Context: an optimization exercise on an open-source flow, tuned for small area and a short achievable clock period. The choices shown serve that exercise and are no tape-out recipe. Only simulation tests tie the RTL to the original design; equivalence was not proved. Some runs may be left out. An edit can pass the tests and still lose a function that they never use. Power figures rest on the tool's default switching activity, not on a simulated workload.

===== flow/polarity.py =====
#!/usr/bin/env python3
"""Re-phase full adders in a mapped sky130 netlist to remove inverters.

A full adder is self-dual: FA(~a,~b,~c) = (~sum, ~cout). Flipping the phase of
an adder cell inverts what it needs on its inputs and what it drives on its
outputs, without changing the cell. This script picks a phase per sky130 fa_*
cell (greedy local search) to minimise the number of inverters needed, then
rebuilds the inverter trees it touched. Registers and all other cells are left
as they are. Usage: polarity.py IN.v OUT.v
"""
import re, sys, random

LIB = '/OpenROAD-flow-scripts/flow/platforms/sky130hd/lib/sky130_fd_sc_hd__tt_025C_1v80.lib'
OUTS = {'X', 'Y', 'Q', 'Q_N', 'SUM', 'COUT', 'HI', 'LO'}
src = open(sys.argv[1]).read()

inst_re = re.compile(r'^(\s*)(sky130_fd_sc_hd__\w+)\s+(\S+)\s*\((.*?)\n\s*\);\n', re.S | re.M)
pin_re = re.compile(r'\.(\w+)\((.*?)\)\s*(?:,|$)', re.M)

cells = []
for m in inst_re.finditer(src):
    typ, name, body = m.group(2), m.group(3), m.group(4)
    pins = [(p, n.strip()) for p, n in pin_re.findall(body)]
    cells.append(dict(typ=typ, name=name, pins=pins, span=m.span(), indent=m.group(1)))

# module ports
hdr = src[:src.index(');')]
ports = set()
for m in re.finditer(r'^\s*(input|output|inout)\s+(?:wire\s+)?(\[[^\]]*\]\s*)?(\S+?)\s*;', src, re.M):
    ports.add(m.group(3))
def base(n):
    n = n.strip()
    if n.startswith('\\'):
        b = n.split(' ')[0]
    else:
        b = n
    return re.sub(r'\[\d+\]$', '', b) if not n.startswith('\\') else b.rstrip()

def is_port(n):
    b = n.strip()
    if b.startswith('\\'):
        return b.split(' ')[0] in ports or b in ports
    return re.sub(r'\s*\[\d+\]$', '', b) in ports

driver = {}
loads = {}
for ci, c in enumerate(cells):
    for p, n in c['pins']:
        if not n or n.startswith("1'") or n.startswith('{'):
            continue
        if p in OUTS:
            driver[n] = (ci, p)
        else:
            loads.setdefault(n, []).append((ci, p))

def is_inv(ci):
    return re.match(r'sky130_fd_sc_hd__(clk)?inv_\d+$', cells[ci]['typ']) is not None
def is_fa(ci):
    return re.match(r'sky130_fd_sc_hd__fa_\d+$', cells[ci]['typ']) is not None

# roots: nets not driven by an inverter
def pinnet(ci, p):
    for q, n in cells[ci]['pins']:
        if q == p:
            return n
roots = {}
for n in set(list(driver) + list(loads)):
    d = driver.get(n)
    if d is not None and is_inv(d[0]):
        continue
    # walk the inverter tree
    cons = []  # (ci, pin, polarity)
    invs = []
    nets = [n]
    stack = [(n, 0)]
    bad = is_port(n)
    while stack:
        m, q = stack.pop()
        for ci, p in loads.get(m, []):
            if is_inv(ci):
                invs.append(ci)
                y = pinnet(ci, 'Y')
                nets.append(y)
                if is_port(y):
                    bad = True
                stack.append((y, q ^ 1))
            else:
                cons.append((ci, p, q))
    roots[n] = dict(cons=cons, invs=invs, nets=nets, bad=bad,
                    src=d[0] if d is not None else None)

fas = [ci for ci in range(len(cells)) if is_fa(ci)]
fa_set = set(fas)
x = {ci: 0 for ci in fas}

# Simple gates whose output phase can be swapped by using the complementary
# cell (and2 <-> nand2, or2 <-> nor2, xor2 <-> xnor2).
lib = open(LIB).read()
AREA = {m.group(1): float(m.group(2)) for m in re.finditer(
    r'cell \(\"?(sky130_fd_sc_hd__\w+)\"?\)\s*\{.*?area\s*:\s*([0-9.]+)', lib, re.S)}
PAIRS = [('and2', 'nand2', 'X', 'Y'), ('or2', 'nor2', 'X', 'Y'), ('xor2', 'xnor2', 'X', 'Y')]
swap = {}   # ci -> (newtype, oldout, newout, area delta)
for ci, c in enumerate(cells):
    m = re.match(r'sky130_fd_sc_hd__(\w+?)_(\d+)$', c['typ'])
    if not m:
        continue
    fam, sz = m.group(1), m.group(2)
    for a, b, pa, pb in PAIRS:
        for f1, f2, p1, p2 in ((a, b, pa, pb), (b, a, pb, pa)):
            if fam == f1:
                nt = f"sky130_fd_sc_hd__{f2}_{sz}"
                if nt in AREA:
                    swap[ci] = (nt, p1, p2, AREA[nt] - AREA[c['typ']])
for ci in swap:
    x[ci] = 0
INV = AREA['sky130_fd_sc_hd__inv_1']
fixed = set()
for r, R in roots.items():
    if R['bad'] or R['src'] is None:
        for ci, p, q in R['cons']:
            if ci in x:
                fixed.add(ci)
        if R['src'] in x:
            fixed.add(R['src'])

def need(R, ci, q):
    xs = x.get(R['src'], 0) if R['src'] is not None else 0
    return q ^ xs ^ (x[ci] if ci in fa_set else 0)

def cost(R):
    g = R['src']
    c0 = swap[g][3] if (g in swap and x[g]) else 0.0
    if not R['cons']:
        return c0
    return c0 + (INV if any(need(R, ci, q) for ci, p, q in R['cons']) else 0)

fa_roots = {ci: set() for ci in x}
for r, R in roots.items():
    if R['src'] in x:
        fa_roots[R['src']].add(r)
    for ci, p, q in R['cons']:
        if ci in x:
            fa_roots[ci].add(r)

total0 = sum(cost(R) for R in roots.values())
orig_inv = sum(len(R['invs']) for R in roots.values())
random.seed(1)
import math
order = [f for f in x if f not in fixed]
cur = total0
best = cur
bestx = dict(x)
T = 2.0 * INV
steps = 300 * max(1, len(order))
for step in range(steps):
    f = order[random.randrange(len(order))]
    rs = fa_roots[f]
    before = sum(cost(roots[r]) for r in rs)
    x[f] ^= 1
    after = sum(cost(roots[r]) for r in rs)
    d = after - before
    if d <= 0 or random.random() < math.exp(-d / T):
        cur += d
        if cur < best:
            best = cur
            bestx = dict(x)
    else:
        x[f] ^= 1
    T = max(0.02, 2.0 * INV * (1 - step / steps))
x = bestx
total1 = sum(cost(R) for R in roots.values())
sys.stderr.write(f"fa={len(fas)} swappable gates={len(swap)} fixed={len(fixed)} "
                 f"flipped fa={sum(x[f] for f in fas)} gates={sum(x[g] for g in swap)} "
                 f"inverters: original {orig_inv}; cost (um2) before {total0:.1f}, after {total1:.1f}\n")

# rebuild: for every root touching an FA, drop its inverters and reconnect.
edits = {}      # ci -> {pin: newnet}
remove = set()
newcells = []
newwires = []
k = 0
for r, R in roots.items():
    touches = (R['src'] in x and (R['src'] not in swap or x[R['src']])) or any(ci in fas and x[ci] for ci, p, q in R['cons']) or (R['src'] in fas) or any(ci in fas for ci, p, q in R['cons'])
    if not touches or R['bad'] or not R['cons']:
        continue
    inv_net = None
    for ci in R['invs']:
        remove.add(ci)
    for ci, p, q in R['cons']:
        if need(R, ci, q):
            if inv_net is None:
                k += 1
                inv_net = f"_pol_net_{k}_"
                newwires.append(inv_net)
                newcells.append((f"_pol_inv_{k}_", r, inv_net))
            edits.setdefault(ci, {})[p] = inv_net
        else:
            edits.setdefault(ci, {})[p] = r

def esc(n):
    return n + ' ' if n.startswith('\\') else n

out = []
pos = 0
for ci, c in enumerate(cells):
    s, e = c['span']
    out.append(src[pos:s])
    pos = e
    if ci in remove:
        continue
    pins = c['pins']
    ed = edits.get(ci, {})
    typ = c['typ']
    ren = {}
    if ci in swap and x[ci]:
        typ, po, pn, _ = swap[ci]
        ren = {po: pn}
    body = ",\n".join(f"{c['indent']}  .{ren.get(p, p)}({esc(ed.get(p, n))})" for p, n in pins)
    out.append(f"{c['indent']}{typ} {c['name']} (\n{body}\n{c['indent']});\n")
rest = src[pos:]
i = rest.rindex('endmodule')
add = "".join(f"  wire {w};\n" for w in newwires)
add += "".join(f"  sky130_fd_sc_hd__inv_1 {n} (\n    .A({esc(a)}),\n    .Y({y})\n  );\n" for n, a, y in newcells)
out.append(rest[:i] + add + rest[i:])
open(sys.argv[2], 'w').write("".join(out))
sys.stderr.write(f"removed {len(remove)} inverters, added {len(newcells)}\n")

===== flow/run.sh =====
#!/bin/bash
# Layout flow: the standard ORFS flow with two changes.
#  1. After the standard synthesis, flow/polarity.py re-phases the full-adder
#     cells (a full adder is self-dual) so fewer inverters are needed between
#     them. Registers and every other cell are kept as synthesised.
#  2. Ports are buffered with a plain buffer (buf_4) instead of the delay
#     cell buffer_ports picks by default.
# Each tool's output goes to a log file of its own in this folder.
set -euo pipefail
R=orfs/results/sky130hd/top_systolic_array/base
EXTRA=("BUFFER_PORTS_ARGS=-buffer_cell sky130_fd_sc_hd__buf_4")
if [[ -f flow/extra.txt ]]; then
  while read -r l; do [[ -n "$l" ]] && EXTRA+=("$l"); done < flow/extra.txt
fi
export BUFFER_PORTS_ARGS="-buffer_cell sky130_fd_sc_hd__buf_4"
bash standard.sh "${EXTRA[@]}" synth > make_synth.log 2>&1
cp $R/1_2_yosys.v 1_2_yosys.standard.v
python3 flow/polarity.py 1_2_yosys.standard.v $R/1_2_yosys.v > polarity.log 2>&1
touch $R/1_2_yosys.v
bash standard.sh "${EXTRA[@]}" finish > make_finish.log 2>&1

===== design.v =====
module mac_pe (
  input  logic        clk_i,
  input  logic        rst_ni,
  input  logic [15:0] a_i,
  input  logic [15:0] b_i,
  input  logic        a_valid_i,
  input  logic        b_valid_i,
  input  logic        acc_en_i,
  input  logic        acc_clr_i,
  output logic [15:0] a_reg_o,
  output logic [15:0] b_reg_o,
  output logic [15:0] acc_x_o,
  output logic [15:0] acc_y_o
);
  logic p1;
  logic p2;
  logic p3;
  logic p4;
  logic p5;
  logic p6;
  logic p7;
  logic p8;
  logic p9;
  logic p10;
  logic p11;
  logic p12;
  logic p13;
  logic p14;
  logic p15;
  logic p16;
  logic p17;
  logic p18;
  logic p19;
  logic p20;
  logic p21;
  logic p22;
  logic p23;
  logic p24;
  logic p25;
  logic p26;
  logic p27;
  logic p28;
  logic p29;
  logic p30;
  logic p31;
  logic p32;
  logic p33;
  logic p34;
  logic p35;
  logic p36;
  logic p37;
  logic p38;
  logic p39;
  logic p40;
  logic p41;
  logic p42;
  logic p43;
  logic p44;
  logic p45;
  logic p46;
  logic p47;
  logic p48;
  logic p49;
  logic p50;
  logic p51;
  logic p52;
  logic p53;
  logic p54;
  logic p55;
  logic p56;
  logic p57;
  logic p58;
  logic p59;
  logic p60;
  logic p61;
  logic p62;
  logic p63;
  logic p64;
  logic p65;
  logic p66;
  logic p67;
  logic p68;
  logic p69;
  logic p70;
  logic p71;
  logic p72;
  logic p73;
  logic p74;
  logic p75;
  logic p76;
  logic p77;
  logic p78;
  logic p79;
  logic p80;
  logic p81;
  logic p82;
  logic p83;
  logic p84;
  logic p85;
  logic p86;
  logic p87;
  logic p88;
  logic p89;
  logic p90;
  logic p91;
  logic p92;
  logic p93;
  logic p94;
  logic p95;
  logic p96;
  logic p97;
  logic p98;
  logic p99;
  logic p100;
  logic p101;
  logic p102;
  logic p103;
  logic p104;
  logic p105;
  logic p106;
  logic p107;
  logic p108;
  logic p109;
  logic p110;
  logic p111;
  logic p112;
  logic p113;
  logic p114;
  logic p115;
  logic p116;
  logic p117;
  logic p118;
  logic p119;
  logic p120;
  logic p121;
  logic p122;
  logic p123;
  logic p124;
  logic p125;
  logic p126;
  logic p127;
  logic p128;
  logic p129;
  logic p130;
  logic p131;
  logic p132;
  logic p133;
  logic p134;
  logic p135;
  logic p136;
  logic s137;
  logic k138;
  logic s139;
  logic k140;
  logic s141;
  logic k142;
  logic s143;
  logic k144;
  logic s145;
  logic k146;
  logic s147;
  logic k148;
  logic s149;
  logic k150;
  logic s151;
  logic k152;
  logic s153;
  logic k154;
  logic s155;
  logic k156;
  logic s157;
  logic k158;
  logic s159;
  logic k160;
  logic s161;
  logic k162;
  logic s163;
  logic k164;
  logic s165;
  logic k166;
  logic s167;
  logic k168;
  logic s169;
  logic k170;
  logic s171;
  logic k172;
  logic s173;
  logic k174;
  logic s175;
  logic k176;
  logic s177;
  logic k178;
  logic s179;
  logic k180;
  logic s181;
  logic k182;
  logic s183;
  logic k184;
  logic s185;
  logic k186;
  logic s187;
  logic k188;
  logic s189;
  logic k190;
  logic s191;
  logic k192;
  logic s193;
  logic k194;
  logic s195;
  logic k196;
  logic s197;
  logic k198;
  logic s199;
  logic k200;
  logic s201;
  logic k202;
  logic s203;
  logic k204;
  logic s205;
  logic k206;
  logic s207;
  logic k208;
  logic s209;
  logic k210;
  logic s211;
  logic k212;
  logic s213;
  logic k214;
  logic s215;
  logic k216;
  logic s217;
  logic k218;
  logic s219;
  logic k220;
  logic s221;
  logic k222;
  logic s223;
  logic k224;
  logic s225;
  logic k226;
  logic s227;
  logic k228;
  logic s229;
  logic k230;
  logic s231;
  logic k232;
  logic s233;
  logic k234;
  logic s235;
  logic k236;
  logic s237;
  logic k238;
  logic s239;
  logic k240;
  logic s241;
  logic k242;
  logic s243;
  logic k244;
  logic s245;
  logic k246;
  logic s247;
  logic k248;
  logic s249;
  logic k250;
  logic s251;
  logic k252;
  logic s253;
  logic k254;
  logic s255;
  logic k256;
  logic s257;
  logic k258;
  logic s259;
  logic k260;
  logic s261;
  logic k262;
  logic s263;
  logic k264;
  logic s265;
  logic k266;
  logic s267;
  logic k268;
  logic s269;
  logic k270;
  logic s271;
  logic k272;
  logic s273;
  logic k274;
  logic s275;
  logic k276;
  logic s277;
  logic k278;
  logic s279;
  logic k280;
  logic s281;
  logic k282;
  logic s283;
  logic k284;
  logic s285;
  logic k286;
  logic s287;
  logic k288;
  logic s289;
  logic k290;
  logic s291;
  logic k292;
  logic s293;
  logic k294;
  logic s295;
  logic k296;
  logic s297;
  logic k298;
  logic s299;
  logic k300;
  logic s301;
  logic k302;
  logic s303;
  logic k304;
  logic s305;
  logic k306;
  logic s307;
  logic k308;
  logic s309;
  logic k310;
  logic s311;
  logic k312;
  logic s313;
  logic k314;
  logic s315;
  logic k316;
  logic s317;
  logic k318;
  logic s319;
  logic k320;
  logic s321;
  logic k322;
  logic s323;
  logic k324;
  logic s325;
  logic k326;
  logic s327;
  logic k328;
  logic s329;
  logic k330;
  logic s331;
  logic k332;
  logic s333;
  logic k334;
  logic s335;
  logic k336;
  logic s337;
  logic k338;
  logic s339;
  logic k340;
  logic s341;
  logic k342;
  logic s343;
  logic k344;
  logic s345;
  logic k346;
  logic s347;
  logic k348;
  logic s349;
  logic k350;
  logic s351;
  logic k352;
  logic s353;
  logic k354;
  logic s355;
  logic k356;
  logic s357;
  logic k358;
  logic s359;
  logic k360;
  logic s361;
  logic k362;
  logic s363;
  logic k364;
  logic s365;
  logic k366;
  logic s367;
  logic k368;
  logic s369;
  logic k370;
  logic s371;
  logic k372;
  logic s373;
  logic k374;
  logic s375;
  logic k376;
  logic t377;
  logic t378;
  logic [15:0] nx, ny;
  assign p1 = a_i[0] & b_i[0];
  assign p2 = a_i[0] & b_i[1];
  assign p3 = a_i[0] & b_i[2];
  assign p4 = a_i[0] & b_i[3];
  assign p5 = a_i[0] & b_i[4];
  assign p6 = a_i[0] & b_i[5];
  assign p7 = a_i[0] & b_i[6];
  assign p8 = a_i[0] & b_i[7];
  assign p9 = a_i[0] & b_i[8];
  assign p10 = a_i[0] & b_i[9];
  assign p11 = a_i[0] & b_i[10];
  assign p12 = a_i[0] & b_i[11];
  assign p13 = a_i[0] & b_i[12];
  assign p14 = a_i[0] & b_i[13];
  assign p15 = a_i[0] & b_i[14];
  assign p16 = a_i[0] & b_i[15];
  assign p17 = a_i[1] & b_i[0];
  assign p18 = a_i[1] & b_i[1];
  assign p19 = a_i[1] & b_i[2];
  assign p20 = a_i[1] & b_i[3];
  assign p21 = a_i[1] & b_i[4];
  assign p22 = a_i[1] & b_i[5];
  assign p23 = a_i[1] & b_i[6];
  assign p24 = a_i[1] & b_i[7];
  assign p25 = a_i[1] & b_i[8];
  assign p26 = a_i[1] & b_i[9];
  assign p27 = a_i[1] & b_i[10];
  assign p28 = a_i[1] & b_i[11];
  assign p29 = a_i[1] & b_i[12];
  assign p30 = a_i[1] & b_i[13];
  assign p31 = a_i[1] & b_i[14];
  assign p32 = a_i[2] & b_i[0];
  assign p33 = a_i[2] & b_i[1];
  assign p34 = a_i[2] & b_i[2];
  assign p35 = a_i[2] & b_i[3];
  assign p36 = a_i[2] & b_i[4];
  assign p37 = a_i[2] & b_i[5];
  assign p38 = a_i[2] & b_i[6];
  assign p39 = a_i[2] & b_i[7];
  assign p40 = a_i[2] & b_i[8];
  assign p41 = a_i[2] & b_i[9];
  assign p42 = a_i[2] & b_i[10];
  assign p43 = a_i[2] & b_i[11];
  assign p44 = a_i[2] & b_i[12];
  assign p45 = a_i[2] & b_i[13];
  assign p46 = a_i[3] & b_i[0];
  assign p47 = a_i[3] & b_i[1];
  assign p48 = a_i[3] & b_i[2];
  assign p49 = a_i[3] & b_i[3];
  assign p50 = a_i[3] & b_i[4];
  assign p51 = a_i[3] & b_i[5];
  assign p52 = a_i[3] & b_i[6];
  assign p53 = a_i[3] & b_i[7];
  assign p54 = a_i[3] & b_i[8];
  assign p55 = a_i[3] & b_i[9];
  assign p56 = a_i[3] & b_i[10];
  assign p57 = a_i[3] & b_i[11];
  assign p58 = a_i[3] & b_i[12];
  assign p59 = a_i[4] & b_i[0];
  assign p60 = a_i[4] & b_i[1];
  assign p61 = a_i[4] & b_i[2];
  assign p62 = a_i[4] & b_i[3];
  assign p63 = a_i[4] & b_i[4];
  assign p64 = a_i[4] & b_i[5];
  assign p65 = a_i[4] & b_i[6];
  assign p66 = a_i[4] & b_i[7];
  assign p67 = a_i[4] & b_i[8];
  assign p68 = a_i[4] & b_i[9];
  assign p69 = a_i[4] & b_i[10];
  assign p70 = a_i[4] & b_i[11];
  assign p71 = a_i[5] & b_i[0];
  assign p72 = a_i[5] & b_i[1];
  assign p73 = a_i[5] & b_i[2];
  assign p74 = a_i[5] & b_i[3];
  assign p75 = a_i[5] & b_i[4];
  assign p76 = a_i[5] & b_i[5];
  assign p77 = a_i[5] & b_i[6];
  assign p78 = a_i[5] & b_i[7];
  assign p79 = a_i[5] & b_i[8];
  assign p80 = a_i[5] & b_i[9];
  assign p81 = a_i[5] & b_i[10];
  assign p82 = a_i[6] & b_i[0];
  assign p83 = a_i[6] & b_i[1];
  assign p84 = a_i[6] & b_i[2];
  assign p85 = a_i[6] & b_i[3];
  assign p86 = a_i[6] & b_i[4];
  assign p87 = a_i[6] & b_i[5];
  assign p88 = a_i[6] & b_i[6];
  assign p89 = a_i[6] & b_i[7];
  assign p90 = a_i[6] & b_i[8];
  assign p91 = a_i[6] & b_i[9];
  assign p92 = a_i[7] & b_i[0];
  assign p93 = a_i[7] & b_i[1];
  assign p94 = a_i[7] & b_i[2];
  assign p95 = a_i[7] & b_i[3];
  assign p96 = a_i[7] & b_i[4];
  assign p97 = a_i[7] & b_i[5];
  assign p98 = a_i[7] & b_i[6];
  assign p99 = a_i[7] & b_i[7];
  assign p100 = a_i[7] & b_i[8];
  assign p101 = a_i[8] & b_i[0];
  assign p102 = a_i[8] & b_i[1];
  assign p103 = a_i[8] & b_i[2];
  assign p104 = a_i[8] & b_i[3];
  assign p105 = a_i[8] & b_i[4];
  assign p106 = a_i[8] & b_i[5];
  assign p107 = a_i[8] & b_i[6];
  assign p108 = a_i[8] & b_i[7];
  assign p109 = a_i[9] & b_i[0];
  assign p110 = a_i[9] & b_i[1];
  assign p111 = a_i[9] & b_i[2];
  assign p112 = a_i[9] & b_i[3];
  assign p113 = a_i[9] & b_i[4];
  assign p114 = a_i[9] & b_i[5];
  assign p115 = a_i[9] & b_i[6];
  assign p116 = a_i[10] & b_i[0];
  assign p117 = a_i[10] & b_i[1];
  assign p118 = a_i[10] & b_i[2];
  assign p119 = a_i[10] & b_i[3];
  assign p120 = a_i[10] & b_i[4];
  assign p121 = a_i[10] & b_i[5];
  assign p122 = a_i[11] & b_i[0];
  assign p123 = a_i[11] & b_i[1];
  assign p124 = a_i[11] & b_i[2];
  assign p125 = a_i[11] & b_i[3];
  assign p126 = a_i[11] & b_i[4];
  assign p127 = a_i[12] & b_i[0];
  assign p128 = a_i[12] & b_i[1];
  assign p129 = a_i[12] & b_i[2];
  assign p130 = a_i[12] & b_i[3];
  assign p131 = a_i[13] & b_i[0];
  assign p132 = a_i[13] & b_i[1];
  assign p133 = a_i[13] & b_i[2];
  assign p134 = a_i[14] & b_i[0];
  assign p135 = a_i[14] & b_i[1];
  assign p136 = a_i[15] & b_i[0];
  assign s137 = acc_x_o[11] ^ acc_y_o[11];
  assign k138 = acc_x_o[11] & acc_y_o[11];
  assign s139 = acc_x_o[12] ^ acc_y_o[12] ^ p13;
  assign k140 = (acc_x_o[12] & acc_y_o[12]) | (acc_x_o[12] & p13) | (acc_y_o[12] & p13);
  assign s141 = p28 ^ p42;
  assign k142 = p28 & p42;
  assign s143 = acc_x_o[13] ^ acc_y_o[13] ^ p14;
  assign k144 = (acc_x_o[13] & acc_y_o[13]) | (acc_x_o[13] & p14) | (acc_y_o[13] & p14);
  assign s145 = p29 ^ p43 ^ p56;
  assign k146 = (p29 & p43) | (p29 & p56) | (p43 & p56);
  assign s147 = p68 ^ p79;
  assign k148 = p68 & p79;
  assign s149 = acc_x_o[14] ^ acc_y_o[14] ^ p15;
  assign k150 = (acc_x_o[14] & acc_y_o[14]) | (acc_x_o[14] & p15) | (acc_y_o[14] & p15);
  assign s151 = p30 ^ p44 ^ p57;
  assign k152 = (p30 & p44) | (p30 & p57) | (p44 & p57);
  assign s153 = p69 ^ p80 ^ p90;
  assign k154 = (p69 & p80) | (p69 & p90) | (p80 & p90);
  assign s155 = p99 ^ p107;
  assign k156 = p99 & p107;
  assign s157 = acc_x_o[7] ^ acc_y_o[7];
  assign k158 = acc_x_o[7] & acc_y_o[7];
  assign s159 = acc_x_o[8] ^ acc_y_o[8] ^ p9;
  assign k160 = (acc_x_o[8] & acc_y_o[8]) | (acc_x_o[8] & p9) | (acc_y_o[8] & p9);
  assign s161 = p24 ^ p38;
  assign k162 = p24 & p38;
  assign s163 = acc_x_o[9] ^ acc_y_o[9] ^ p10;
  assign k164 = (acc_x_o[9] & acc_y_o[9]) | (acc_x_o[9] & p10) | (acc_y_o[9] & p10);
  assign s165 = p25 ^ p39 ^ p52;
  assign k166 = (p25 & p39) | (p25 & p52) | (p39 & p52);
  assign s167 = p64 ^ p75;
  assign k168 = p64 & p75;
  assign s169 = acc_x_o[10] ^ acc_y_o[10] ^ p11;
  assign k170 = (acc_x_o[10] & acc_y_o[10]) | (acc_x_o[10] & p11) | (acc_y_o[10] & p11);
  assign s171 = p26 ^ p40 ^ p53;
  assign k172 = (p26 & p40) | (p26 & p53) | (p40 & p53);
  assign s173 = p65 ^ p76 ^ p86;
  assign k174 = (p65 & p76) | (p65 & p86) | (p76 & p86);
  assign s175 = p95 ^ p103;
  assign k176 = p95 & p103;
  assign s177 = p12 ^ p27 ^ p41;
  assign k178 = (p12 & p27) | (p12 & p41) | (p27 & p41);
  assign s179 = p54 ^ p66 ^ p77;
  assign k180 = (p54 & p66) | (p54 & p77) | (p66 & p77);
  assign s181 = p87 ^ p96 ^ p104;
  assign k182 = (p87 & p96) | (p87 & p104) | (p96 & p104);
  assign s183 = p111 ^ p117 ^ p122;
  assign k184 = (p111 & p117) | (p111 & p122) | (p117 & p122);
  assign s185 = p55 ^ p67 ^ p78;
  assign k186 = (p55 & p67) | (p55 & p78) | (p67 & p78);
  assign s187 = p88 ^ p97 ^ p105;
  assign k188 = (p88 & p97) | (p88 & p105) | (p97 & p105);
  assign s189 = p112 ^ p118 ^ p123;
  assign k190 = (p112 & p118) | (p112 & p123) | (p118 & p123);
  assign s191 = p127 ^ k138 ^ s139;
  assign k192 = (p127 & k138) | (p127 & s139) | (k138 & s139);
  assign s193 = p89 ^ p98 ^ p106;
  assign k194 = (p89 & p98) | (p89 & p106) | (p98 & p106);
  assign s195 = p113 ^ p119 ^ p124;
  assign k196 = (p113 & p119) | (p113 & p124) | (p119 & p124);
  assign s197 = p128 ^ p131 ^ k140;
  assign k198 = (p128 & p131) | (p128 & k140) | (p131 & k140);
  assign s199 = k142 ^ s143 ^ s145;
  assign k200 = (k142 & s143) | (k142 & s145) | (s143 & s145);
  assign s201 = p114 ^ p120 ^ p125;
  assign k202 = (p114 & p120) | (p114 & p125) | (p120 & p125);
  assign s203 = p129 ^ p132 ^ p134;
  assign k204 = (p129 & p132) | (p129 & p134) | (p132 & p134);
  assign s205 = k144 ^ k146 ^ k148;
  assign k206 = (k144 & k146) | (k144 & k148) | (k146 & k148);
  assign s207 = s149 ^ s151 ^ s153;
  assign k208 = (s149 & s151) | (s149 & s153) | (s151 & s153);
  assign s209 = acc_x_o[4] ^ acc_y_o[4];
  assign k210 = acc_x_o[4] & acc_y_o[4];
  assign s211 = acc_x_o[5] ^ acc_y_o[5] ^ p6;
  assign k212 = (acc_x_o[5] & acc_y_o[5]) | (acc_x_o[5] & p6) | (acc_y_o[5] & p6);
  assign s213 = p21 ^ p35;
  assign k214 = p21 & p35;
  assign s215 = acc_x_o[6] ^ acc_y_o[6] ^ p7;
  assign k216 = (acc_x_o[6] & acc_y_o[6]) | (acc_x_o[6] & p7) | (acc_y_o[6] & p7);
  assign s217 = p22 ^ p36 ^ p49;
  assign k218 = (p22 & p36) | (p22 & p49) | (p36 & p49);
  assign s219 = p61 ^ p72;
  assign k220 = p61 & p72;
  assign s221 = p8 ^ p23 ^ p37;
  assign k222 = (p8 & p23) | (p8 & p37) | (p23 & p37);
  assign s223 = p50 ^ p62 ^ p73;
  assign k224 = (p50 & p62) | (p50 & p73) | (p62 & p73);
  assign s225 = p83 ^ p92 ^ s157;
  assign k226 = (p83 & p92) | (p83 & s157) | (p92 & s157);
  assign s227 = p51 ^ p63 ^ p74;
  assign k228 = (p51 & p63) | (p51 & p74) | (p63 & p74);
  assign s229 = p84 ^ p93 ^ p101;
  assign k230 = (p84 & p93) | (p84 & p101) | (p93 & p101);
  assign s231 = k158 ^ s159 ^ s161;
  assign k232 = (k158 & s159) | (k158 & s161) | (s159 & s161);
  assign s233 = p85 ^ p94 ^ p102;
  assign k234 = (p85 & p94) | (p85 & p102) | (p94 & p102);
  assign s235 = p109 ^ k160 ^ k162;
  assign k236 = (p109 & k160) | (p109 & k162) | (k160 & k162);
  assign s237 = s163 ^ s165 ^ s167;
  assign k238 = (s163 & s165) | (s163 & s167) | (s165 & s167);
  assign s239 = p110 ^ p116 ^ k164;
  assign k240 = (p110 & p116) | (p110 & k164) | (p116 & k164);
  assign s241 = k166 ^ k168 ^ s169;
  assign k242 = (k166 & k168) | (k166 & s169) | (k168 & s169);
  assign s243 = s171 ^ s173 ^ s175;
  assign k244 = (s171 & s173) | (s171 & s175) | (s173 & s175);
  assign s245 = s137 ^ k170 ^ k172;
  assign k246 = (s137 & k170) | (s137 & k172) | (k170 & k172);
  assign s247 = k174 ^ k176 ^ s177;
  assign k248 = (k174 & k176) | (k174 & s177) | (k176 & s177);
  assign s249 = s179 ^ s181 ^ s183;
  assign k250 = (s179 & s181) | (s179 & s183) | (s181 & s183);
  assign s251 = s141 ^ k178 ^ k180;
  assign k252 = (s141 & k178) | (s141 & k180) | (k178 & k180);
  assign s253 = k182 ^ k184 ^ s185;
  assign k254 = (k182 & k184) | (k182 & s185) | (k184 & s185);
  assign s255 = s187 ^ s189 ^ s191;
  assign k256 = (s187 & s189) | (s187 & s191) | (s189 & s191);
  assign s257 = s147 ^ k186 ^ k188;
  assign k258 = (s147 & k186) | (s147 & k188) | (k186 & k188);
  assign s259 = k190 ^ k192 ^ s193;
  assign k260 = (k190 & k192) | (k190 & s193) | (k192 & s193);
  assign s261 = s195 ^ s197 ^ s199;
  assign k262 = (s195 & s197) | (s195 & s199) | (s197 & s199);
  assign s263 = s155 ^ k194 ^ k196;
  assign k264 = (s155 & k194) | (s155 & k196) | (k194 & k196);
  assign s265 = k198 ^ k200 ^ s201;
  assign k266 = (k198 & k200) | (k198 & s201) | (k200 & s201);
  assign s267 = s203 ^ s205 ^ s207;
  assign k268 = (s203 & s205) | (s203 & s207) | (s205 & s207);
  assign s269 = acc_x_o[2] ^ acc_y_o[2];
  assign k270 = acc_x_o[2] & acc_y_o[2];
  assign s271 = acc_x_o[3] ^ acc_y_o[3] ^ p4;
  assign k272 = (acc_x_o[3] & acc_y_o[3]) | (acc_x_o[3] & p4) | (acc_y_o[3] & p4);
  assign s273 = p19 ^ p33;
  assign k274 = p19 & p33;
  assign s275 = p5 ^ p20 ^ p34;
  assign k276 = (p5 & p20) | (p5 & p34) | (p20 & p34);
  assign s277 = p47 ^ p59 ^ s209;
  assign k278 = (p47 & p59) | (p47 & s209) | (p59 & s209);
  assign s279 = p48 ^ p60 ^ p71;
  assign k280 = (p48 & p60) | (p48 & p71) | (p60 & p71);
  assign s281 = k210 ^ s211 ^ s213;
  assign k282 = (k210 & s211) | (k210 & s213) | (s211 & s213);
  assign s283 = p82 ^ k212 ^ k214;
  assign k284 = (p82 & k212) | (p82 & k214) | (k212 & k214);
  assign s285 = s215 ^ s217 ^ s219;
  assign k286 = (s215 & s217) | (s215 & s219) | (s217 & s219);
  assign s287 = k216 ^ k218 ^ k220;
  assign k288 = (k216 & k218) | (k216 & k220) | (k218 & k220);
  assign s289 = s221 ^ s223 ^ s225;
  assign k290 = (s221 & s223) | (s221 & s225) | (s223 & s225);
  assign s291 = k222 ^ k224 ^ k226;
  assign k292 = (k222 & k224) | (k222 & k226) | (k224 & k226);
  assign s293 = s227 ^ s229 ^ s231;
  assign k294 = (s227 & s229) | (s227 & s231) | (s229 & s231);
  assign s295 = k228 ^ k230 ^ k232;
  assign k296 = (k228 & k230) | (k228 & k232) | (k230 & k232);
  assign s297 = s233 ^ s235 ^ s237;
  assign k298 = (s233 & s235) | (s233 & s237) | (s235 & s237);
  assign s299 = k234 ^ k236 ^ k238;
  assign k300 = (k234 & k236) | (k234 & k238) | (k236 & k238);
  assign s301 = s239 ^ s241 ^ s243;
  assign k302 = (s239 & s241) | (s239 & s243) | (s241 & s243);
  assign s303 = k240 ^ k242 ^ k244;
  assign k304 = (k240 & k242) | (k240 & k244) | (k242 & k244);
  assign s305 = s245 ^ s247 ^ s249;
  assign k306 = (s245 & s247) | (s245 & s249) | (s247 & s249);
  assign s307 = k246 ^ k248 ^ k250;
  assign k308 = (k246 & k248) | (k246 & k250) | (k248 & k250);
  assign s309 = s251 ^ s253 ^ s255;
  assign k310 = (s251 & s253) | (s251 & s255) | (s253 & s255);
  assign s311 = k252 ^ k254 ^ k256;
  assign k312 = (k252 & k254) | (k252 & k256) | (k254 & k256);
  assign s313 = s257 ^ s259 ^ s261;
  assign k314 = (s257 & s259) | (s257 & s261) | (s259 & s261);
  assign s315 = k258 ^ k260 ^ k262;
  assign k316 = (k258 & k260) | (k258 & k262) | (k260 & k262);
  assign s317 = s263 ^ s265 ^ s267;
  assign k318 = (s263 & s265) | (s263 & s267) | (s265 & s267);
  assign s319 = acc_x_o[1] ^ acc_y_o[1];
  assign k320 = acc_x_o[1] & acc_y_o[1];
  assign s321 = p3 ^ p18 ^ p32;
  assign k322 = (p3 & p18) | (p3 & p32) | (p18 & p32);
  assign s323 = p46 ^ k270 ^ s271;
  assign k324 = (p46 & k270) | (p46 & s271) | (k270 & s271);
  assign s325 = k272 ^ k274 ^ s275;
  assign k326 = (k272 & k274) | (k272 & s275) | (k274 & s275);
  assign s327 = k276 ^ k278 ^ s279;
  assign k328 = (k276 & k278) | (k276 & s279) | (k278 & s279);
  assign s329 = k280 ^ k282 ^ s283;
  assign k330 = (k280 & k282) | (k280 & s283) | (k282 & s283);
  assign s331 = k284 ^ k286 ^ s287;
  assign k332 = (k284 & k286) | (k284 & s287) | (k286 & s287);
  assign s333 = k288 ^ k290 ^ s291;
  assign k334 = (k288 & k290) | (k288 & s291) | (k290 & s291);
  assign s335 = k292 ^ k294 ^ s295;
  assign k336 = (k292 & k294) | (k292 & s295) | (k294 & s295);
  assign s337 = k296 ^ k298 ^ s299;
  assign k338 = (k296 & k298) | (k296 & s299) | (k298 & s299);
  assign s339 = k300 ^ k302 ^ s303;
  assign k340 = (k300 & k302) | (k300 & s303) | (k302 & s303);
  assign s341 = k304 ^ k306 ^ s307;
  assign k342 = (k304 & k306) | (k304 & s307) | (k306 & s307);
  assign s343 = k308 ^ k310 ^ s311;
  assign k344 = (k308 & k310) | (k308 & s311) | (k310 & s311);
  assign s345 = k312 ^ k314 ^ s315;
  assign k346 = (k312 & k314) | (k312 & s315) | (k314 & s315);
  assign s347 = acc_x_o[0] ^ p1;
  assign k348 = acc_x_o[0] & p1;
  assign s349 = p2 ^ p17 ^ s319;
  assign k350 = (p2 & p17) | (p2 & s319) | (p17 & s319);
  assign s351 = s269 ^ k320 ^ s321;
  assign k352 = (s269 & k320) | (s269 & s321) | (k320 & s321);
  assign s353 = s273 ^ k322 ^ s323;
  assign k354 = (s273 & k322) | (s273 & s323) | (k322 & s323);
  assign s355 = s277 ^ k324 ^ s325;
  assign k356 = (s277 & k324) | (s277 & s325) | (k324 & s325);
  assign s357 = s281 ^ k326 ^ s327;
  assign k358 = (s281 & k326) | (s281 & s327) | (k326 & s327);
  assign s359 = s285 ^ k328 ^ s329;
  assign k360 = (s285 & k328) | (s285 & s329) | (k328 & s329);
  assign s361 = s289 ^ k330 ^ s331;
  assign k362 = (s289 & k330) | (s289 & s331) | (k330 & s331);
  assign s363 = s293 ^ k332 ^ s333;
  assign k364 = (s293 & k332) | (s293 & s333) | (k332 & s333);
  assign s365 = s297 ^ k334 ^ s335;
  assign k366 = (s297 & k334) | (s297 & s335) | (k334 & s335);
  assign s367 = s301 ^ k336 ^ s337;
  assign k368 = (s301 & k336) | (s301 & s337) | (k336 & s337);
  assign s369 = s305 ^ k338 ^ s339;
  assign k370 = (s305 & k338) | (s305 & s339) | (k338 & s339);
  assign s371 = s309 ^ k340 ^ s341;
  assign k372 = (s309 & k340) | (s309 & s341) | (k340 & s341);
  assign s373 = s313 ^ k342 ^ s343;
  assign k374 = (s313 & k342) | (s313 & s343) | (k342 & s343);
  assign s375 = s317 ^ k344 ^ s345;
  assign k376 = (s317 & k344) | (s317 & s345) | (k344 & s345);
  assign t377 = acc_x_o[15] ^ acc_y_o[15] ^ p16 ^ p31 ^ p45 ^ p58 ^ p70 ^ p81 ^ p91 ^ p100 ^ p108 ^ p115 ^ p121 ^ p126 ^ p130 ^ p133 ^ p135 ^ p136 ^ k150 ^ k152 ^ k154 ^ k156 ^ k202 ^ k204 ^ k206 ^ k208 ^ k264 ^ k266 ^ k268 ^ k316 ^ k318;
  assign t378 = k346 ^ k376;
  assign nx = {t377, k374, k372, k370, k368, k366, k364, k362, k360, k358, k356, k354, k352, k350, k348, s347};
  assign ny = {t378, s375, s373, s371, s369, s367, s365, s363, s361, s359, s357, s355, s353, s351, s349, 1'b0};
  always_ff @(posedge clk_i) begin
    if (a_valid_i) a_reg_o <= a_i;
    if (b_valid_i) b_reg_o <= b_i;
  end
  always_ff @(posedge clk_i or negedge rst_ni) begin
    if (!rst_ni) begin
      acc_x_o <= '0;
      acc_y_o <= '0;
    end else if (acc_clr_i) begin
      acc_x_o <= '0;
      acc_y_o <= '0;
    end else if (acc_en_i) begin
      acc_x_o <= nx;
      acc_y_o <= ny;
    end
  end
endmodule
module mac_array #(
  parameter int unsigned DATA_WIDTH = 16,
  parameter int unsigned M_ROWS     = 4,
  parameter int unsigned N_COLS     = 4,
  parameter int unsigned PE_COUNT   = M_ROWS * N_COLS
)(
  input  logic                                clk_i,
  input  logic                                rst_ni,
  input  logic [  M_ROWS-1:0][DATA_WIDTH-1:0] array_a_i,
  input  logic [  N_COLS-1:0][DATA_WIDTH-1:0] array_b_i,
  input  logic                                feed_a_valid_i,
  input  logic                                feed_b_valid_i,
  input  logic                                a_clr_i,
  input  logic                                b_clr_i,
  input  logic                                acc_clr_i,
  output logic [PE_COUNT-1:0][DATA_WIDTH-1:0] acc_x_o,
  output logic [PE_COUNT-1:0][DATA_WIDTH-1:0] acc_y_o
);
  logic [M_ROWS-1:0][N_COLS-1:0][DATA_WIDTH-1:0] a_reg;
  logic [M_ROWS-1:0][N_COLS-1:0][DATA_WIDTH-1:0] b_reg;
  logic [N_COLS-1:0] a_live;
  logic [M_ROWS-1:0] b_live;
  logic              acc_valid;
  assign acc_valid = feed_a_valid_i | feed_b_valid_i;
  always_ff @(posedge clk_i or negedge rst_ni) begin
    if (!rst_ni) begin
      a_live <= '0;
    end else if (a_clr_i) begin
      a_live <= '0;
    end else if (feed_a_valid_i) begin
      a_live <= {a_live[N_COLS-2:0], 1'b1};
    end
  end
  always_ff @(posedge clk_i or negedge rst_ni) begin
    if (!rst_ni) begin
      b_live <= '0;
    end else if (b_clr_i) begin
      b_live <= '0;
    end else if (feed_b_valid_i) begin
      b_live <= {b_live[M_ROWS-2:0], 1'b1};
    end
  end
  genvar i, j;
  generate
    for (i = 0; i < M_ROWS; i++) begin : array_row
      for (j = 0; j < N_COLS; j++) begin : array_col
        logic [DATA_WIDTH-1:0] a_in, b_in;
        logic                  a_in_live, b_in_live;
        if (j == 0) begin : a_port
          assign a_in      = array_a_i[i];
          assign a_in_live = 1'b1;
        end else begin : a_chain
          assign a_in      = a_reg[i][j-1];
          assign a_in_live = a_live[j-1];
        end
        if (i == 0) begin : b_port
          assign b_in      = array_b_i[j];
          assign b_in_live = 1'b1;
        end else begin : b_chain
          assign b_in      = b_reg[i-1][j];
          assign b_in_live = b_live[i-1];
        end
        mac_pe i_mac_pe (
          .clk_i      ( clk_i                      ),
          .rst_ni     ( rst_ni                     ),
          .a_i        ( a_in                       ),
          .b_i        ( b_in                       ),
          .a_valid_i  ( feed_a_valid_i             ),
          .b_valid_i  ( feed_b_valid_i             ),
          .acc_en_i   ( acc_valid & a_in_live & b_in_live ),
          .acc_clr_i  ( acc_clr_i                  ),
          .a_reg_o    ( a_reg[i][j]                ),
          .b_reg_o    ( b_reg[i][j]                ),
          .acc_x_o    ( acc_x_o[i * N_COLS + j]    ),
          .acc_y_o    ( acc_y_o[i * N_COLS + j]    )
        );
      end
    end
  endgenerate
endmodule
module stream_out #(
  parameter int unsigned DATA_WIDTH = 16,
  parameter int unsigned TOTAL_ELEM = 16,
  parameter int unsigned IDX_WIDTH  = $clog2(TOTAL_ELEM)
)(
  input  logic                                  clk_i,
  input  logic                                  rst_ni,
  input  logic [TOTAL_ELEM-1:0][DATA_WIDTH-1:0] bus_x_i,
  input  logic [TOTAL_ELEM-1:0][DATA_WIDTH-1:0] bus_y_i,
  input  logic                                  start_stream_i,
  input  logic                                  stream_clr_i,
  output logic                 [DATA_WIDTH-1:0] stream_data_o,
  output logic                                  stream_valid_o
);
  logic [IDX_WIDTH-1:0] index_reg;
  logic streaming_active;
  logic counter_done;
  logic [DATA_WIDTH-1:0] sel_x, sel_y;
  assign counter_done = (index_reg == TOTAL_ELEM-1);
  assign sel_x = bus_x_i[index_reg];
  assign sel_y = bus_y_i[index_reg];
  always_ff @(posedge clk_i or negedge rst_ni) begin
    if (!rst_ni) begin
      streaming_active <= 1'b0;
    end else if (counter_done || stream_clr_i) begin
      streaming_active <= 1'b0;
    end else if (start_stream_i) begin
      streaming_active <= 1'b1;
    end
  end
  always_ff @(posedge clk_i or negedge rst_ni) begin
    if (!rst_ni) begin
      index_reg <= '0;
    end else if (counter_done || stream_clr_i) begin
      index_reg <= '0;
    end else if (start_stream_i || streaming_active) begin
      index_reg <= index_reg + 1'b1;
    end
  end
  always_ff @(posedge clk_i or negedge rst_ni) begin
    if (!rst_ni) begin
      stream_data_o  <= '0;
      stream_valid_o <= 1'b0;
    end else if (stream_clr_i) begin
      stream_data_o  <= '0;
      stream_valid_o <= 1'b0;
    end else if (start_stream_i || streaming_active) begin
      stream_data_o  <= sel_x + sel_y;
      stream_valid_o <= 1'b1;
    end else begin
      stream_valid_o <= 1'b0;
    end
  end
endmodule
module top_systolic_array #(
  parameter int unsigned DATA_WIDTH = 16,
  parameter int unsigned RESET_VAL  = 0,
  parameter int unsigned M_ROWS     = 4,
  parameter int unsigned N_COLS     = 4,
  parameter int unsigned TOTAL_ELEM = M_ROWS * N_COLS
)(
  input  logic clk_i,
  input  logic rst_ni,
  input  logic [M_ROWS*DATA_WIDTH-1:0] array_a_i,
  input  logic [N_COLS*DATA_WIDTH-1:0] array_b_i,
  input  logic feed_a_valid_i,
  input  logic feed_b_valid_i,
  input  logic a_clr_i,
  input  logic b_clr_i,
  input  logic acc_clr_i,
  input  logic start_stream_i,
  input  logic stream_clr_i,
  output logic stream_valid_o,
  output logic [DATA_WIDTH-1:0] stream_data_o
);
  logic [TOTAL_ELEM-1:0][DATA_WIDTH-1:0] bus_x, bus_y;
  mac_array #(
    .DATA_WIDTH      ( DATA_WIDTH     ),
    .M_ROWS          ( M_ROWS         ),
    .N_COLS          ( N_COLS         )
  ) i_mac_array (
    .clk_i           ( clk_i          ),
    .rst_ni          ( rst_ni         ),
    .array_a_i       ( array_a_i      ),
    .array_b_i       ( array_b_i      ),
    .feed_a_valid_i  ( feed_a_valid_i ),
    .feed_b_valid_i  ( feed_b_valid_i ),
    .a_clr_i         ( a_clr_i        ),
    .b_clr_i         ( b_clr_i        ),
    .acc_clr_i       ( acc_clr_i      ),
    .acc_x_o         ( bus_x          ),
    .acc_y_o         ( bus_y          )
  );
  stream_out #(
    .DATA_WIDTH      ( DATA_WIDTH     ),
    .TOTAL_ELEM      ( TOTAL_ELEM     )
  ) i_stream_out (
    .clk_i           ( clk_i          ),
    .rst_ni          ( rst_ni         ),
    .bus_x_i         ( bus_x          ),
    .bus_y_i         ( bus_y          ),
    .start_stream_i  ( start_stream_i ),
    .stream_clr_i    ( stream_clr_i   ),
    .stream_data_o   ( stream_data_o  ),
    .stream_valid_o  ( stream_valid_o )
  );
endmodule

===== config.mk =====
export PLATFORM = sky130hd
export DESIGN_NAME = top_systolic_array
export DESIGN_NICKNAME = top_systolic_array
export VERILOG_FILES = /design/flow/design.v
export SDC_FILE = /design/flow/constraint.sdc
export NUM_CORES = 4
export LEC_CHECK = 0
export CAP_MARGIN = 20
export CORE_MARGIN = 2
export CORE_UTILIZATION = 50
export SETUP_SLACK_MARGIN = 4.5
export SLEW_MARGIN = 20

===== constraint.sdc =====
create_clock -name core_clock -period 8.0 [get_ports {clk_i}]
set_input_delay 1.6000 -clock core_clock [delete_from_list [all_inputs] [get_ports {clk_i}]]
set_output_delay 1.6000 -clock core_clock [all_outputs]
set_load 0.01 [all_outputs]

===== standard.sh =====
#!/bin/bash
# synth_recipe.tcl (not shown) runs the flow's synth.tcl, then flattens the netlist and writes it again
# the make line also repeats each setting of config.mk as NAME=value (left out here)
make -C /OpenROAD-flow-scripts/flow DESIGN_CONFIG=/design/flow/config.mk WORK_HOME=/design/flow/orfs CLKGATE_MAP_FILE= SYNTH_SCRIPT=/design/flow/synth_recipe.tcl "${@:-finish}"

Fig. 1: run 1, clock network drawn from the DEF
Bar = 100 µm.
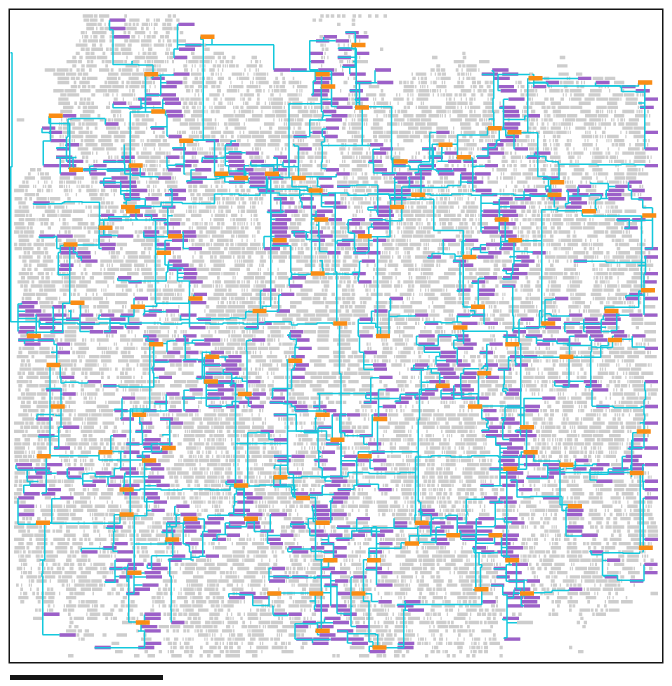
[flip-flops] purple | count: 908
[cells driving clock nets] orange | count: 110
[clock wires] cyan | length: 14800 µm
routed clock nets: 111
clock skew: 0.0438 ns
clk pwr: 5.41 mW
Clock power frac: 21.8%
Clock Latency Late Sink: 0.79 ns

Fig. 2: run 1, clock routing
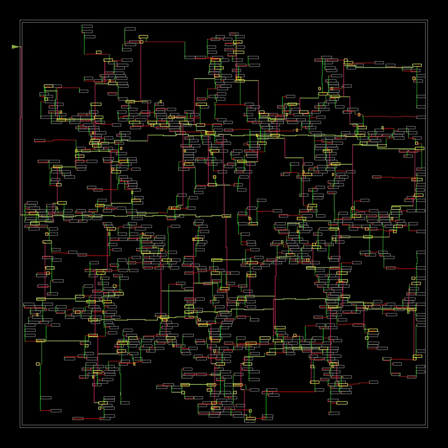
clkbuf count: 147
Seq cells: 908
number of clock sinks: 908
CTS buffer count: 110

==> impl_results.md, run 1 <==
- Top Layer Used: met5
- Share of cells above drive strength 1: 24.1%
- Crit path arrival time: 4.97 ns
- Ant diodes: 7
- Top flop regs: i_mac_array.array_row.array_col.i_mac_pe.acc_x_o: 256 flops, i_mac_array.array_row.array_col.i_mac_pe.acc_y_o: 240 flops
- Final nets: 10562
- Reg area: 24700 µm²
- Levels on crit path: 12
- # setup viols final: 0
- Flop2flop setup slack: 3.86 ns
- Commonest cells after routing, fill and taps aside: 1793 x nand2_1, 1199 x fa_1, 729 x inv_1, 594 x and2_1, 557 x buf_4
- Drt drc: 0
- Setup TNS: 0 ns
- Mapped Cells: 7956
- H-Tree Depth: 3
- Per-cell routed wire length: 28.2 µm
- First-pass GRT wire length: 457 mm
- IO Port Bufs: 153
- Period utilization: 53.5%
- Ys Warns: 3
- Max FO, Critical Path: 4
- Vias per cell: 5.75
- Hold-fix buffers at CTS: 0
- Fraction of area in registers: 23.4%
- GRT Total Usage: 34.9%
- Max-Cap Viols: 0
- Sw Ratio: 40.2%
- Worst path cell trace: buf_4, and2_1, fa_1, fa_1, fa_2, fa_1, fa_1, fa_1, inv_1, xnor2_1, nand2_1, a21oi_2
- Layout clock area frac: 3.64%
- Initial antenna violation count: 17
- Slew margin rel.: 28.0%
- DP Wirelength: 225 mm
- Area grow syn2layout: 18.0%
- Sequential share of power: 24.9%
- Crit start category: input port
- Clk buf depth: 3
- Period minus WS final: 4.28 ns
- Internal cell power: 14.8 mW
- CP peak stage delay: 0.50 ns
- Min-delay worst type: flop to flop
- Status: no timing/DRC/antenna violations
Fig. 3: run 1, gate families picked out
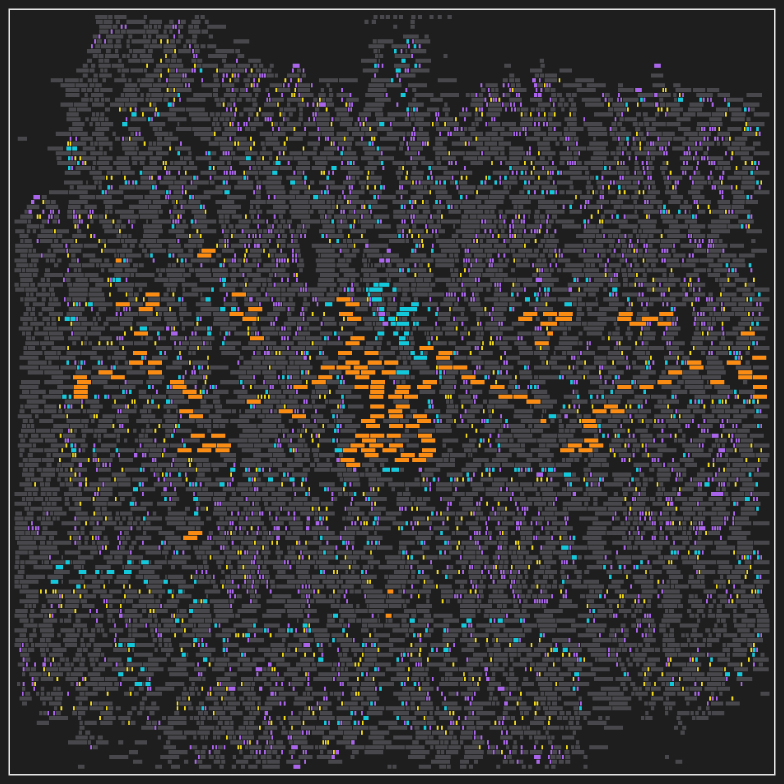
| family | colour | cells | most used | where |
|---|---|---|---|---|
| inverters | yellow | 789 | inv_1 | widely spread |
| multiplexers | orange | 158 | mux4_2 | a horizontal strip, middle |
| NAND gates | purple | 1866 | nand2_1 | widely spread |
| inverting AOI/OAI gates | cyan | 490 | o21ai_0 | widely spread |
Final Non-Filler Cells: 10949
fraction of area in multi-input gates: 59.8%
most common cell after layout, fill and taps aside: nand2_1

Fig. 4: run 1, pin map
Bar = 100 µm. Pins as bars across the die edge, other pins in grey.
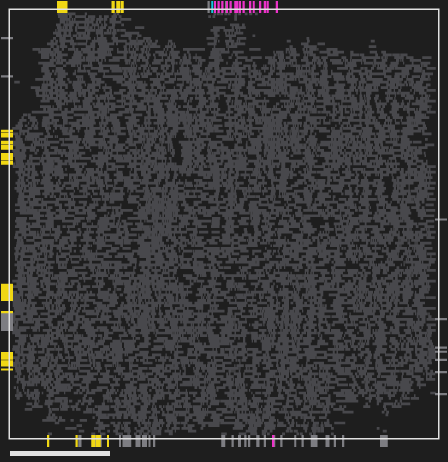
| port | colour | pins | direction | edge |
|---|---|---|---|---|
| array_b_i | yellow | 64 | input | 39 left, 16 top, 9 bottom |
| stream_data_o | magenta | 16 | output | 15 top, 1 bottom |
| start_stream_i | cyan | 1 | input | top |
Die Ht: 427 µm
die width: 427 µm

-- run 1: power groups by stage --
stage	Combinational, mW	Sequential, mW	Clock (mW)
after global routing	14.9	6.18	5.64
after global placement	11.5	6.47	0
final	13.2	6.18	5.41
after floorplan	9.05	5.68	0
after CTS	12.8	6.18	5.48
after detailed placement	11.8	6.47	0
-- run 1: repair_timing --
action | 4_1_cts | 5_1_grt
pin swaps | 324 | 318
buffers inserted | 440 | 132
resized for setup | 537 | 400
endpoints found under the hold margin | 0 | 0
endpoints found under the setup margin | 319 | 306
cloned | 9 | 1
-- run 1: worst min-delay path by stage --
stage | endpoint | from | slack, ns
floorplan | flop | flop | 0.42
global placement | flop | flop | 0.44
detailed placement | flop | flop | 0.45
CTS | flop | flop | 0.47
global route | flop | flop | 0.48
finish | flop | flop | 0.47
-- run 1: metrics by stage --
| step | utilization (%) | cell area, µm² |
|---|---|---|
| after global placement | 52.7 | 93900 |
| after floorplan | - | 91500 |
| final | 59.3 | 105000 |
| after CTS | 58.0 | 103000 |
| after detailed placement | 52.7 | 93900 |
| after global routing | 59.2 | 105000 |
Fig. 5: run 1, nets reached from selected ports
Bar = 100 µm.
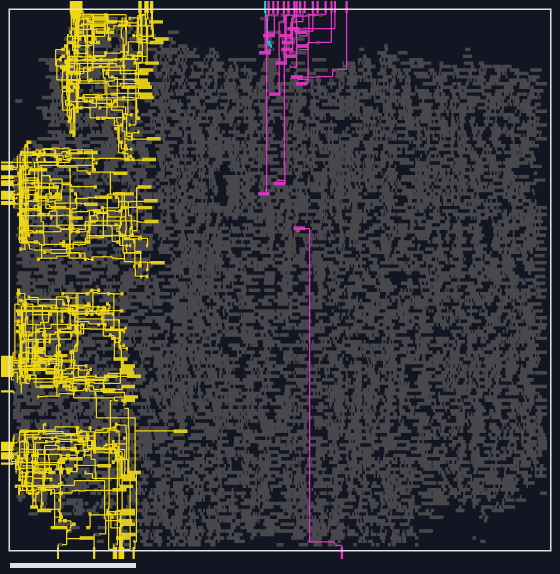

==> inputs of run 2 (changes only) <==
--- a/config.mk
+++ b/config.mk
@@ -9,3 +9,5 @@
 export CORE_MARGIN = 2
-export CORE_UTILIZATION = 50
+export CORE_UTILIZATION = 60
+export CTS_BUF_LIST = sky130_fd_sc_hd__clkbuf_8
+export CTS_CLUSTER_SIZE = 20
 export SETUP_SLACK_MARGIN = 4.5
Fig. 6: run 2, nets reached from selected ports
Bar = 100 µm.
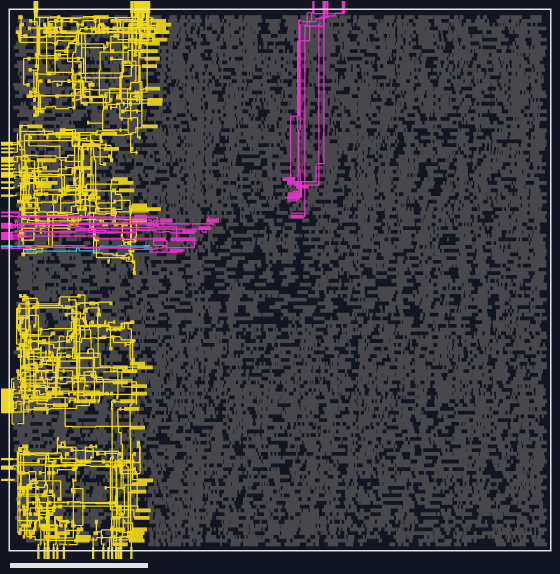
| port | colour | bits | direction | edge | end cells | buffers | wire |
|---|---|---|---|---|---|---|---|
| start_stream_i | cyan | 1 | input | left | 2 | 1 | 111 µm |
| stream_data_o | magenta | 16 | output | 10 left, 6 top | 16 | 16 | 2370 µm |
| array_b_i | yellow | 64 | input | 32 left, 17 top, 15 bottom | 608 | 86 | 12500 µm |
IO Port Bufs: 153
io pins: 154

==> impl_results.md, run 2 <==
- Mapped Cells: 7956 (unchanged)
- # setup viols final: 0 (unchanged)
- Ys Warns: 3 (unchanged)
- Most common cell after layout, fill and taps aside: nand2_1
- Area grow syn2layout: 17.0%
- DP Area: 93300 µm² (-0.61%)
- CTS buffer count: 170 (+55%)
- Die Ht: 390 µm (-8.6%)
- Per-cell routed wire length: 28.9 µm (+2.6%)
- Number of clock sinks: 908 (unchanged)
- Slew margin rel.: 21.3% (-6.7 points)
- Hold-fix buffers at CTS: 0 (unchanged)
- Max FO, Critical Path: 16 (+12)
- Clk buf depth: 3 (unchanged)
- Setup TNS: 0 ns (unchanged)
- Period utilization: 51.5% (-2.0 points)
- Top flop regs: i_mac_array.array_row.array_col.i_mac_pe.acc_x_o: 256 flops, i_mac_array.array_row.array_col.i_mac_pe.acc_y_o: 240 flops
- Crit start category: input port
- Max-Cap Viols: 0 (unchanged)
- GRT Total Usage: 42.0% (+7.1 points)
- Seq. pwr: 6.18 mW (about the same)
- Period minus WS final: 4.12 ns (-0.158 ns)
- Postcts setup bufs: 480 (+9.1%)
- Status: no timing/DRC/antenna violations
- Final nets: 10662 (+0.95%)
- Commonest cells after routing, fill and taps aside: 1799 x nand2_1, 1195 x fa_1, 775 x inv_1, 618 x and2_1, 598 x buf_4
- Post-CTS resize count: 453 (-16%)
- Vias per cell: 6.00 (+4.4%)
- Initial antenna violation count: 23 (+6)
- Worst path cell trace: buf_6, and2_4, fa_1, fa_1, fa_2, fa_1, fa_1, fa_1, inv_1, xnor2_1, nand2_1, a21oi_2
- Share of cells above drive strength 1: 24.4% (+0.32 points)
- Comb power: 13.3 mW (about the same)
- Levels on crit path: 12 (unchanged)
- DP Wirelength: 221 mm (-1.6%)
- Final Non-Filler Cells: 10672 (-2.5%)
- CP peak stage delay: 0.54 ns (+0.04 ns)
- H-Tree Depth: 4 (+1)
- Min-delay worst type: flop to flop
- Sequential share of power: 25.3% (+0.4 points)
Fig. 7: run 2, clock network drawn from the DEF
Bar = 100 µm.
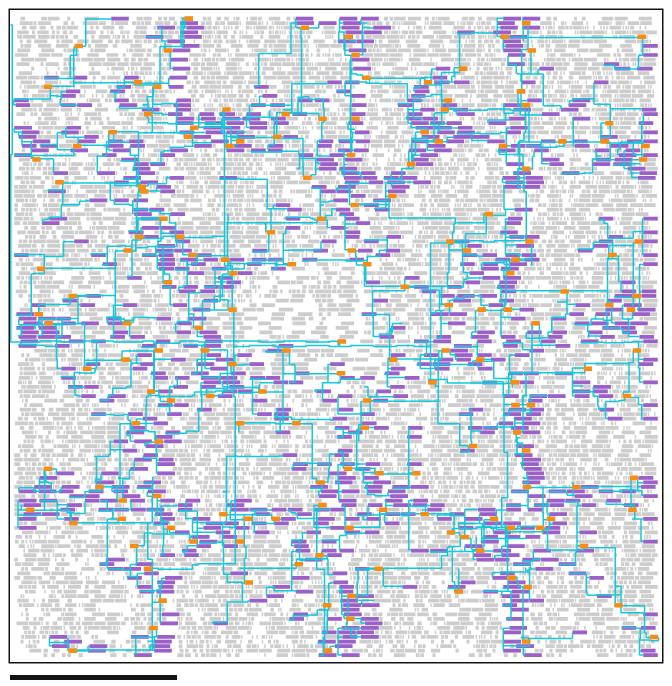
[flip-flops] purple | count: 908
[cells driving clock nets] orange | count: 170
[clock wires] cyan | length: 15400 µm
routed clock nets: 171
flops lie: widely spread
Clock power frac: 20.5%
clock skew: 0.0596 ns
clk pwr: 5.01 mW

-- run 2: cell count changes in the layout (fill, tap and decap cells not counted), moves of 23 or more --
cell       change
clkbuf_8     +185
buf_12        -30
clkbuf_16    -113
clkbuf_1      -23
buf_6         +33
and2_4        -24
and2_1        +24
buf_4         +41
inv_1         +46
-- run 2: worst min path at each step --
| stage | start | to | cells after the start |
|---|---|---|---|
| 2_1_floorplan | flop | flop | 0 |
| 3_3_place_gp | flop | flop | 0 |
| 3_5_place_dp | flop | flop | 0 |
| 4_1_cts | flop | flop | 0 |
| 5_1_grt | flop | flop | 0 |
| 6_report | flop | flop | 0 |
-- run 2: cell type report --
type | instances | area, µm²
multi-input combinational | 5888 | 62900
antenna | 7 | 17.5
clock buffer | 195 | 2680
clock inverter | 123 | 973
sequential | 908 | 24700
fill | 10772 | 43200
tap | 1930 | 2410
timing repair buffer | 832 | 7950
inverter | 789 | 2960
-- run 2: routing by layer --
metal  vias up  GRT usage [%]  part of all wire [%]
li1      26097              -                     -
met1     33304           51.8                    35
met2      3593           64.1                    46
met3      1021           9.99                   9.6
met4        14           33.6                   9.9
met5         -              0                 0.027
Fig. 8: run 2, clock routing
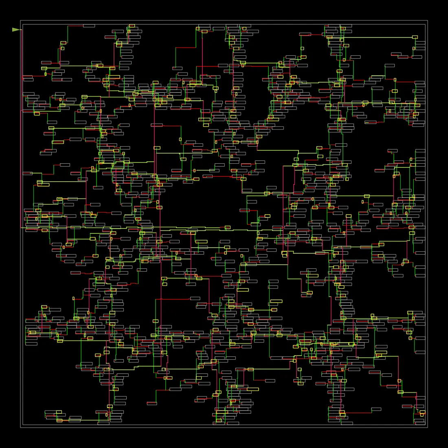

==> inputs of run 3 (changes only) <==
--- a/design.v
+++ b/design.v
@@ -12,3 +12,4 @@
   output logic [15:0] acc_x_o,
-  output logic [15:0] acc_y_o
+  output logic [15:0] acc_y_o,
+  output logic        acc_t_o
 );
@@ -392,3 +393,5 @@
   logic t378;
+  logic t379;
   logic [15:0] nx, ny;
+  logic        nt;
   assign p1 = a_i[0] & b_i[0];
@@ -769,6 +772,8 @@
   assign k376 = (s317 & k344) | (s317 & s345) | (k344 & s345);
-  assign t377 = acc_x_o[15] ^ acc_y_o[15] ^ p16 ^ p31 ^ p45 ^ p58 ^ p70 ^ p81 ^ p91 ^ p100 ^ p108 ^ p115 ^ p121 ^ p126 ^ p130 ^ p133 ^ p135 ^ p136 ^ k150 ^ k152 ^ k154 ^ k156 ^ k202 ^ k204 ^ k206 ^ k208 ^ k264 ^ k266 ^ k268 ^ k316 ^ k318;
-  assign t378 = k346 ^ k376;
+  assign t377 = acc_x_o[15] ^ acc_y_o[15] ^ acc_t_o ^ p16 ^ p31 ^ p45 ^ p58 ^ p70 ^ p81 ^ p91 ^ p100 ^ p108 ^ p115 ^ p121 ^ p126 ^ p130 ^ p133 ^ p135 ^ p136 ^ k150 ^ k152 ^ k154 ^ k156 ^ k202 ^ k204 ^ k206 ^ k208 ^ k264 ^ k266 ^ k268;
+  assign t378 = k316 ^ k318 ^ k346;
+  assign t379 = k376;
   assign nx = {t377, k374, k372, k370, k368, k366, k364, k362, k360, k358, k356, k354, k352, k350, k348, s347};
   assign ny = {t378, s375, s373, s371, s369, s367, s365, s363, s361, s359, s357, s355, s353, s351, s349, 1'b0};
+  assign nt = t379;
   always_ff @(posedge clk_i) begin
@@ -781,2 +786,3 @@
       acc_y_o <= '0;
+      acc_t_o <= 1'b0;
     end else if (acc_clr_i) begin
@@ -784,2 +790,3 @@
       acc_y_o <= '0;
+      acc_t_o <= 1'b0;
     end else if (acc_en_i) begin
@@ -787,2 +794,3 @@
       acc_y_o <= ny;
+      acc_t_o <= nt;
     end
@@ -806,3 +814,4 @@
   output logic [PE_COUNT-1:0][DATA_WIDTH-1:0] acc_x_o,
-  output logic [PE_COUNT-1:0][DATA_WIDTH-1:0] acc_y_o
+  output logic [PE_COUNT-1:0][DATA_WIDTH-1:0] acc_y_o,
+  output logic [PE_COUNT-1:0]                 acc_t_o
 );
@@ -864,3 +873,4 @@
           .acc_x_o    ( acc_x_o[i * N_COLS + j]    ),
-          .acc_y_o    ( acc_y_o[i * N_COLS + j]    )
+          .acc_y_o    ( acc_y_o[i * N_COLS + j]    ),
+          .acc_t_o    ( acc_t_o[i * N_COLS + j]    )
         );
@@ -879,2 +889,3 @@
   input  logic [TOTAL_ELEM-1:0][DATA_WIDTH-1:0] bus_y_i,
+  input  logic [TOTAL_ELEM-1:0]                 bus_t_i,
   input  logic                                  start_stream_i,
@@ -888,2 +899,3 @@
   logic [DATA_WIDTH-1:0] sel_x, sel_y;
+  logic                  sel_t;
   assign counter_done = (index_reg == TOTAL_ELEM-1);
@@ -891,2 +903,3 @@
   assign sel_y = bus_y_i[index_reg];
+  assign sel_t = bus_t_i[index_reg];
   always_ff @(posedge clk_i or negedge rst_ni) begin
@@ -917,3 +930,3 @@
     end else if (start_stream_i || streaming_active) begin
-      stream_data_o  <= sel_x + sel_y;
+      stream_data_o  <= sel_x + sel_y + {sel_t, {(DATA_WIDTH-1){1'b0}}};
       stream_valid_o <= 1'b1;
@@ -946,2 +959,3 @@
   logic [TOTAL_ELEM-1:0][DATA_WIDTH-1:0] bus_x, bus_y;
+  logic [TOTAL_ELEM-1:0]                 bus_t;
   mac_array #(
@@ -961,3 +975,4 @@
     .acc_x_o         ( bus_x          ),
-    .acc_y_o         ( bus_y          )
+    .acc_y_o         ( bus_y          ),
+    .acc_t_o         ( bus_t          )
   );
@@ -971,2 +986,3 @@
     .bus_y_i         ( bus_y          ),
+    .bus_t_i         ( bus_t          ),
     .start_stream_i  ( start_stream_i ),
--- a/flow/polarity.py
+++ b/flow/polarity.py
@@ -134,4 +134,8 @@
         return c0
-    return c0 + (INV if any(need(R, ci, q) for ci, p, q in R['cons']) else 0)
-
+    return c0 + (INV * R['w'] if any(need(R, ci, q) for ci, p, q in R['cons']) else 0)
+
+# An inverter between the last adders and the accumulator registers' input
+# logic sits on the critical path: weigh it more.
+for r, R in roots.items():
+    R['w'] = 3.0 if (R['src'] in fa_set and any(ci not in fa_set for ci, p, q in R['cons'])) else 1.0
 fa_roots = {ci: set() for ci in x}
--- a/config.mk
+++ b/config.mk
@@ -9,6 +9,4 @@
 export CORE_MARGIN = 2
-export CORE_UTILIZATION = 60
-export CTS_BUF_LIST = sky130_fd_sc_hd__clkbuf_8
-export CTS_CLUSTER_SIZE = 20
-export SETUP_SLACK_MARGIN = 4.5
+export CORE_UTILIZATION = 50
+export SETUP_SLACK_MARGIN = 3.5
 export SLEW_MARGIN = 20
Fig. 9: run 3, clock routing
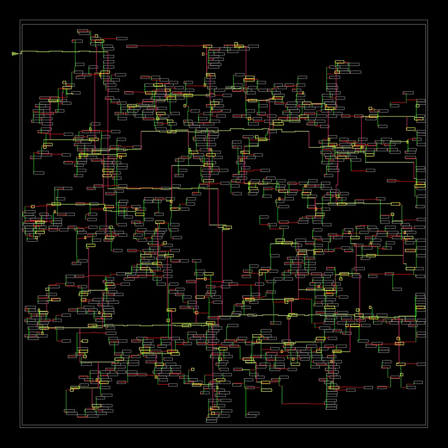
Clock Latency Late Sink: 0.78 ns
CTS buffer count: 112
Seq cells: 924

Fig. 10: run 3, gate families picked out
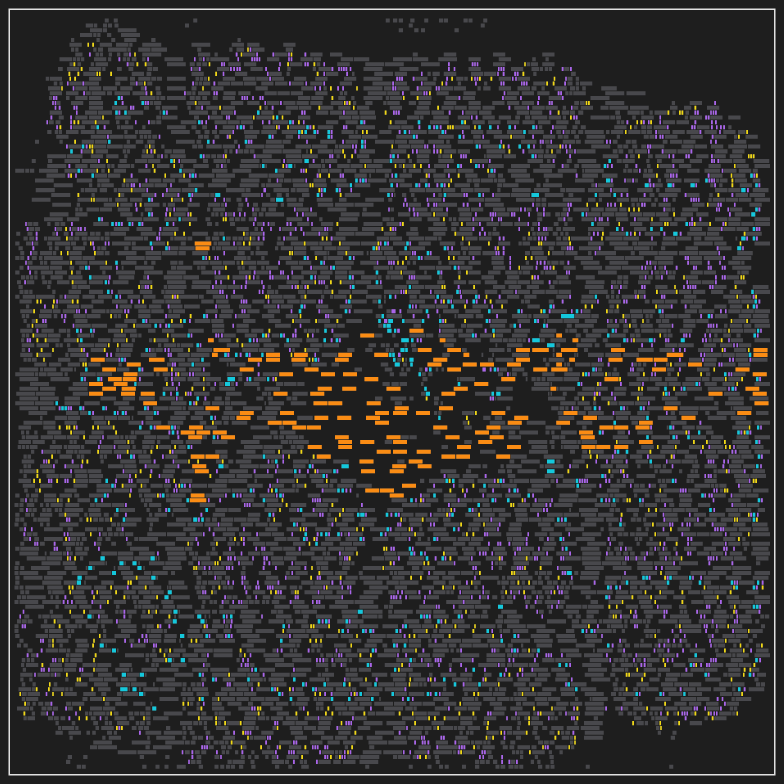
| family | colour | cells | most used | where |
|---|---|---|---|---|
| inverters | yellow | 810 | inv_1 | widely spread |
| NAND gates | purple | 1864 | nand2_1 | widely spread |
| multiplexers | orange | 168 | mux4_2 | a horizontal strip, middle |
| inverting AOI/OAI gates | cyan | 503 | o21ai_0 | widely spread |
Final Non-Filler Cells: 10462
fraction of area in multi-input gates: 62.5%

==> impl_results.md, run 3 <==
- Clk pwr: 5.36 mW (+7.0%)
- Top Layer Used: met5
- DP Area: 93700 µm² (+0.48%)
- Clock skew: 0.0474 ns (-0.0121 ns)
- Per-cell routed wire length: 28.8 µm (-0.45%)
- Comb power: 10.8 mW (-19%)
- Slew margin rel.: 30.9% (+9.6 points)
- WL met2: 140 mm (-0.87%)
- Commonest cells after routing, fill and taps aside: 1857 x nand2_1, 1627 x fa_1, 810 x inv_1, 773 x and2_1, 537 x dfrtp_1
- Wire length on met3: 21.0 mm (-29%)
- Hold-fix buffers at CTS: 0 (unchanged)
- Share of cells above drive strength 1: 8.06% (-16 points)
- Number of clock sinks: 924 (+1.8%)
- H-Tree Depth: 3 (-1)
- Most common cell after layout, fill and taps aside: nand2_1
- Io pins: 154 (unchanged)
- IO Port Bufs: 153 (unchanged)
- Clock power frac: 23.6% (+3.1 points)
- Status: no timing/DRC/antenna violations
- CP peak stage delay: 0.55 ns (about the same)
- # setup viols final: 0 (unchanged)
- Period utilization: 53.9% (+2.4 points)
- Vias per cell: 5.79 (-3.5%)
- Worst path cell trace: buf_4, and2_4, fa_1, fa_1, inv_1, fa_2, fa_2, fa_1, fa_2, a211oi_1
- Gr busiest metal: met2
- GR Util met2: 52.9% (-11 points)
- Sequential share of power: 28.7% (+3.4 points)
- Final nets: 10088 (-5.4%)
- Max FO, Critical Path: 16 (unchanged)
- Setup TNS: 0 ns (unchanged)
- Max-Cap Viols: 0 (unchanged)
- GRT Total Usage: 33.9% (-8.1 points)
- Met1 wire length: 111 mm (+3.4%)
- Crit start category: input port
- Initial antenna violation count: 15 (-35%)
- Die Ht: 429 µm (+10%)
- Ys Warns: 3 (unchanged)
- Min-delay worst type: flop to flop
[run 3: worst max path at each step]
stage	endpoint	depth (start not counted)	startpoint	slack [ns]
after floorplan	flop	10	array_a_i[33]	3.13
after detailed placement	flop	10	array_a_i[33]	2.90
after CTS	i_stream_out.stream_data_o[14]$_DFFE_PN0P_	14	i_stream_out.index_reg[0]$_DFFE_PN0P_	3.54
after global routing	i_stream_out.stream_data_o[14]$_DFFE_PN0P_	14	i_stream_out.index_reg[1]$_DFFE_PN0P_	3.50
after global placement	flop	10	array_a_i[16]	2.95
final	flop	10	array_a_i[1]	3.69
[run 3: layout make-up]
type	instances	area (µm²)
well taps	2355	2950
flip-flops and latches	924	25100
diodes	6	15.0
repair buffers	223	1850
multi-input cells	5931	61000
clock buffers	130	2920
fillers	15533	81300
inverters	810	3040
clock inverters	83	871
[run 3: what timing repair did]
item / in CTS / in global routing
cloned: 0 / 0
resized for setup: 3 / 3
buffers inserted: 4 / 4
hold endpoints to repair: 0 / 0
setup endpoints to repair: 7 / 4
Fig. 11: run 3, clock network drawn from the DEF
Bar = 100 µm.
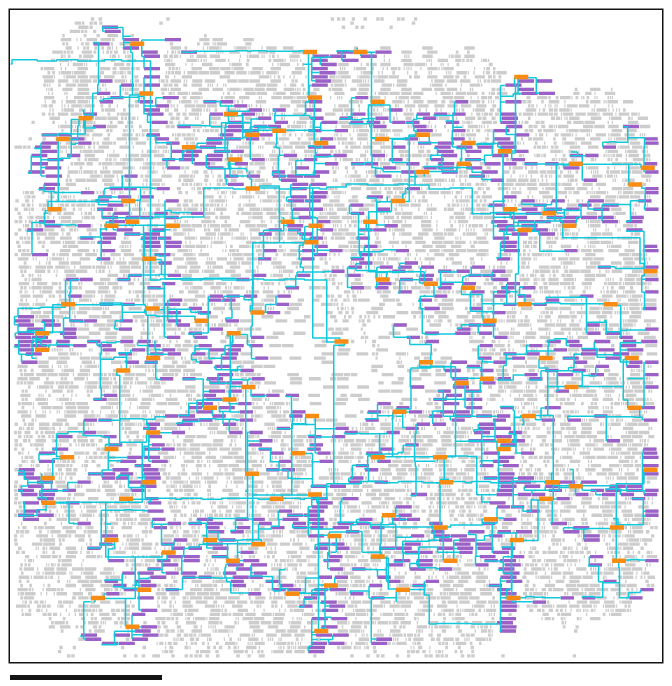

==> inputs of run 4 (changes only) <==
--- a/config.mk
+++ b/config.mk
@@ -10,3 +10,3 @@
 export CORE_UTILIZATION = 50
-export SETUP_SLACK_MARGIN = 3.5
+export SETUP_SLACK_MARGIN = 4.0
 export SLEW_MARGIN = 20
Fig. 12: run 4, clock network drawn from the DEF
Bar = 100 µm.
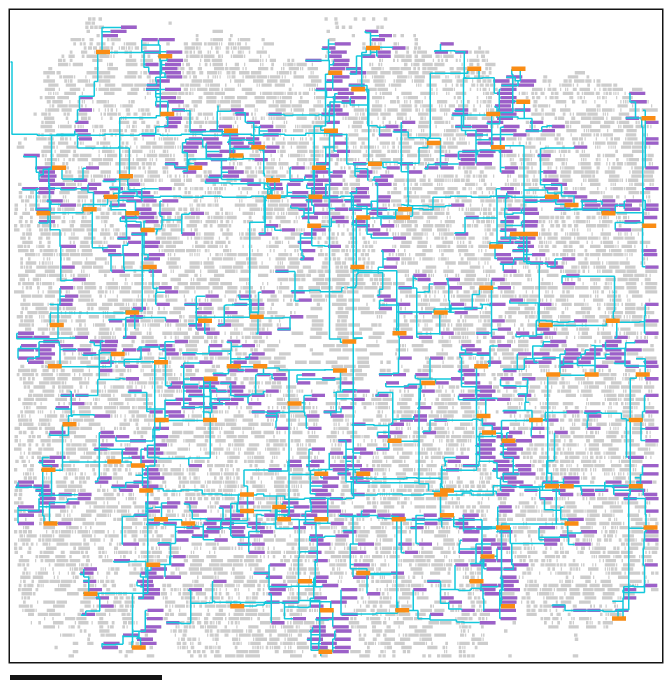
[flip-flops] purple | count: 924
[cells driving clock nets] orange | count: 112
[clock wires] cyan | length: 15100 µm
flops lie: widely spread
Clock Latency Late Sink: 0.80 ns
clock skew: 0.0355 ns

Fig. 13: run 4, nets reached from selected ports
Bar = 100 µm.
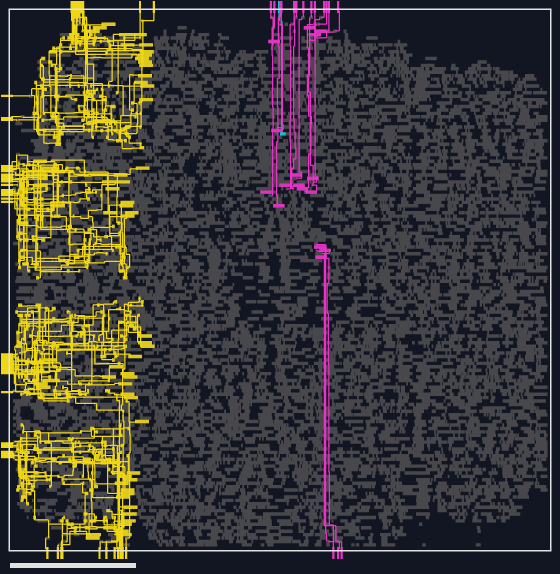
| port | colour | bits | direction | edge | end cells | buffers | wire |
|---|---|---|---|---|---|---|---|
| stream_data_o | magenta | 16 | output | 13 top, 3 bottom | 16 | 16 | 2230 µm |
| array_b_i | yellow | 64 | input | 39 left, 13 top, 12 bottom | 608 | 66 | 12800 µm |
| start_stream_i | cyan | 1 | input | top | 2 | 1 | 99.9 µm |

==> impl_results.md, run 4 <==
- Worst path cell trace: buf_6, and2_4, fa_1, fa_1, inv_2, fa_2, fa_1, fa_2, fa_2, a211oi_2
- Setup TNS: 0 ns (unchanged)
- CTS buffer count: 112 (unchanged)
- Synthesized Nets: 10121
- Crit start category: input port
- Io pins: 154 (unchanged)
- Ys Warns: 3 (unchanged)
- Clk pwr: 5.41 mW (+0.9%)
- Slew margin rel.: 27.6% (-3.3 points)
- Post-CTS resize count: 49 (+46)
- Status: no timing/DRC/antenna violations
- Clock power frac: 23.0% (-0.6 points)
- Commonest cells after routing, fill and taps aside: 1847 x nand2_1, 1513 x fa_1, 795 x inv_1, 718 x and2_1, 537 x dfrtp_1
- Comb power: 11.6 mW (+7%)
- DP Area: 94300 µm² (+0.56%)
- DP Cell Count: 10227
- Per-cell routed wire length: 28.9 µm (+0.52%)
- Number of fillers in the final layout: 15221 (-2.0%)
- Die Ht: 429 µm (unchanged)
- # setup viols final: 0 (unchanged)
- Final Hold Fails: 0
- DP Worst Slack: 2.85 ns
- Initial antenna violation count: 18 (+3)
- Sequential share of power: 27.4% (-1.3 points)
- CP peak stage delay: 0.58 ns (+0.03 ns)
- Max FO, Critical Path: 14 (-2)
- Reg area: 25100 µm² (unchanged)
- Number of clock sinks: 924 (unchanged)
- Vias per cell: 5.74 (-0.89%)
- Final Non-Filler Cells: 10615 (+1.5%)
- Multi-input gate area: 61900 µm² (+1.4%)
- Worst Hold Slack: 0.477 ns
- Max-Cap Viols: 0 (unchanged)
- IO Port Bufs: 153 (unchanged)
- Hold-fix buffers at CTS: 0 (unchanged)
- Postcts setup bufs: 70 (+66)
- Final nets: 10242 (+1.5%)
- GRT Total Usage: 34.4% (+0.44 points)
- Sw Ratio: 40.3%
==> run 4: final cells by class <==
class	count	share of cell area, %
well taps	2355	2.94
clock inverters	75	0.816
multi-input cells	5931	61.7
inverters	810	3.03
clock buffers	139	3.01
flip-flops and latches	924	25.0
diodes	4	0.00998
repair buffers	377	3.52
==> run 4: worst max-delay path: cells and delay by family <==
| family | cells | cell delay, ns |
|---|---|---|
| compound gates | 1 | 0.19 |
| fa+ha+maj | 6 | 2.78 |
| buf+inv | 2 | 0.21 |
| simple gates | 1 | 0.16 |
==> run 4: routing by layer <==
metal  vias up  wire [µm]  GRT usage (%)
met1     32135     113000           43.4
li1      25296          -              -
met2      2790     144000           54.3
met5         -         34              0
met3       695      23400           6.35
met4         6      25900           23.4
==> run 4: final timing paths <==
path,end,cells after the start,slack [ns],start
min,flop,0,0.48,flop
max in group asynchronous,async pin,3,5.46,rst_ni
max reg2reg,flop,9,3.85,flop
min reg2reg,flop,0,0.48,flop
min in group asynchronous,async pin,1,0.81,rst_ni
max,flop,10,3.75,array_a_i[3]
Fig. 14: run 4, gate families picked out
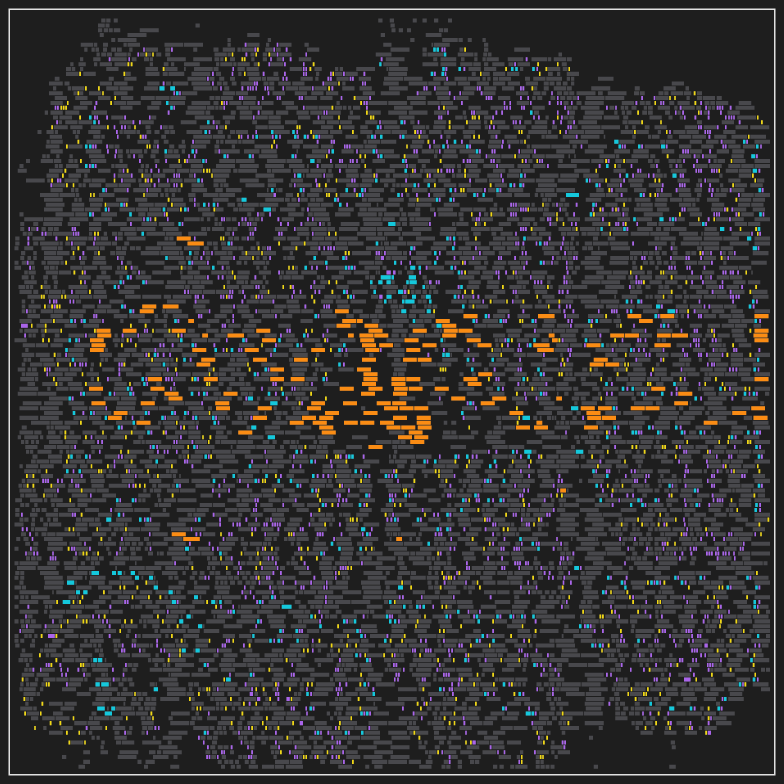

==> inputs of run 5 (changes only) <==
--- a/flow/run.sh
+++ b/flow/run.sh
@@ -7,2 +7,4 @@
 #     cell buffer_ports picks by default.
+#  3. Extra make settings, one per line, from flow/extra.txt (here: clock
+#     tree synthesis with larger sink clusters and no dummy loads).
 # Each tool's output goes to a log file of its own in this folder.
==> flow/extra.txt (new file) <==
CTS_ARGS=-sink_clustering_enable -repair_clock_nets -dont_use_dummy_load -sink_clustering_size 30 -sink_clustering_max_diameter 80
Fig. 15: run 5, gate families picked out
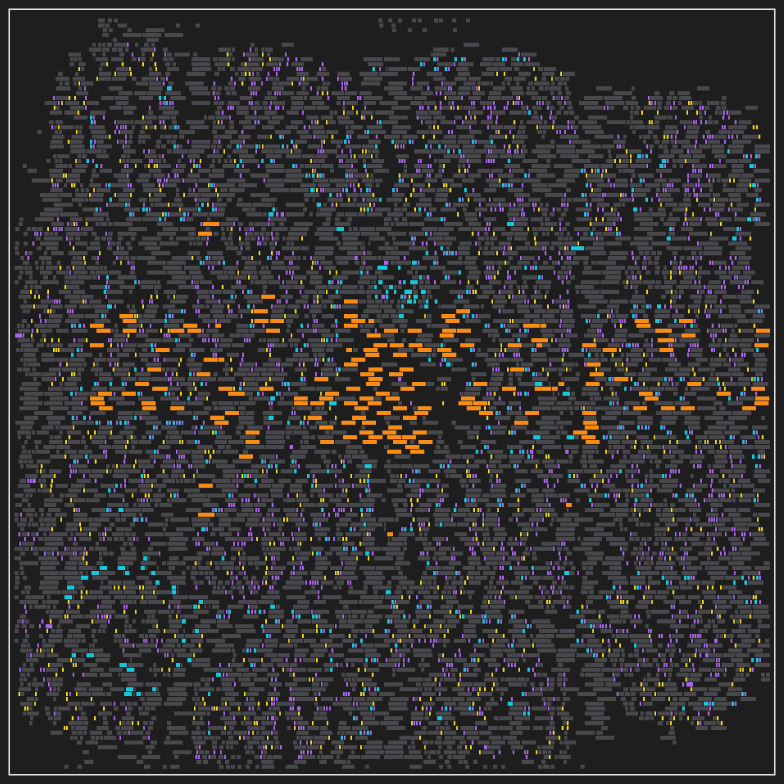
| family | colour | cells | most used | where |
|---|---|---|---|---|
| NAND gates | purple | 1864 | nand2_1 | widely spread |
| inverting AOI/OAI gates | cyan | 503 | o21ai_0 | widely spread |
| multiplexers | orange | 168 | mux4_2 | a horizontal strip, middle |
| inverters | yellow | 810 | inv_1 | widely spread |
fraction of area in multi-input gates: 63.0%
Final Non-Filler Cells: 10456

==> impl_results.md, run 5 <==
- Clock power frac: 16.4% (-6.6 points)
- Ys Warns: 3 (unchanged)
- Clk pwr: 3.54 mW (-35%)
- Gr busiest metal: met2
- Wire length on met3: 22.9 mm (-2.2%)
- Postcts setup bufs: 68 (-2.9%)
- Sw Ratio: 41.3% (+0.96 points)
- CTS buffer count: 77 (-31%)
- Setup TNS: 0 ns (unchanged)
- Top Family by Delay on Critical Path: adder cells
- Hold-fix buffers at CTS: 0 (unchanged)
- Clock skew: 0.0876 ns (+0.0521 ns)
- # setup viols final: 0 (unchanged)
- Commonest cells after routing, fill and taps aside: 1842 x nand2_1, 1497 x fa_1, 797 x inv_1, 711 x and2_1, 537 x dfrtp_1
- Max FO, Critical Path: 6 (-8)
- Clock Latency Late Sink: 0.76 ns (-0.04 ns)
- Number of fillers in the final layout: 15346 (+0.82%)
- Max-Cap Viols: 0 (unchanged)
- Status: no timing/DRC/antenna violations
- Met1 wire length: 111 mm (-1.8%)
- Worst path buffer plus inverter count: 2 (unchanged)
- Io pins: 154 (unchanged)
- CP peak stage delay: 0.53 ns (-0.05 ns)
- Worst path cell trace: buf_12, and2_4, fa_1, inv_1, fa_2, fa_2, fa_2, fa_1, fa_2, o21ai_0
- WL met2: 142 mm (-1.7%)
- GR Util met2: 53.5% (-0.76 points)
- Vias per cell: 5.79 (+0.88%)
- Final Hold Fails: 0 (unchanged)
- Met1 Usage GRT: 43.1% (-0.30 points)
- Synthesized Nets: 10121 (unchanged)
- Slew margin rel.: 25.7% (-1.9 points)
- Top Layer Used: met5
- DP Area: 94300 µm² (unchanged)
- IO Port Bufs: 153 (unchanged)
- Comb power: 11.6 mW (about the same)
- Number of clock sinks: 924 (unchanged)
- Initial antenna violation count: 14 (-4)
Fig. 16: run 5, pin map
Bar = 100 µm. Pins as bars across the die edge, other pins in grey.
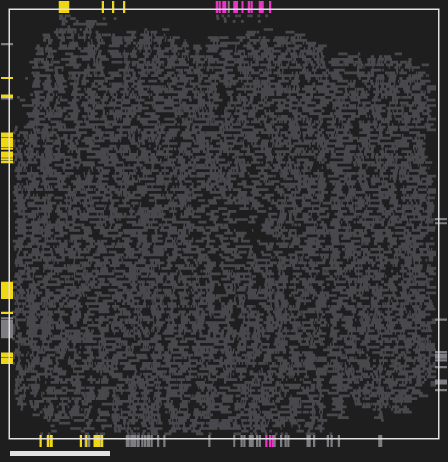
| port | colour | pins | direction | edge |
|---|---|---|---|---|
| start_stream_i | cyan | 1 | input | top |
| stream_data_o | magenta | 16 | output | 13 top, 3 bottom |
| array_b_i | yellow | 64 | input | 39 left, 13 top, 12 bottom |
all pins by edge: 57 bottom, 55 left, 29 top, 13 right
Die Ht: 429 µm
die width: 429 µm

run 5: worst paths after layout:
kind	endpoint	start	slack, ns	cells past startpoint
worst max-delay path	flop	array_a_i[16]	3.74	10
worst min-delay path	flop	flop	0.44	0
worst max register to register	flop	flop	3.83	9
worst min register to register	flop	flop	0.44	0
max in group asynchronous	async pin	rst_ni	5.55	2
min in group asynchronous	async pin	rst_ni	0.85	1
run 5: layout make-up:
class                   instances  area, µm²  share of cell area (%)
diodes                          9       22.5                  0.0229
multi-input cells            5931      61900                    63.0
inverters                     810       3040                    3.09
clock buffers                  77       1930                    1.96
repair buffers                350       3410                    3.47
flip-flops and latches        924      25100                    25.5
well taps                    2355       2950                    3.00
run 5: metrics by stage:
| stage | instances | setup slack, ns | utilization (%) | total power [mW] | hold WS (ns) |
|---|---|---|---|---|---|
| floorplan | 8035 | 3.13 | - | 14.2 | 0.424 |
| global placement | 10233 | 2.92 | 52.7 | 17.5 | 0.469 |
| detailed placement | 10233 | 2.88 | 52.7 | 17.7 | 0.465 |
| CTS | 10381 | 3.71 | 54.3 | 21.5 | 0.436 |
| global route | 10447 | 3.69 | 54.9 | 23.4 | 0.459 |
| finish | 10456 | 3.74 | 54.9 | 21.6 | 0.442 |
Fig. 17: run 5, clock network drawn from the DEF
Bar = 100 µm.
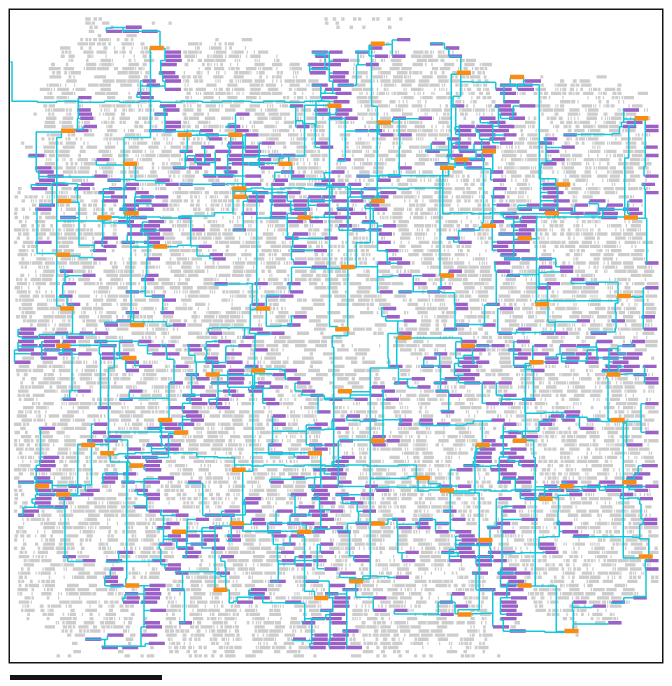

==> inputs of run 6 (changes only) <==
--- a/flow/run.sh
+++ b/flow/run.sh
@@ -8,3 +8,3 @@
 #  3. Extra make settings, one per line, from flow/extra.txt (here: clock
-#     tree synthesis with larger sink clusters and no dummy loads).
+#     tree synthesis without dummy loads).
 # Each tool's output goes to a log file of its own in this folder.
==> flow/extra.txt (replaced) <==
CTS_ARGS=-sink_clustering_enable -repair_clock_nets -dont_use_dummy_load
--- a/config.mk
+++ b/config.mk
@@ -9,3 +9,3 @@
 export CORE_MARGIN = 2
-export CORE_UTILIZATION = 50
+export CORE_UTILIZATION = 60
 export SETUP_SLACK_MARGIN = 4.0
Fig. 18: run 6, clock network drawn from the DEF
Bar = 100 µm.
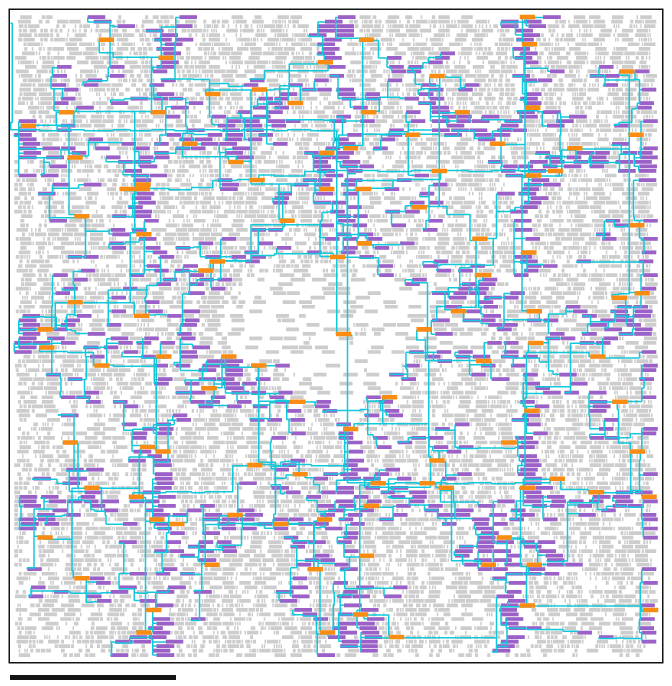
[cells driving clock nets] orange | count: 108
[clock wires] cyan | length: 13600 µm
[flip-flops] purple | count: 924
flops lie: widely spread
clk pwr: 4.28 mW
Clock Latency Late Sink: 0.73 ns
clock skew: 0.0424 ns
Clock power frac: 19.2%

==> impl_results.md, run 6 <==
- Root buffer cell: clkbuf_16
- Number of clock sinks: 924 (unchanged)
- Max FO, Critical Path: 4 (-2)
- Worst r2r src: i_stream_out.index_reg[0]$_DFFE_PN0P_
- Vias per cell: 6.06 (+4.7%)
- Starting Density: 60.3%
- Die Area: 154000 µm²
- Worst path cell trace: buf_12, and2_4, fa_1, inv_2, fa_1, fa_2, fa_1, fa_2, fa_2, o21ai_0
- DP Worst Slack: 2.91 ns (+0.0315 ns)
- DP Cell Count: 9883 (-3.4%)
- # setup viols final: 0 (unchanged)
- Sequential share of power: 29.0%
- Synthesized Nets: 10121 (unchanged)
- Worst path buffer plus inverter count: 2 (unchanged)
- Number of global-route vias before repair: 66243
- Number of fillers in the final layout: 11657 (-24%)
- Top Family by Delay on Critical Path: adder cells
- Max-Cap Viols: 0 (unchanged)
- Final WS setup: 3.75 ns (+0.0120 ns)
- Period minus WS final: 4.25 ns
- Final Hold Fails: 0 (unchanged)
- WHS Path Cells: 0 (unchanged)
- Top flop regs: i_mac_array.array_row.array_col.i_mac_pe.acc_x_o: 256 flops, i_mac_array.array_row.array_col.i_mac_pe.acc_y_o: 240 flops
- Io pins: 154 (unchanged)
- DP Area: 93800 µm² (-0.49%)
- Hold-fix buffers at CTS: 0 (unchanged)
- CTS buffer count: 108 (+40%)
- Area grow syn2layout: 9.05%
- Commonest cells after routing, fill and taps aside: 1841 x nand2_1, 1505 x fa_1, 796 x inv_1, 715 x and2_1, 537 x dfrtp_1
- Worst Hold Slack: 0.437 ns (-0.00509 ns)
- Flop2flop setup slack: 3.85 ns (+0.02 ns)
- IO Port Bufs: 153 (unchanged)
- Die Ht: 392 µm (-8.6%)
- Core Util, Final: 65.8% (+11 points)
- Slew margin rel.: 26.7% (+0.93 points)
- Status: no timing/DRC/antenna violations
- Die width: 392 µm (-8.6%)
- Register-to-Register Path Depth: 16 (+7)
- Ys Warns: 3 (unchanged)
- CTS clk-pin slew, worst paths: 0.06 ns
- Sw Ratio: 40.4% (-0.94 points)
- Setup TNS: 0 ns (unchanged)
- GRT Total Usage: 40.9%
- Initial antenna violation count: 14 (unchanged)
- CP peak stage delay: 0.52 ns (about the same)
- Postcts setup bufs: 70 (+2.9%)
- Design Power: 22.3 mW (+3.3%)
- Comb power: 11.6 mW (about the same)
- Most common cell after layout, fill and taps aside: nand2_1
- FF-to-FF End: i_stream_out.stream_data_o[8]$_DFFE_PN0P_
Fig. 19: run 6, gate families picked out
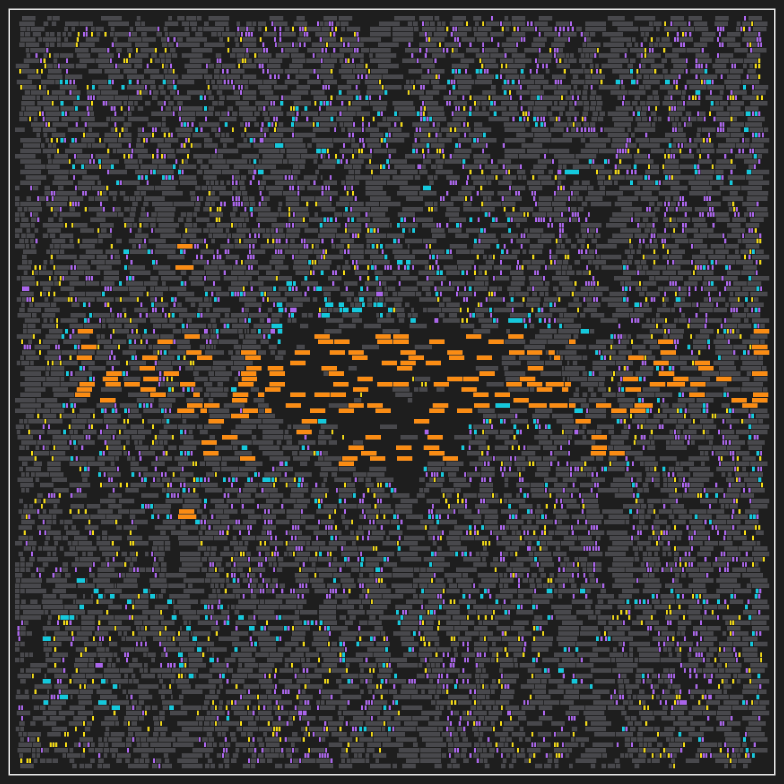
| family | colour | cells | most used | where |
|---|---|---|---|---|
| multiplexers | orange | 168 | mux4_2 | a horizontal strip, middle |
| inverters | yellow | 810 | inv_1 | widely spread |
| inverting AOI/OAI gates | cyan | 503 | o21ai_0 | widely spread |
| NAND gates | purple | 1864 | nand2_1 | widely spread |
Final Non-Filler Cells: 10121
fraction of area in multi-input gates: 62.9%

-- run 6: cell count changes in the layout (fill, tap and decap cells not counted), moves of 8 or more --
cell	previous run	this run
buf_4	266	251
fa_2	184	176
fa_1	1497	1505
buf_8	18	9
clkbuf_16	78	110
-- run 6: routing by layer --
metal	routed length, µm	part of all wire (%)	track usage [%]
met3	26000	8.7	7.87
met4	30800	10	32.8
met2	137000	46	62.2
met1	106000	35	51.7
met5	34	0.011	0
-- run 6: worst max path at each step --
stage                     cells past startpoint     startpoint    to
final                                        10  array_a_i[16]  flop
after global routing                         10   array_a_i[1]  flop
after CTS                                    10   array_a_i[1]  flop
after detailed placement                     10   array_a_i[0]  flop
after global placement                       10   array_a_i[0]  flop
after floorplan                              10  array_a_i[33]  flop
-- run 6: layout make-up --
type | instances | area, µm² | area share [%]
tap | 2016 | 2520 | 2.56
antenna | 5 | 12.5 | 0.0127
sequential | 924 | 25100 | 25.5
inverter | 810 | 3040 | 3.09
timing repair buffer | 327 | 3160 | 3.21
clock buffer | 108 | 2700 | 2.75
multi-input combinational | 5931 | 61900 | 62.9
Fig. 20: run 6, clock routing
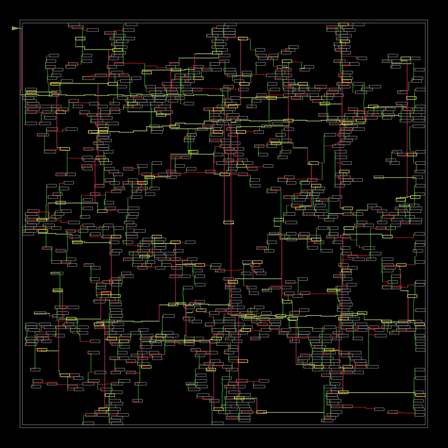

==> inputs of run 7 (changes only) <==
--- a/flow/polarity.py
+++ b/flow/polarity.py
@@ -120,3 +120,3 @@
         for ci, p, q in R['cons']:
-            if ci in x:
+            if ci in fa_set:
                 fixed.add(ci)
Fig. 21: run 7, clock routing
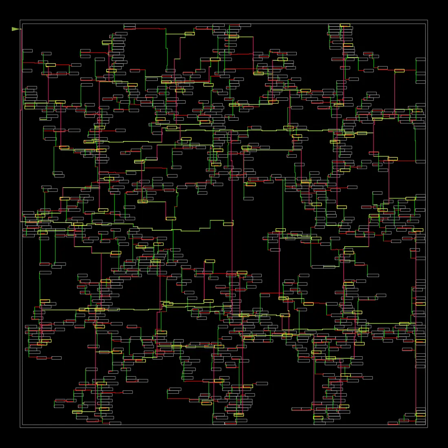
clk pwr: 4.29 mW
Clock Latency Late Sink: 0.74 ns

==> impl_results.md, run 7 <==
- Non-clock inverter count: 724 (-11%)
- Die Ht: 390 µm (-0.52%)
- Worst Hold Slack: 0.452 ns (+0.0153 ns)
- Flop2flop setup slack: 3.82 ns (-0.03 ns)
- FF-to-FF End: i_stream_out.stream_data_o[14]$_DFFE_PN0P_
- Comb_multi_in: 5931 (unchanged)
- Fraction of area in multi-input gates: 62.9% (about the same)
- Hold-fix buffers at CTS: 0 (unchanged)
- DP Cell Count: 9723 (-1.6%)
- Top Family by Delay on Critical Path: adder cells
- CTS buffer count: 108 (unchanged)
- Sequential share of power: 28.8% (-0.2 points)
- Worst path buffer plus inverter count: 2 (unchanged)
- Final WS setup: 3.72 ns (-0.0285 ns)
- Buffers, non-clock: 344 (+5.2%)
- Layout clock area frac: 2.77% (+0.024 points)
- Clock power frac: 19.2% (about the same)
- Multi-input gate area: 61400 µm² (-0.87%)
- Period minus WS final: 4.28 ns (+0.0285 ns)
- Clkbuf count: 108 (unchanged)
- DP Worst Slack: 2.87 ns (-0.0368 ns)
- Io pins: 154 (unchanged)
- CP peak stage delay: 0.54 ns (+0.02 ns)
- Initial antenna violation count: 21 (+7)
- Number of global-route vias before repair: 66230 (-0.020%)
- Worst path cell trace: buf_16, and2_4, fa_1, inv_1, fa_1, fa_2, fa_2, fa_1, fa_2, a211oi_2
- Number of fillers in the final layout: 11497 (-1.4%)
- Commonest cells after routing, fill and taps aside: 2042 x nand2_1, 1510 x fa_1, 715 x inv_1, 537 x dfrtp_1, 512 x and2_1
- Sw Ratio: 40.3% (about the same)
- TAP cells: 1930 (-4.3%)
- NonClk Buf Share: 3.34% (+0.13 points)
- Die width: 390 µm (-0.52%)
- Starting Density: 60.4% (+0.080 points)
- Root buffer cell: clkbuf_16
- Setup TNS: 0 ns (unchanged)
- Vias per cell: 6.14 (+1.3%)
- Max-Cap Viols: 0 (unchanged)
- Top flop regs: i_mac_array.array_row.array_col.i_mac_pe.acc_x_o: 256 flops, i_mac_array.array_row.array_col.i_mac_pe.acc_y_o: 240 flops
- Final Non-Filler Cells: 9970 (-1.5%)
- CTS clk-pin slew, worst paths: 0.06 ns (about the same)
- Status: no timing/DRC/antenna violations
- Number of clock sinks: 924 (unchanged)
Fig. 22: run 7, nets reached from selected ports
Bar = 100 µm.
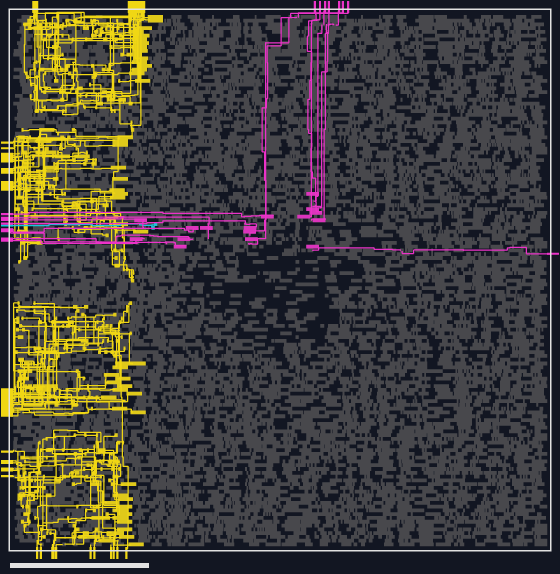
| port | colour | bits | direction | edge | end cells | buffers | wire |
|---|---|---|---|---|---|---|---|
| stream_data_o | magenta | 16 | output | 8 left, 7 top, 1 right | 16 | 16 | 2650 µm |
| start_stream_i | cyan | 1 | input | left | 2 | 1 | 110 µm |
| array_b_i | yellow | 64 | input | 36 left, 17 top, 11 bottom | 608 | 66 | 11900 µm |

## run 7: how the worst max path moves through the flow
| stage | end | slack, ns | cells after the start |
|---|---|---|---|
| 3_5_place_dp | flop | 2.87 | 10 |
| 5_1_grt | flop | 3.66 | 10 |
| 4_1_cts | flop | 3.74 | 10 |
| 6_report | flop | 3.72 | 10 |
| 2_1_floorplan | flop | 3.13 | 10 |
| 3_3_place_gp | flop | 2.92 | 10 |
## run 7: power by group through the flow
stage | Clock (mW) | Combinational [mW] | Sequential (mW)
detailed placement | 0 | 11.1 | 6.56
CTS | 4.34 | 11.5 | 6.41
floorplan | 0 | 8.40 | 5.77
global placement | 0 | 10.9 | 6.55
global route | 4.48 | 13.1 | 6.43
finish | 4.29 | 11.6 | 6.44
## run 7: repair_timing
item | CTS | global route
gates resized for setup | 78 | 95
hold endpoints to repair | 0 | 0
cloned | 4 | 3
pin swaps | 33 | 76
endpoints found under the setup margin | 95 | 183
setup buffers | 83 | 39
## run 7: routing by layer
metal / track usage [%] / routed length [µm] / vias to the layer above
met5: 0 / 21 / -
met4: 33.1 / 31600 / 4
met1: 51.7 / 105000 / 32139
met3: 7.67 / 25800 / 919
met2: 62.8 / 137000 / 3227
li1: - / - / 24925
Fig. 23: run 7, gate families picked out
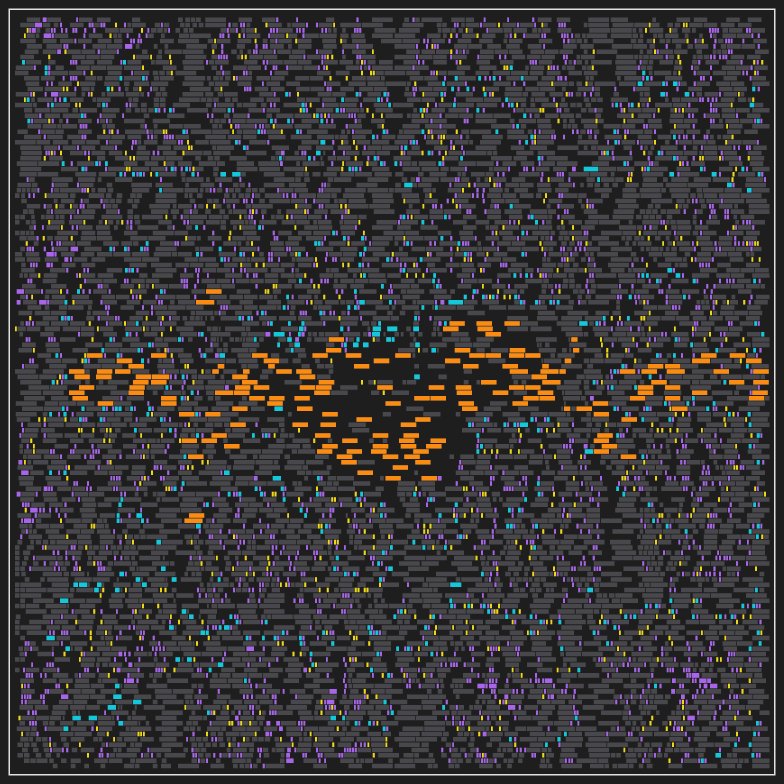

==> inputs of run 8 (changes only) <==
--- a/design.v
+++ b/design.v
@@ -882,4 +882,3 @@
   parameter int unsigned DATA_WIDTH = 16,
-  parameter int unsigned TOTAL_ELEM = 16,
-  parameter int unsigned IDX_WIDTH  = $clog2(TOTAL_ELEM)
+  parameter int unsigned TOTAL_ELEM = 16
 )(
@@ -895,3 +894,3 @@
 );
-  logic [IDX_WIDTH-1:0] index_reg;
+  logic [TOTAL_ELEM-1:0] index_oh;
   logic streaming_active;
@@ -900,6 +899,13 @@
   logic                  sel_t;
-  assign counter_done = (index_reg == TOTAL_ELEM-1);
-  assign sel_x = bus_x_i[index_reg];
-  assign sel_y = bus_y_i[index_reg];
-  assign sel_t = bus_t_i[index_reg];
+  assign counter_done = index_oh[TOTAL_ELEM-1];
+  always_comb begin
+    sel_x = '0;
+    sel_y = '0;
+    sel_t = 1'b0;
+    for (int k = 0; k < TOTAL_ELEM; k++) begin
+      sel_x = sel_x | (bus_x_i[k] & {DATA_WIDTH{index_oh[k]}});
+      sel_y = sel_y | (bus_y_i[k] & {DATA_WIDTH{index_oh[k]}});
+      sel_t = sel_t | (bus_t_i[k] & index_oh[k]);
+    end
+  end
   always_ff @(posedge clk_i or negedge rst_ni) begin
@@ -915,7 +921,16 @@
     if (!rst_ni) begin
-      index_reg <= '0;
+      index_oh[0] <= 1'b1;
+    end else if (counter_done || stream_clr_i) begin
+      index_oh[0] <= 1'b1;
+    end else if (start_stream_i || streaming_active) begin
+      index_oh[0] <= 1'b0;
+    end
+  end
+  always_ff @(posedge clk_i or negedge rst_ni) begin
+    if (!rst_ni) begin
+      index_oh[TOTAL_ELEM-1:1] <= '0;
     end else if (counter_done || stream_clr_i) begin
-      index_reg <= '0;
+      index_oh[TOTAL_ELEM-1:1] <= '0;
     end else if (start_stream_i || streaming_active) begin
-      index_reg <= index_reg + 1'b1;
+      index_oh[TOTAL_ELEM-1:1] <= index_oh[TOTAL_ELEM-2:0];
     end
--- a/config.mk
+++ b/config.mk
@@ -9,3 +9,3 @@
 export CORE_MARGIN = 2
-export CORE_UTILIZATION = 60
+export CORE_UTILIZATION = 70
 export SETUP_SLACK_MARGIN = 4.0
Fig. 24: run 8, gate families picked out
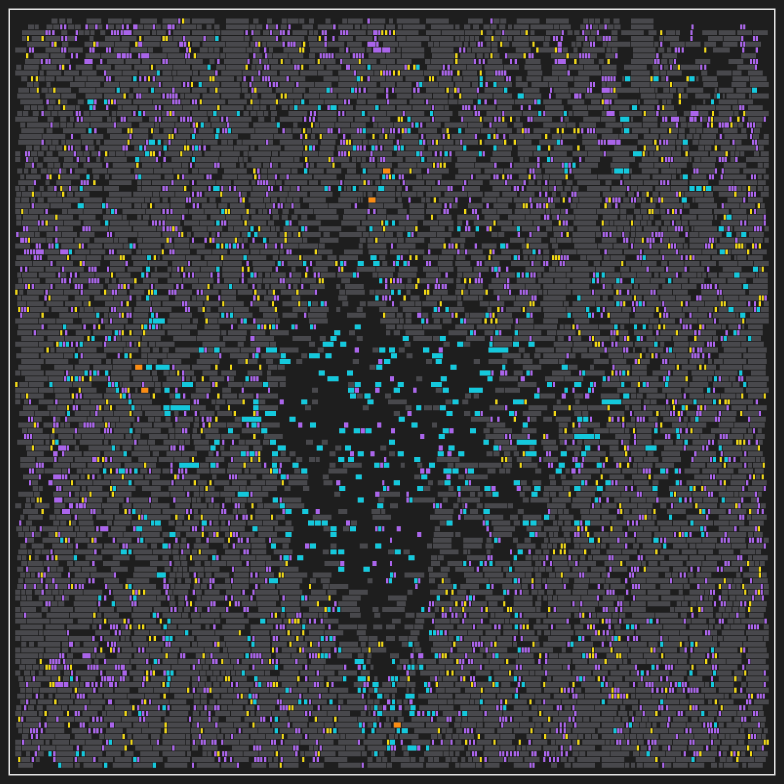
| family | colour | cells | most used |
|---|---|---|---|
| multiplexers | orange | 5 | mux2i_1 |
| inverters | yellow | 732 | inv_1 |
| inverting AOI/OAI gates | cyan | 652 | o21ai_0 |
| NAND gates | purple | 2199 | nand2_1 |
Final Non-Filler Cells: 9894
fraction of area in multi-input gates: 62.6%

==> impl_results.md, run 8 <==
- Drt drc: 0
- Vias per cell: 6.85 (+12%)
- Die Area: 130000 µm²
- Multi-input gate area: 60300 µm² (-1.7%)
- Number of global-route vias before repair: 70776 (+6.9%)
- Number of clock sinks: 936 (+1.3%)
- Routed Antenna Nets: 0
- Final Hold Fails: 0
- Ys Warns: 3
- Flop2flop setup slack: 3.74 ns (-0.08 ns)
- CTS clk-pin slew, worst paths: 0.06 ns (about the same)
- RSZ-0062 raised after global routing: yes
- P per Cell Area: 247 nW/µm²
- GRT Total Usage: 52.1%
- Worst path buffer plus inverter count: 2 (unchanged)
- Core Util, Final: 76.6%
- Initial antenna violation count: 30 (+43%)
- Global route overflow: 0
- DP Wirelength: 250 mm
- Starting Density: 70.6% (+10 points)
- First-pass GRT wire length: 480 mm
- Setup TNS: 0 ns (unchanged)
- Crit path arrival time: 4.94 ns
- Worst path cell trace: buf_8, and2_4, fa_1, inv_1, fa_1, fa_2, fa_2, fa_2, fa_1, nor2_1, a21oi_1, nor2_1
- Commonest cells after routing, fill and taps aside: 2096 x nand2_1, 1499 x fa_1, 725 x inv_1, 543 x dfrtp_1, 493 x and2_1
- Die Ht: 360 µm (-7.6%)
- Max FO, Critical Path: 3
- Worst Hold Slack: 0.468 ns (+0.0162 ns)
- Drt first pass iters: 6
- # setup viols final: 0
- Clock Latency Late Sink: 0.79 ns (+0.05 ns)
- Number of fillers in the final layout: 7676 (-33%)
- Routability cong.: 1.08
- Maximum number of pins on one net before global-route repair: 144
- IO Port Bufs: 153
- Min-delay worst type: flop to flop
- Die width: 360 µm (-7.6%)
- Rows: 130
- Final WS setup: 3.66 ns (-0.0638 ns)
- Top flop regs: i_mac_array.array_row.array_col.i_mac_pe.acc_x_o: 256 flops, i_mac_array.array_row.array_col.i_mac_pe.acc_y_o: 240 flops
- Io pins: 154 (unchanged)
- Hold-fix buffers at CTS: 0 (unchanged)
- Status: no timing/DRC/antenna violations
- Period minus WS final: 4.34 ns (+0.0638 ns)
- Crit start category: input port
- Max-Cap Viols: 0 (unchanged)
- CTS buffer count: 105 (-2.8%)
- CP peak stage delay: 0.52 ns (-0.02 ns)
- Top Family by Delay on Critical Path: adder cells
- Reg area: 25400 µm²
- Pins Over Slew Limit: 0
- Root buffer cell: clkbuf_16
- Levels on crit path: 12 (+2)
- WHS Path Cells: 0
- Register-to-Register Path Depth: 11
- DP Cell Count: 9625 (-1.0%)
- DP Worst Slack: 2.83 ns (-0.0377 ns)
- Peak VDD IR: 0.235 mV
- WL final: 328 mm
- Mapped Cells: 8174
Fig. 25: run 8, clock routing
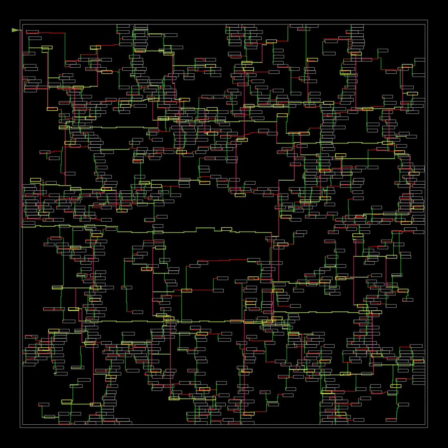
clkbuf count: 105
clock skew: 0.0793 ns

==> run 8: final cells by class <==
| class | instances | area share (%) |
|---|---|---|
| Multi-Input combinational cell | 6099 | 62.6 |
| Clock buffer | 105 | 2.73 |
| Antenna cell | 17 | 0.0442 |
| Tap cell | 1650 | 2.14 |
| Sequential cell | 936 | 26.3 |
| Inverter | 732 | 2.85 |
| Timing Repair Buffer | 355 | 3.28 |
==> run 8: path summary, 6_finish.rpt <==
| kind | end |
|---|---|
| max | flop |
| min | flop |
| max reg2reg | flop |
| min reg2reg | flop |
| max in group asynchronous | async pin |
| min in group asynchronous | async pin |
==> run 8: where the power goes <==
group	switching [mW]	internal (mW)
logic	6.64	5.93
clock network	1.95	2.28
registers	1.49	5.55
total	10.1	13.8
==> run 8: timing repair <==
action,in CTS,in global routing
setup endpoints to repair,58,105
gates resized for setup,73,136
pin swaps,25,80
gates cloned,0,0
buffers inserted,85,62
==> run 8: metal layers <==
layer | vias to the layer above | track usage [%] | routed length [µm]
li1 | 25796 | - | -
met1 | 34246 | 64.7 | 104000
met2 | 6117 | 74.6 | 141000
met3 | 1607 | 21.1 | 51600
met4 | 26 | 37.6 | 31700
met5 | - | 0 | 347
Fig. 26: run 8, clock network drawn from the DEF
Bar = 100 µm.
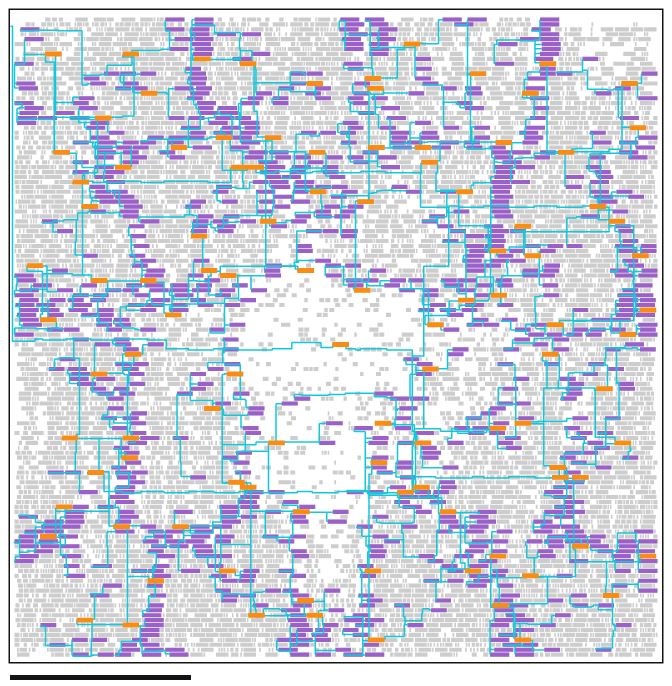

==> inputs of run 9 (changes only) <==
--- a/config.mk
+++ b/config.mk
@@ -9,3 +9,3 @@
 export CORE_MARGIN = 2
-export CORE_UTILIZATION = 70
+export CORE_UTILIZATION = 60
 export SETUP_SLACK_MARGIN = 4.0
Fig. 27: run 9, clock network drawn from the DEF
Bar = 100 µm.
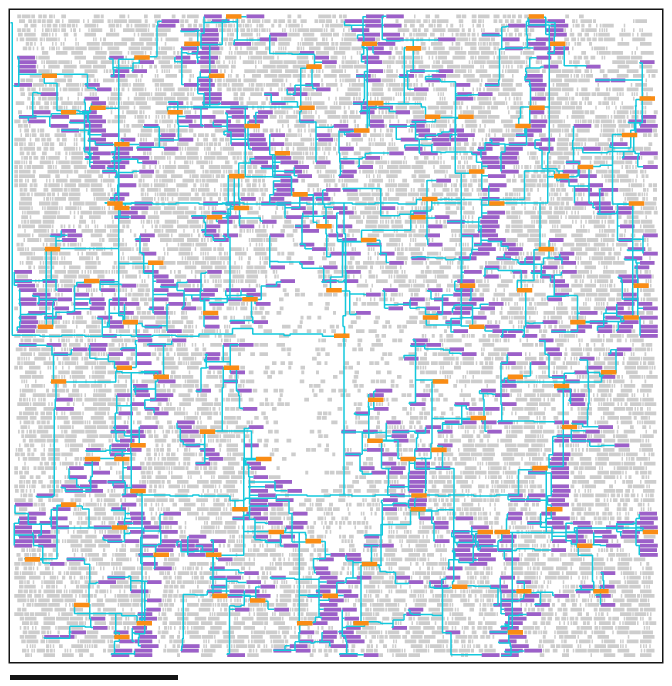
[cells driving clock nets] orange | count: 106
[flip-flops] purple | count: 936
[clock wires] cyan | length: 13300 µm
flops lie: widely spread
routed clock nets: 107
Clock power frac: 17.9%
clk pwr: 4.24 mW
clock skew: 0.0697 ns
Clock Latency Late Sink: 0.76 ns

Fig. 28: run 9, nets reached from selected ports
Bar = 100 µm.
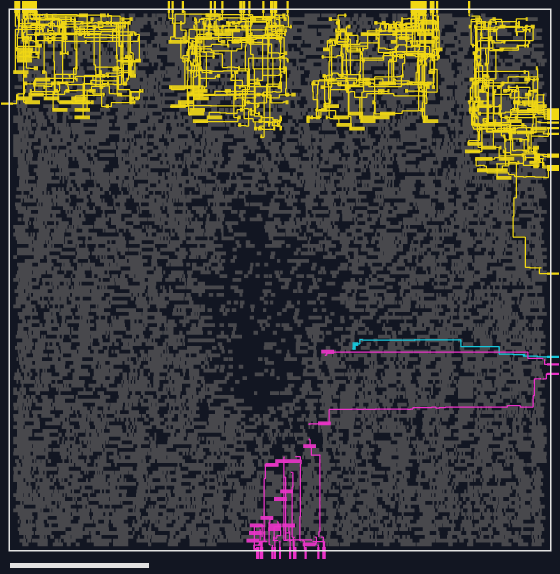
| port | colour | bits | direction | edge | end cells | buffers | wire |
|---|---|---|---|---|---|---|---|
| stream_data_o | magenta | 16 | output | 14 bottom, 2 right | 16 | 16 | 1030 µm |
| array_b_i | yellow | 64 | input | 48 top, 15 right, 1 left | 608 | 66 | 11900 µm |
| start_stream_i | cyan | 1 | input | right | 2 | 1 | 161 µm |

==> impl_results.md, run 9 <==
- Die Ht: 389 µm (+7.9%)
- Global route overflow: 0 (unchanged)
- Status: no timing/DRC/antenna violations
- Post-CTS resize count: 91 (+25%)
- Gr busiest metal: met2
- CTS clk-pin slew, worst paths: 0.06 ns (about the same)
- Worst path cell trace: buf_8, and2_4, fa_1, inv_1, fa_1, fa_2, fa_2, fa_1, fa_1, nor2_1, a21oi_1, nor2_1
- Top Family by Delay on Critical Path: adder cells
- Core Util, Final: 65.6% (-11 points)
- Top flop regs: i_mac_array.array_row.array_col.i_mac_pe.acc_x_o: 256 flops, i_mac_array.array_row.array_col.i_mac_pe.acc_y_o: 240 flops
- Die Area: 151000 µm² (+16%)
- Number of global-route vias before repair: 68104 (-3.8%)
- WL met2: 144 mm (+1.9%)
- IO Port Bufs: 153 (unchanged)
- Root buffer cell: clkbuf_16
- CP peak stage delay: 0.53 ns (about the same)
- Commonest cells after routing, fill and taps aside: 2101 x nand2_1, 1506 x fa_1, 724 x inv_1, 543 x dfrtp_1, 495 x and2_1
- Io pins: 154 (unchanged)
- GR Util met2: 65.4% (-9.1 points)
- Routability cong.: 1.09 (+1.2%)
- Setup TNS: 0 ns (unchanged)
- Maximum number of pins on one net before global-route repair: 155 (+7.6%)
- P_sw: 9.94 mW (-1.3%)
- RSZ-0062 raised after global routing: yes
- Met1 Usage GRT: 59.0% (-5.7 points)
- Sw Ratio: 42.0% (-0.29 points)
- Peak VDD IR: 0.180 mV (-23%)
- Vias per cell: 6.36 (-7.1%)
- Max FO, Critical Path: 2 (-1)
- Top Layer Used: met5
- Wire length on met3: 42.2 mm (-18%)
- Rows: 141 (+8.5%)
- Met3 Usage GRT: 14.9% (-6.2 points)
- Sequential share of power: 29.6% (about the same)
- Min-delay worst type: flop to flop
- Top power group: combinational logic
- Period minus WS final: 4.28 ns (-0.0649 ns)
- Pins Over Slew Limit: 0 (unchanged)
- Routed Antenna Nets: 0 (unchanged)
- Seq. pwr: 7.01 mW (about the same)
- Flop2flop setup slack: 3.83 ns (+0.09 ns)
- Crit start category: input port
- DP Wirelength: 254 mm (+1.9%)
- Crit path arrival time: 4.88 ns (-0.06 ns)
- GRT Total Usage: 45.1% (-7.1 points)
- Comb power: 12.4 mW (about the same)
- Ys Warns: 3 (unchanged)
- Mapped Cells: 8174 (unchanged)
- Comb power frac: 52.5% (-0.2 points)
- Met1 wire length: 118 mm (+14%)
run 9: worst max path at each step:
stage                   from  endpoint  slack (ns)  depth (start not counted)
2_1_floorplan  array_b_i[61]      flop        3.19                         11
3_3_place_gp   array_b_i[61]      flop        2.87                         12
3_5_place_dp   array_b_i[61]      flop        2.89                         12
4_1_cts        array_b_i[61]      flop        3.75                         12
5_1_grt        array_b_i[61]      flop        3.58                         12
6_report       array_b_i[61]      flop        3.72                         12
run 9: final cells by class:
class / instances / area (µm²)
repair buffers: 348 / 3130
clock buffers: 106 / 2650
inverters: 732 / 2750
fillers: 11288 / 50600
flip-flops and latches: 936 / 25400
well taps: 1930 / 2410
multi-input cells: 6099 / 60400
diodes: 11 / 27.5
run 9: per-stage QoR:
| step | hold slack (ns) | setup WS [ns] | cell area (µm²) | cells |
|---|---|---|---|---|
| 6_report | 0.458 | 3.72 | 96700 | 10162 |
| 5_1_grt | 0.469 | 3.58 | 96700 | 10151 |
| 4_1_cts | 0.458 | 3.75 | 95800 | 10096 |
| 3_5_place_dp | 0.443 | 2.89 | 92100 | 9908 |
| 3_3_place_gp | 0.440 | 2.87 | 92100 | 9908 |
| 2_1_floorplan | 0.421 | 3.19 | 90200 | 8174 |

==> separate check: timing with driven ports <==
In the flow no input, the clock included, has a driving cell. The finished layouts below were timed again as built, in two steps.
Step 1, drivers: a clkbuf_16 drives clk_i and a buf_2 each remaining input, both assumed.
Step 2, shift: input delay + t, output delay - t, t = (earliest + latest rising clock arrival at the registers) / 2. This alone moves slack from input paths to output paths.
Three values: no drivers, after step 1, after step 2; two values: the first two.
run | t, ns | setup slack, ns | worst setup path after step 2 | worst register clock-pin slew, ns
run 1 | 0.853 | 3.723 / 3.770 / 2.917 | input to register | 0.07 / 0.07
run 2 | 1.006 | 3.882 / 3.916 / 2.910 | input to register | 0.07 / 0.07
run 3 | 0.850 | 3.691 / 3.691 / 2.907 | input to register | 0.07 / 0.07
run 4 | 0.870 | 3.751 / 3.781 / 2.911 | input to register | 0.08 / 0.08
run 5 | 0.808 | 3.738 / 3.780 / 2.972 | input to register | 0.11 / 0.11
run 6 | 0.799 | 3.750 / 3.787 / 2.988 | input to register | 0.06 / 0.06
run 7 | 0.803 | 3.721 / 3.739 / 2.936 | input to register | 0.07 / 0.07
run 8 | 0.832 | 3.657 / 3.701 / 2.870 | input to register | 0.07 / 0.07
run 9 | 0.814 | 3.722 / 3.767 / 2.953 | input to register | 0.07 / 0.07
After both steps every run listed still meets setup and hold. The setup slack of run 2, which loses most, moves by +0.034 ns with the drivers and by -0.972 ns with both steps.
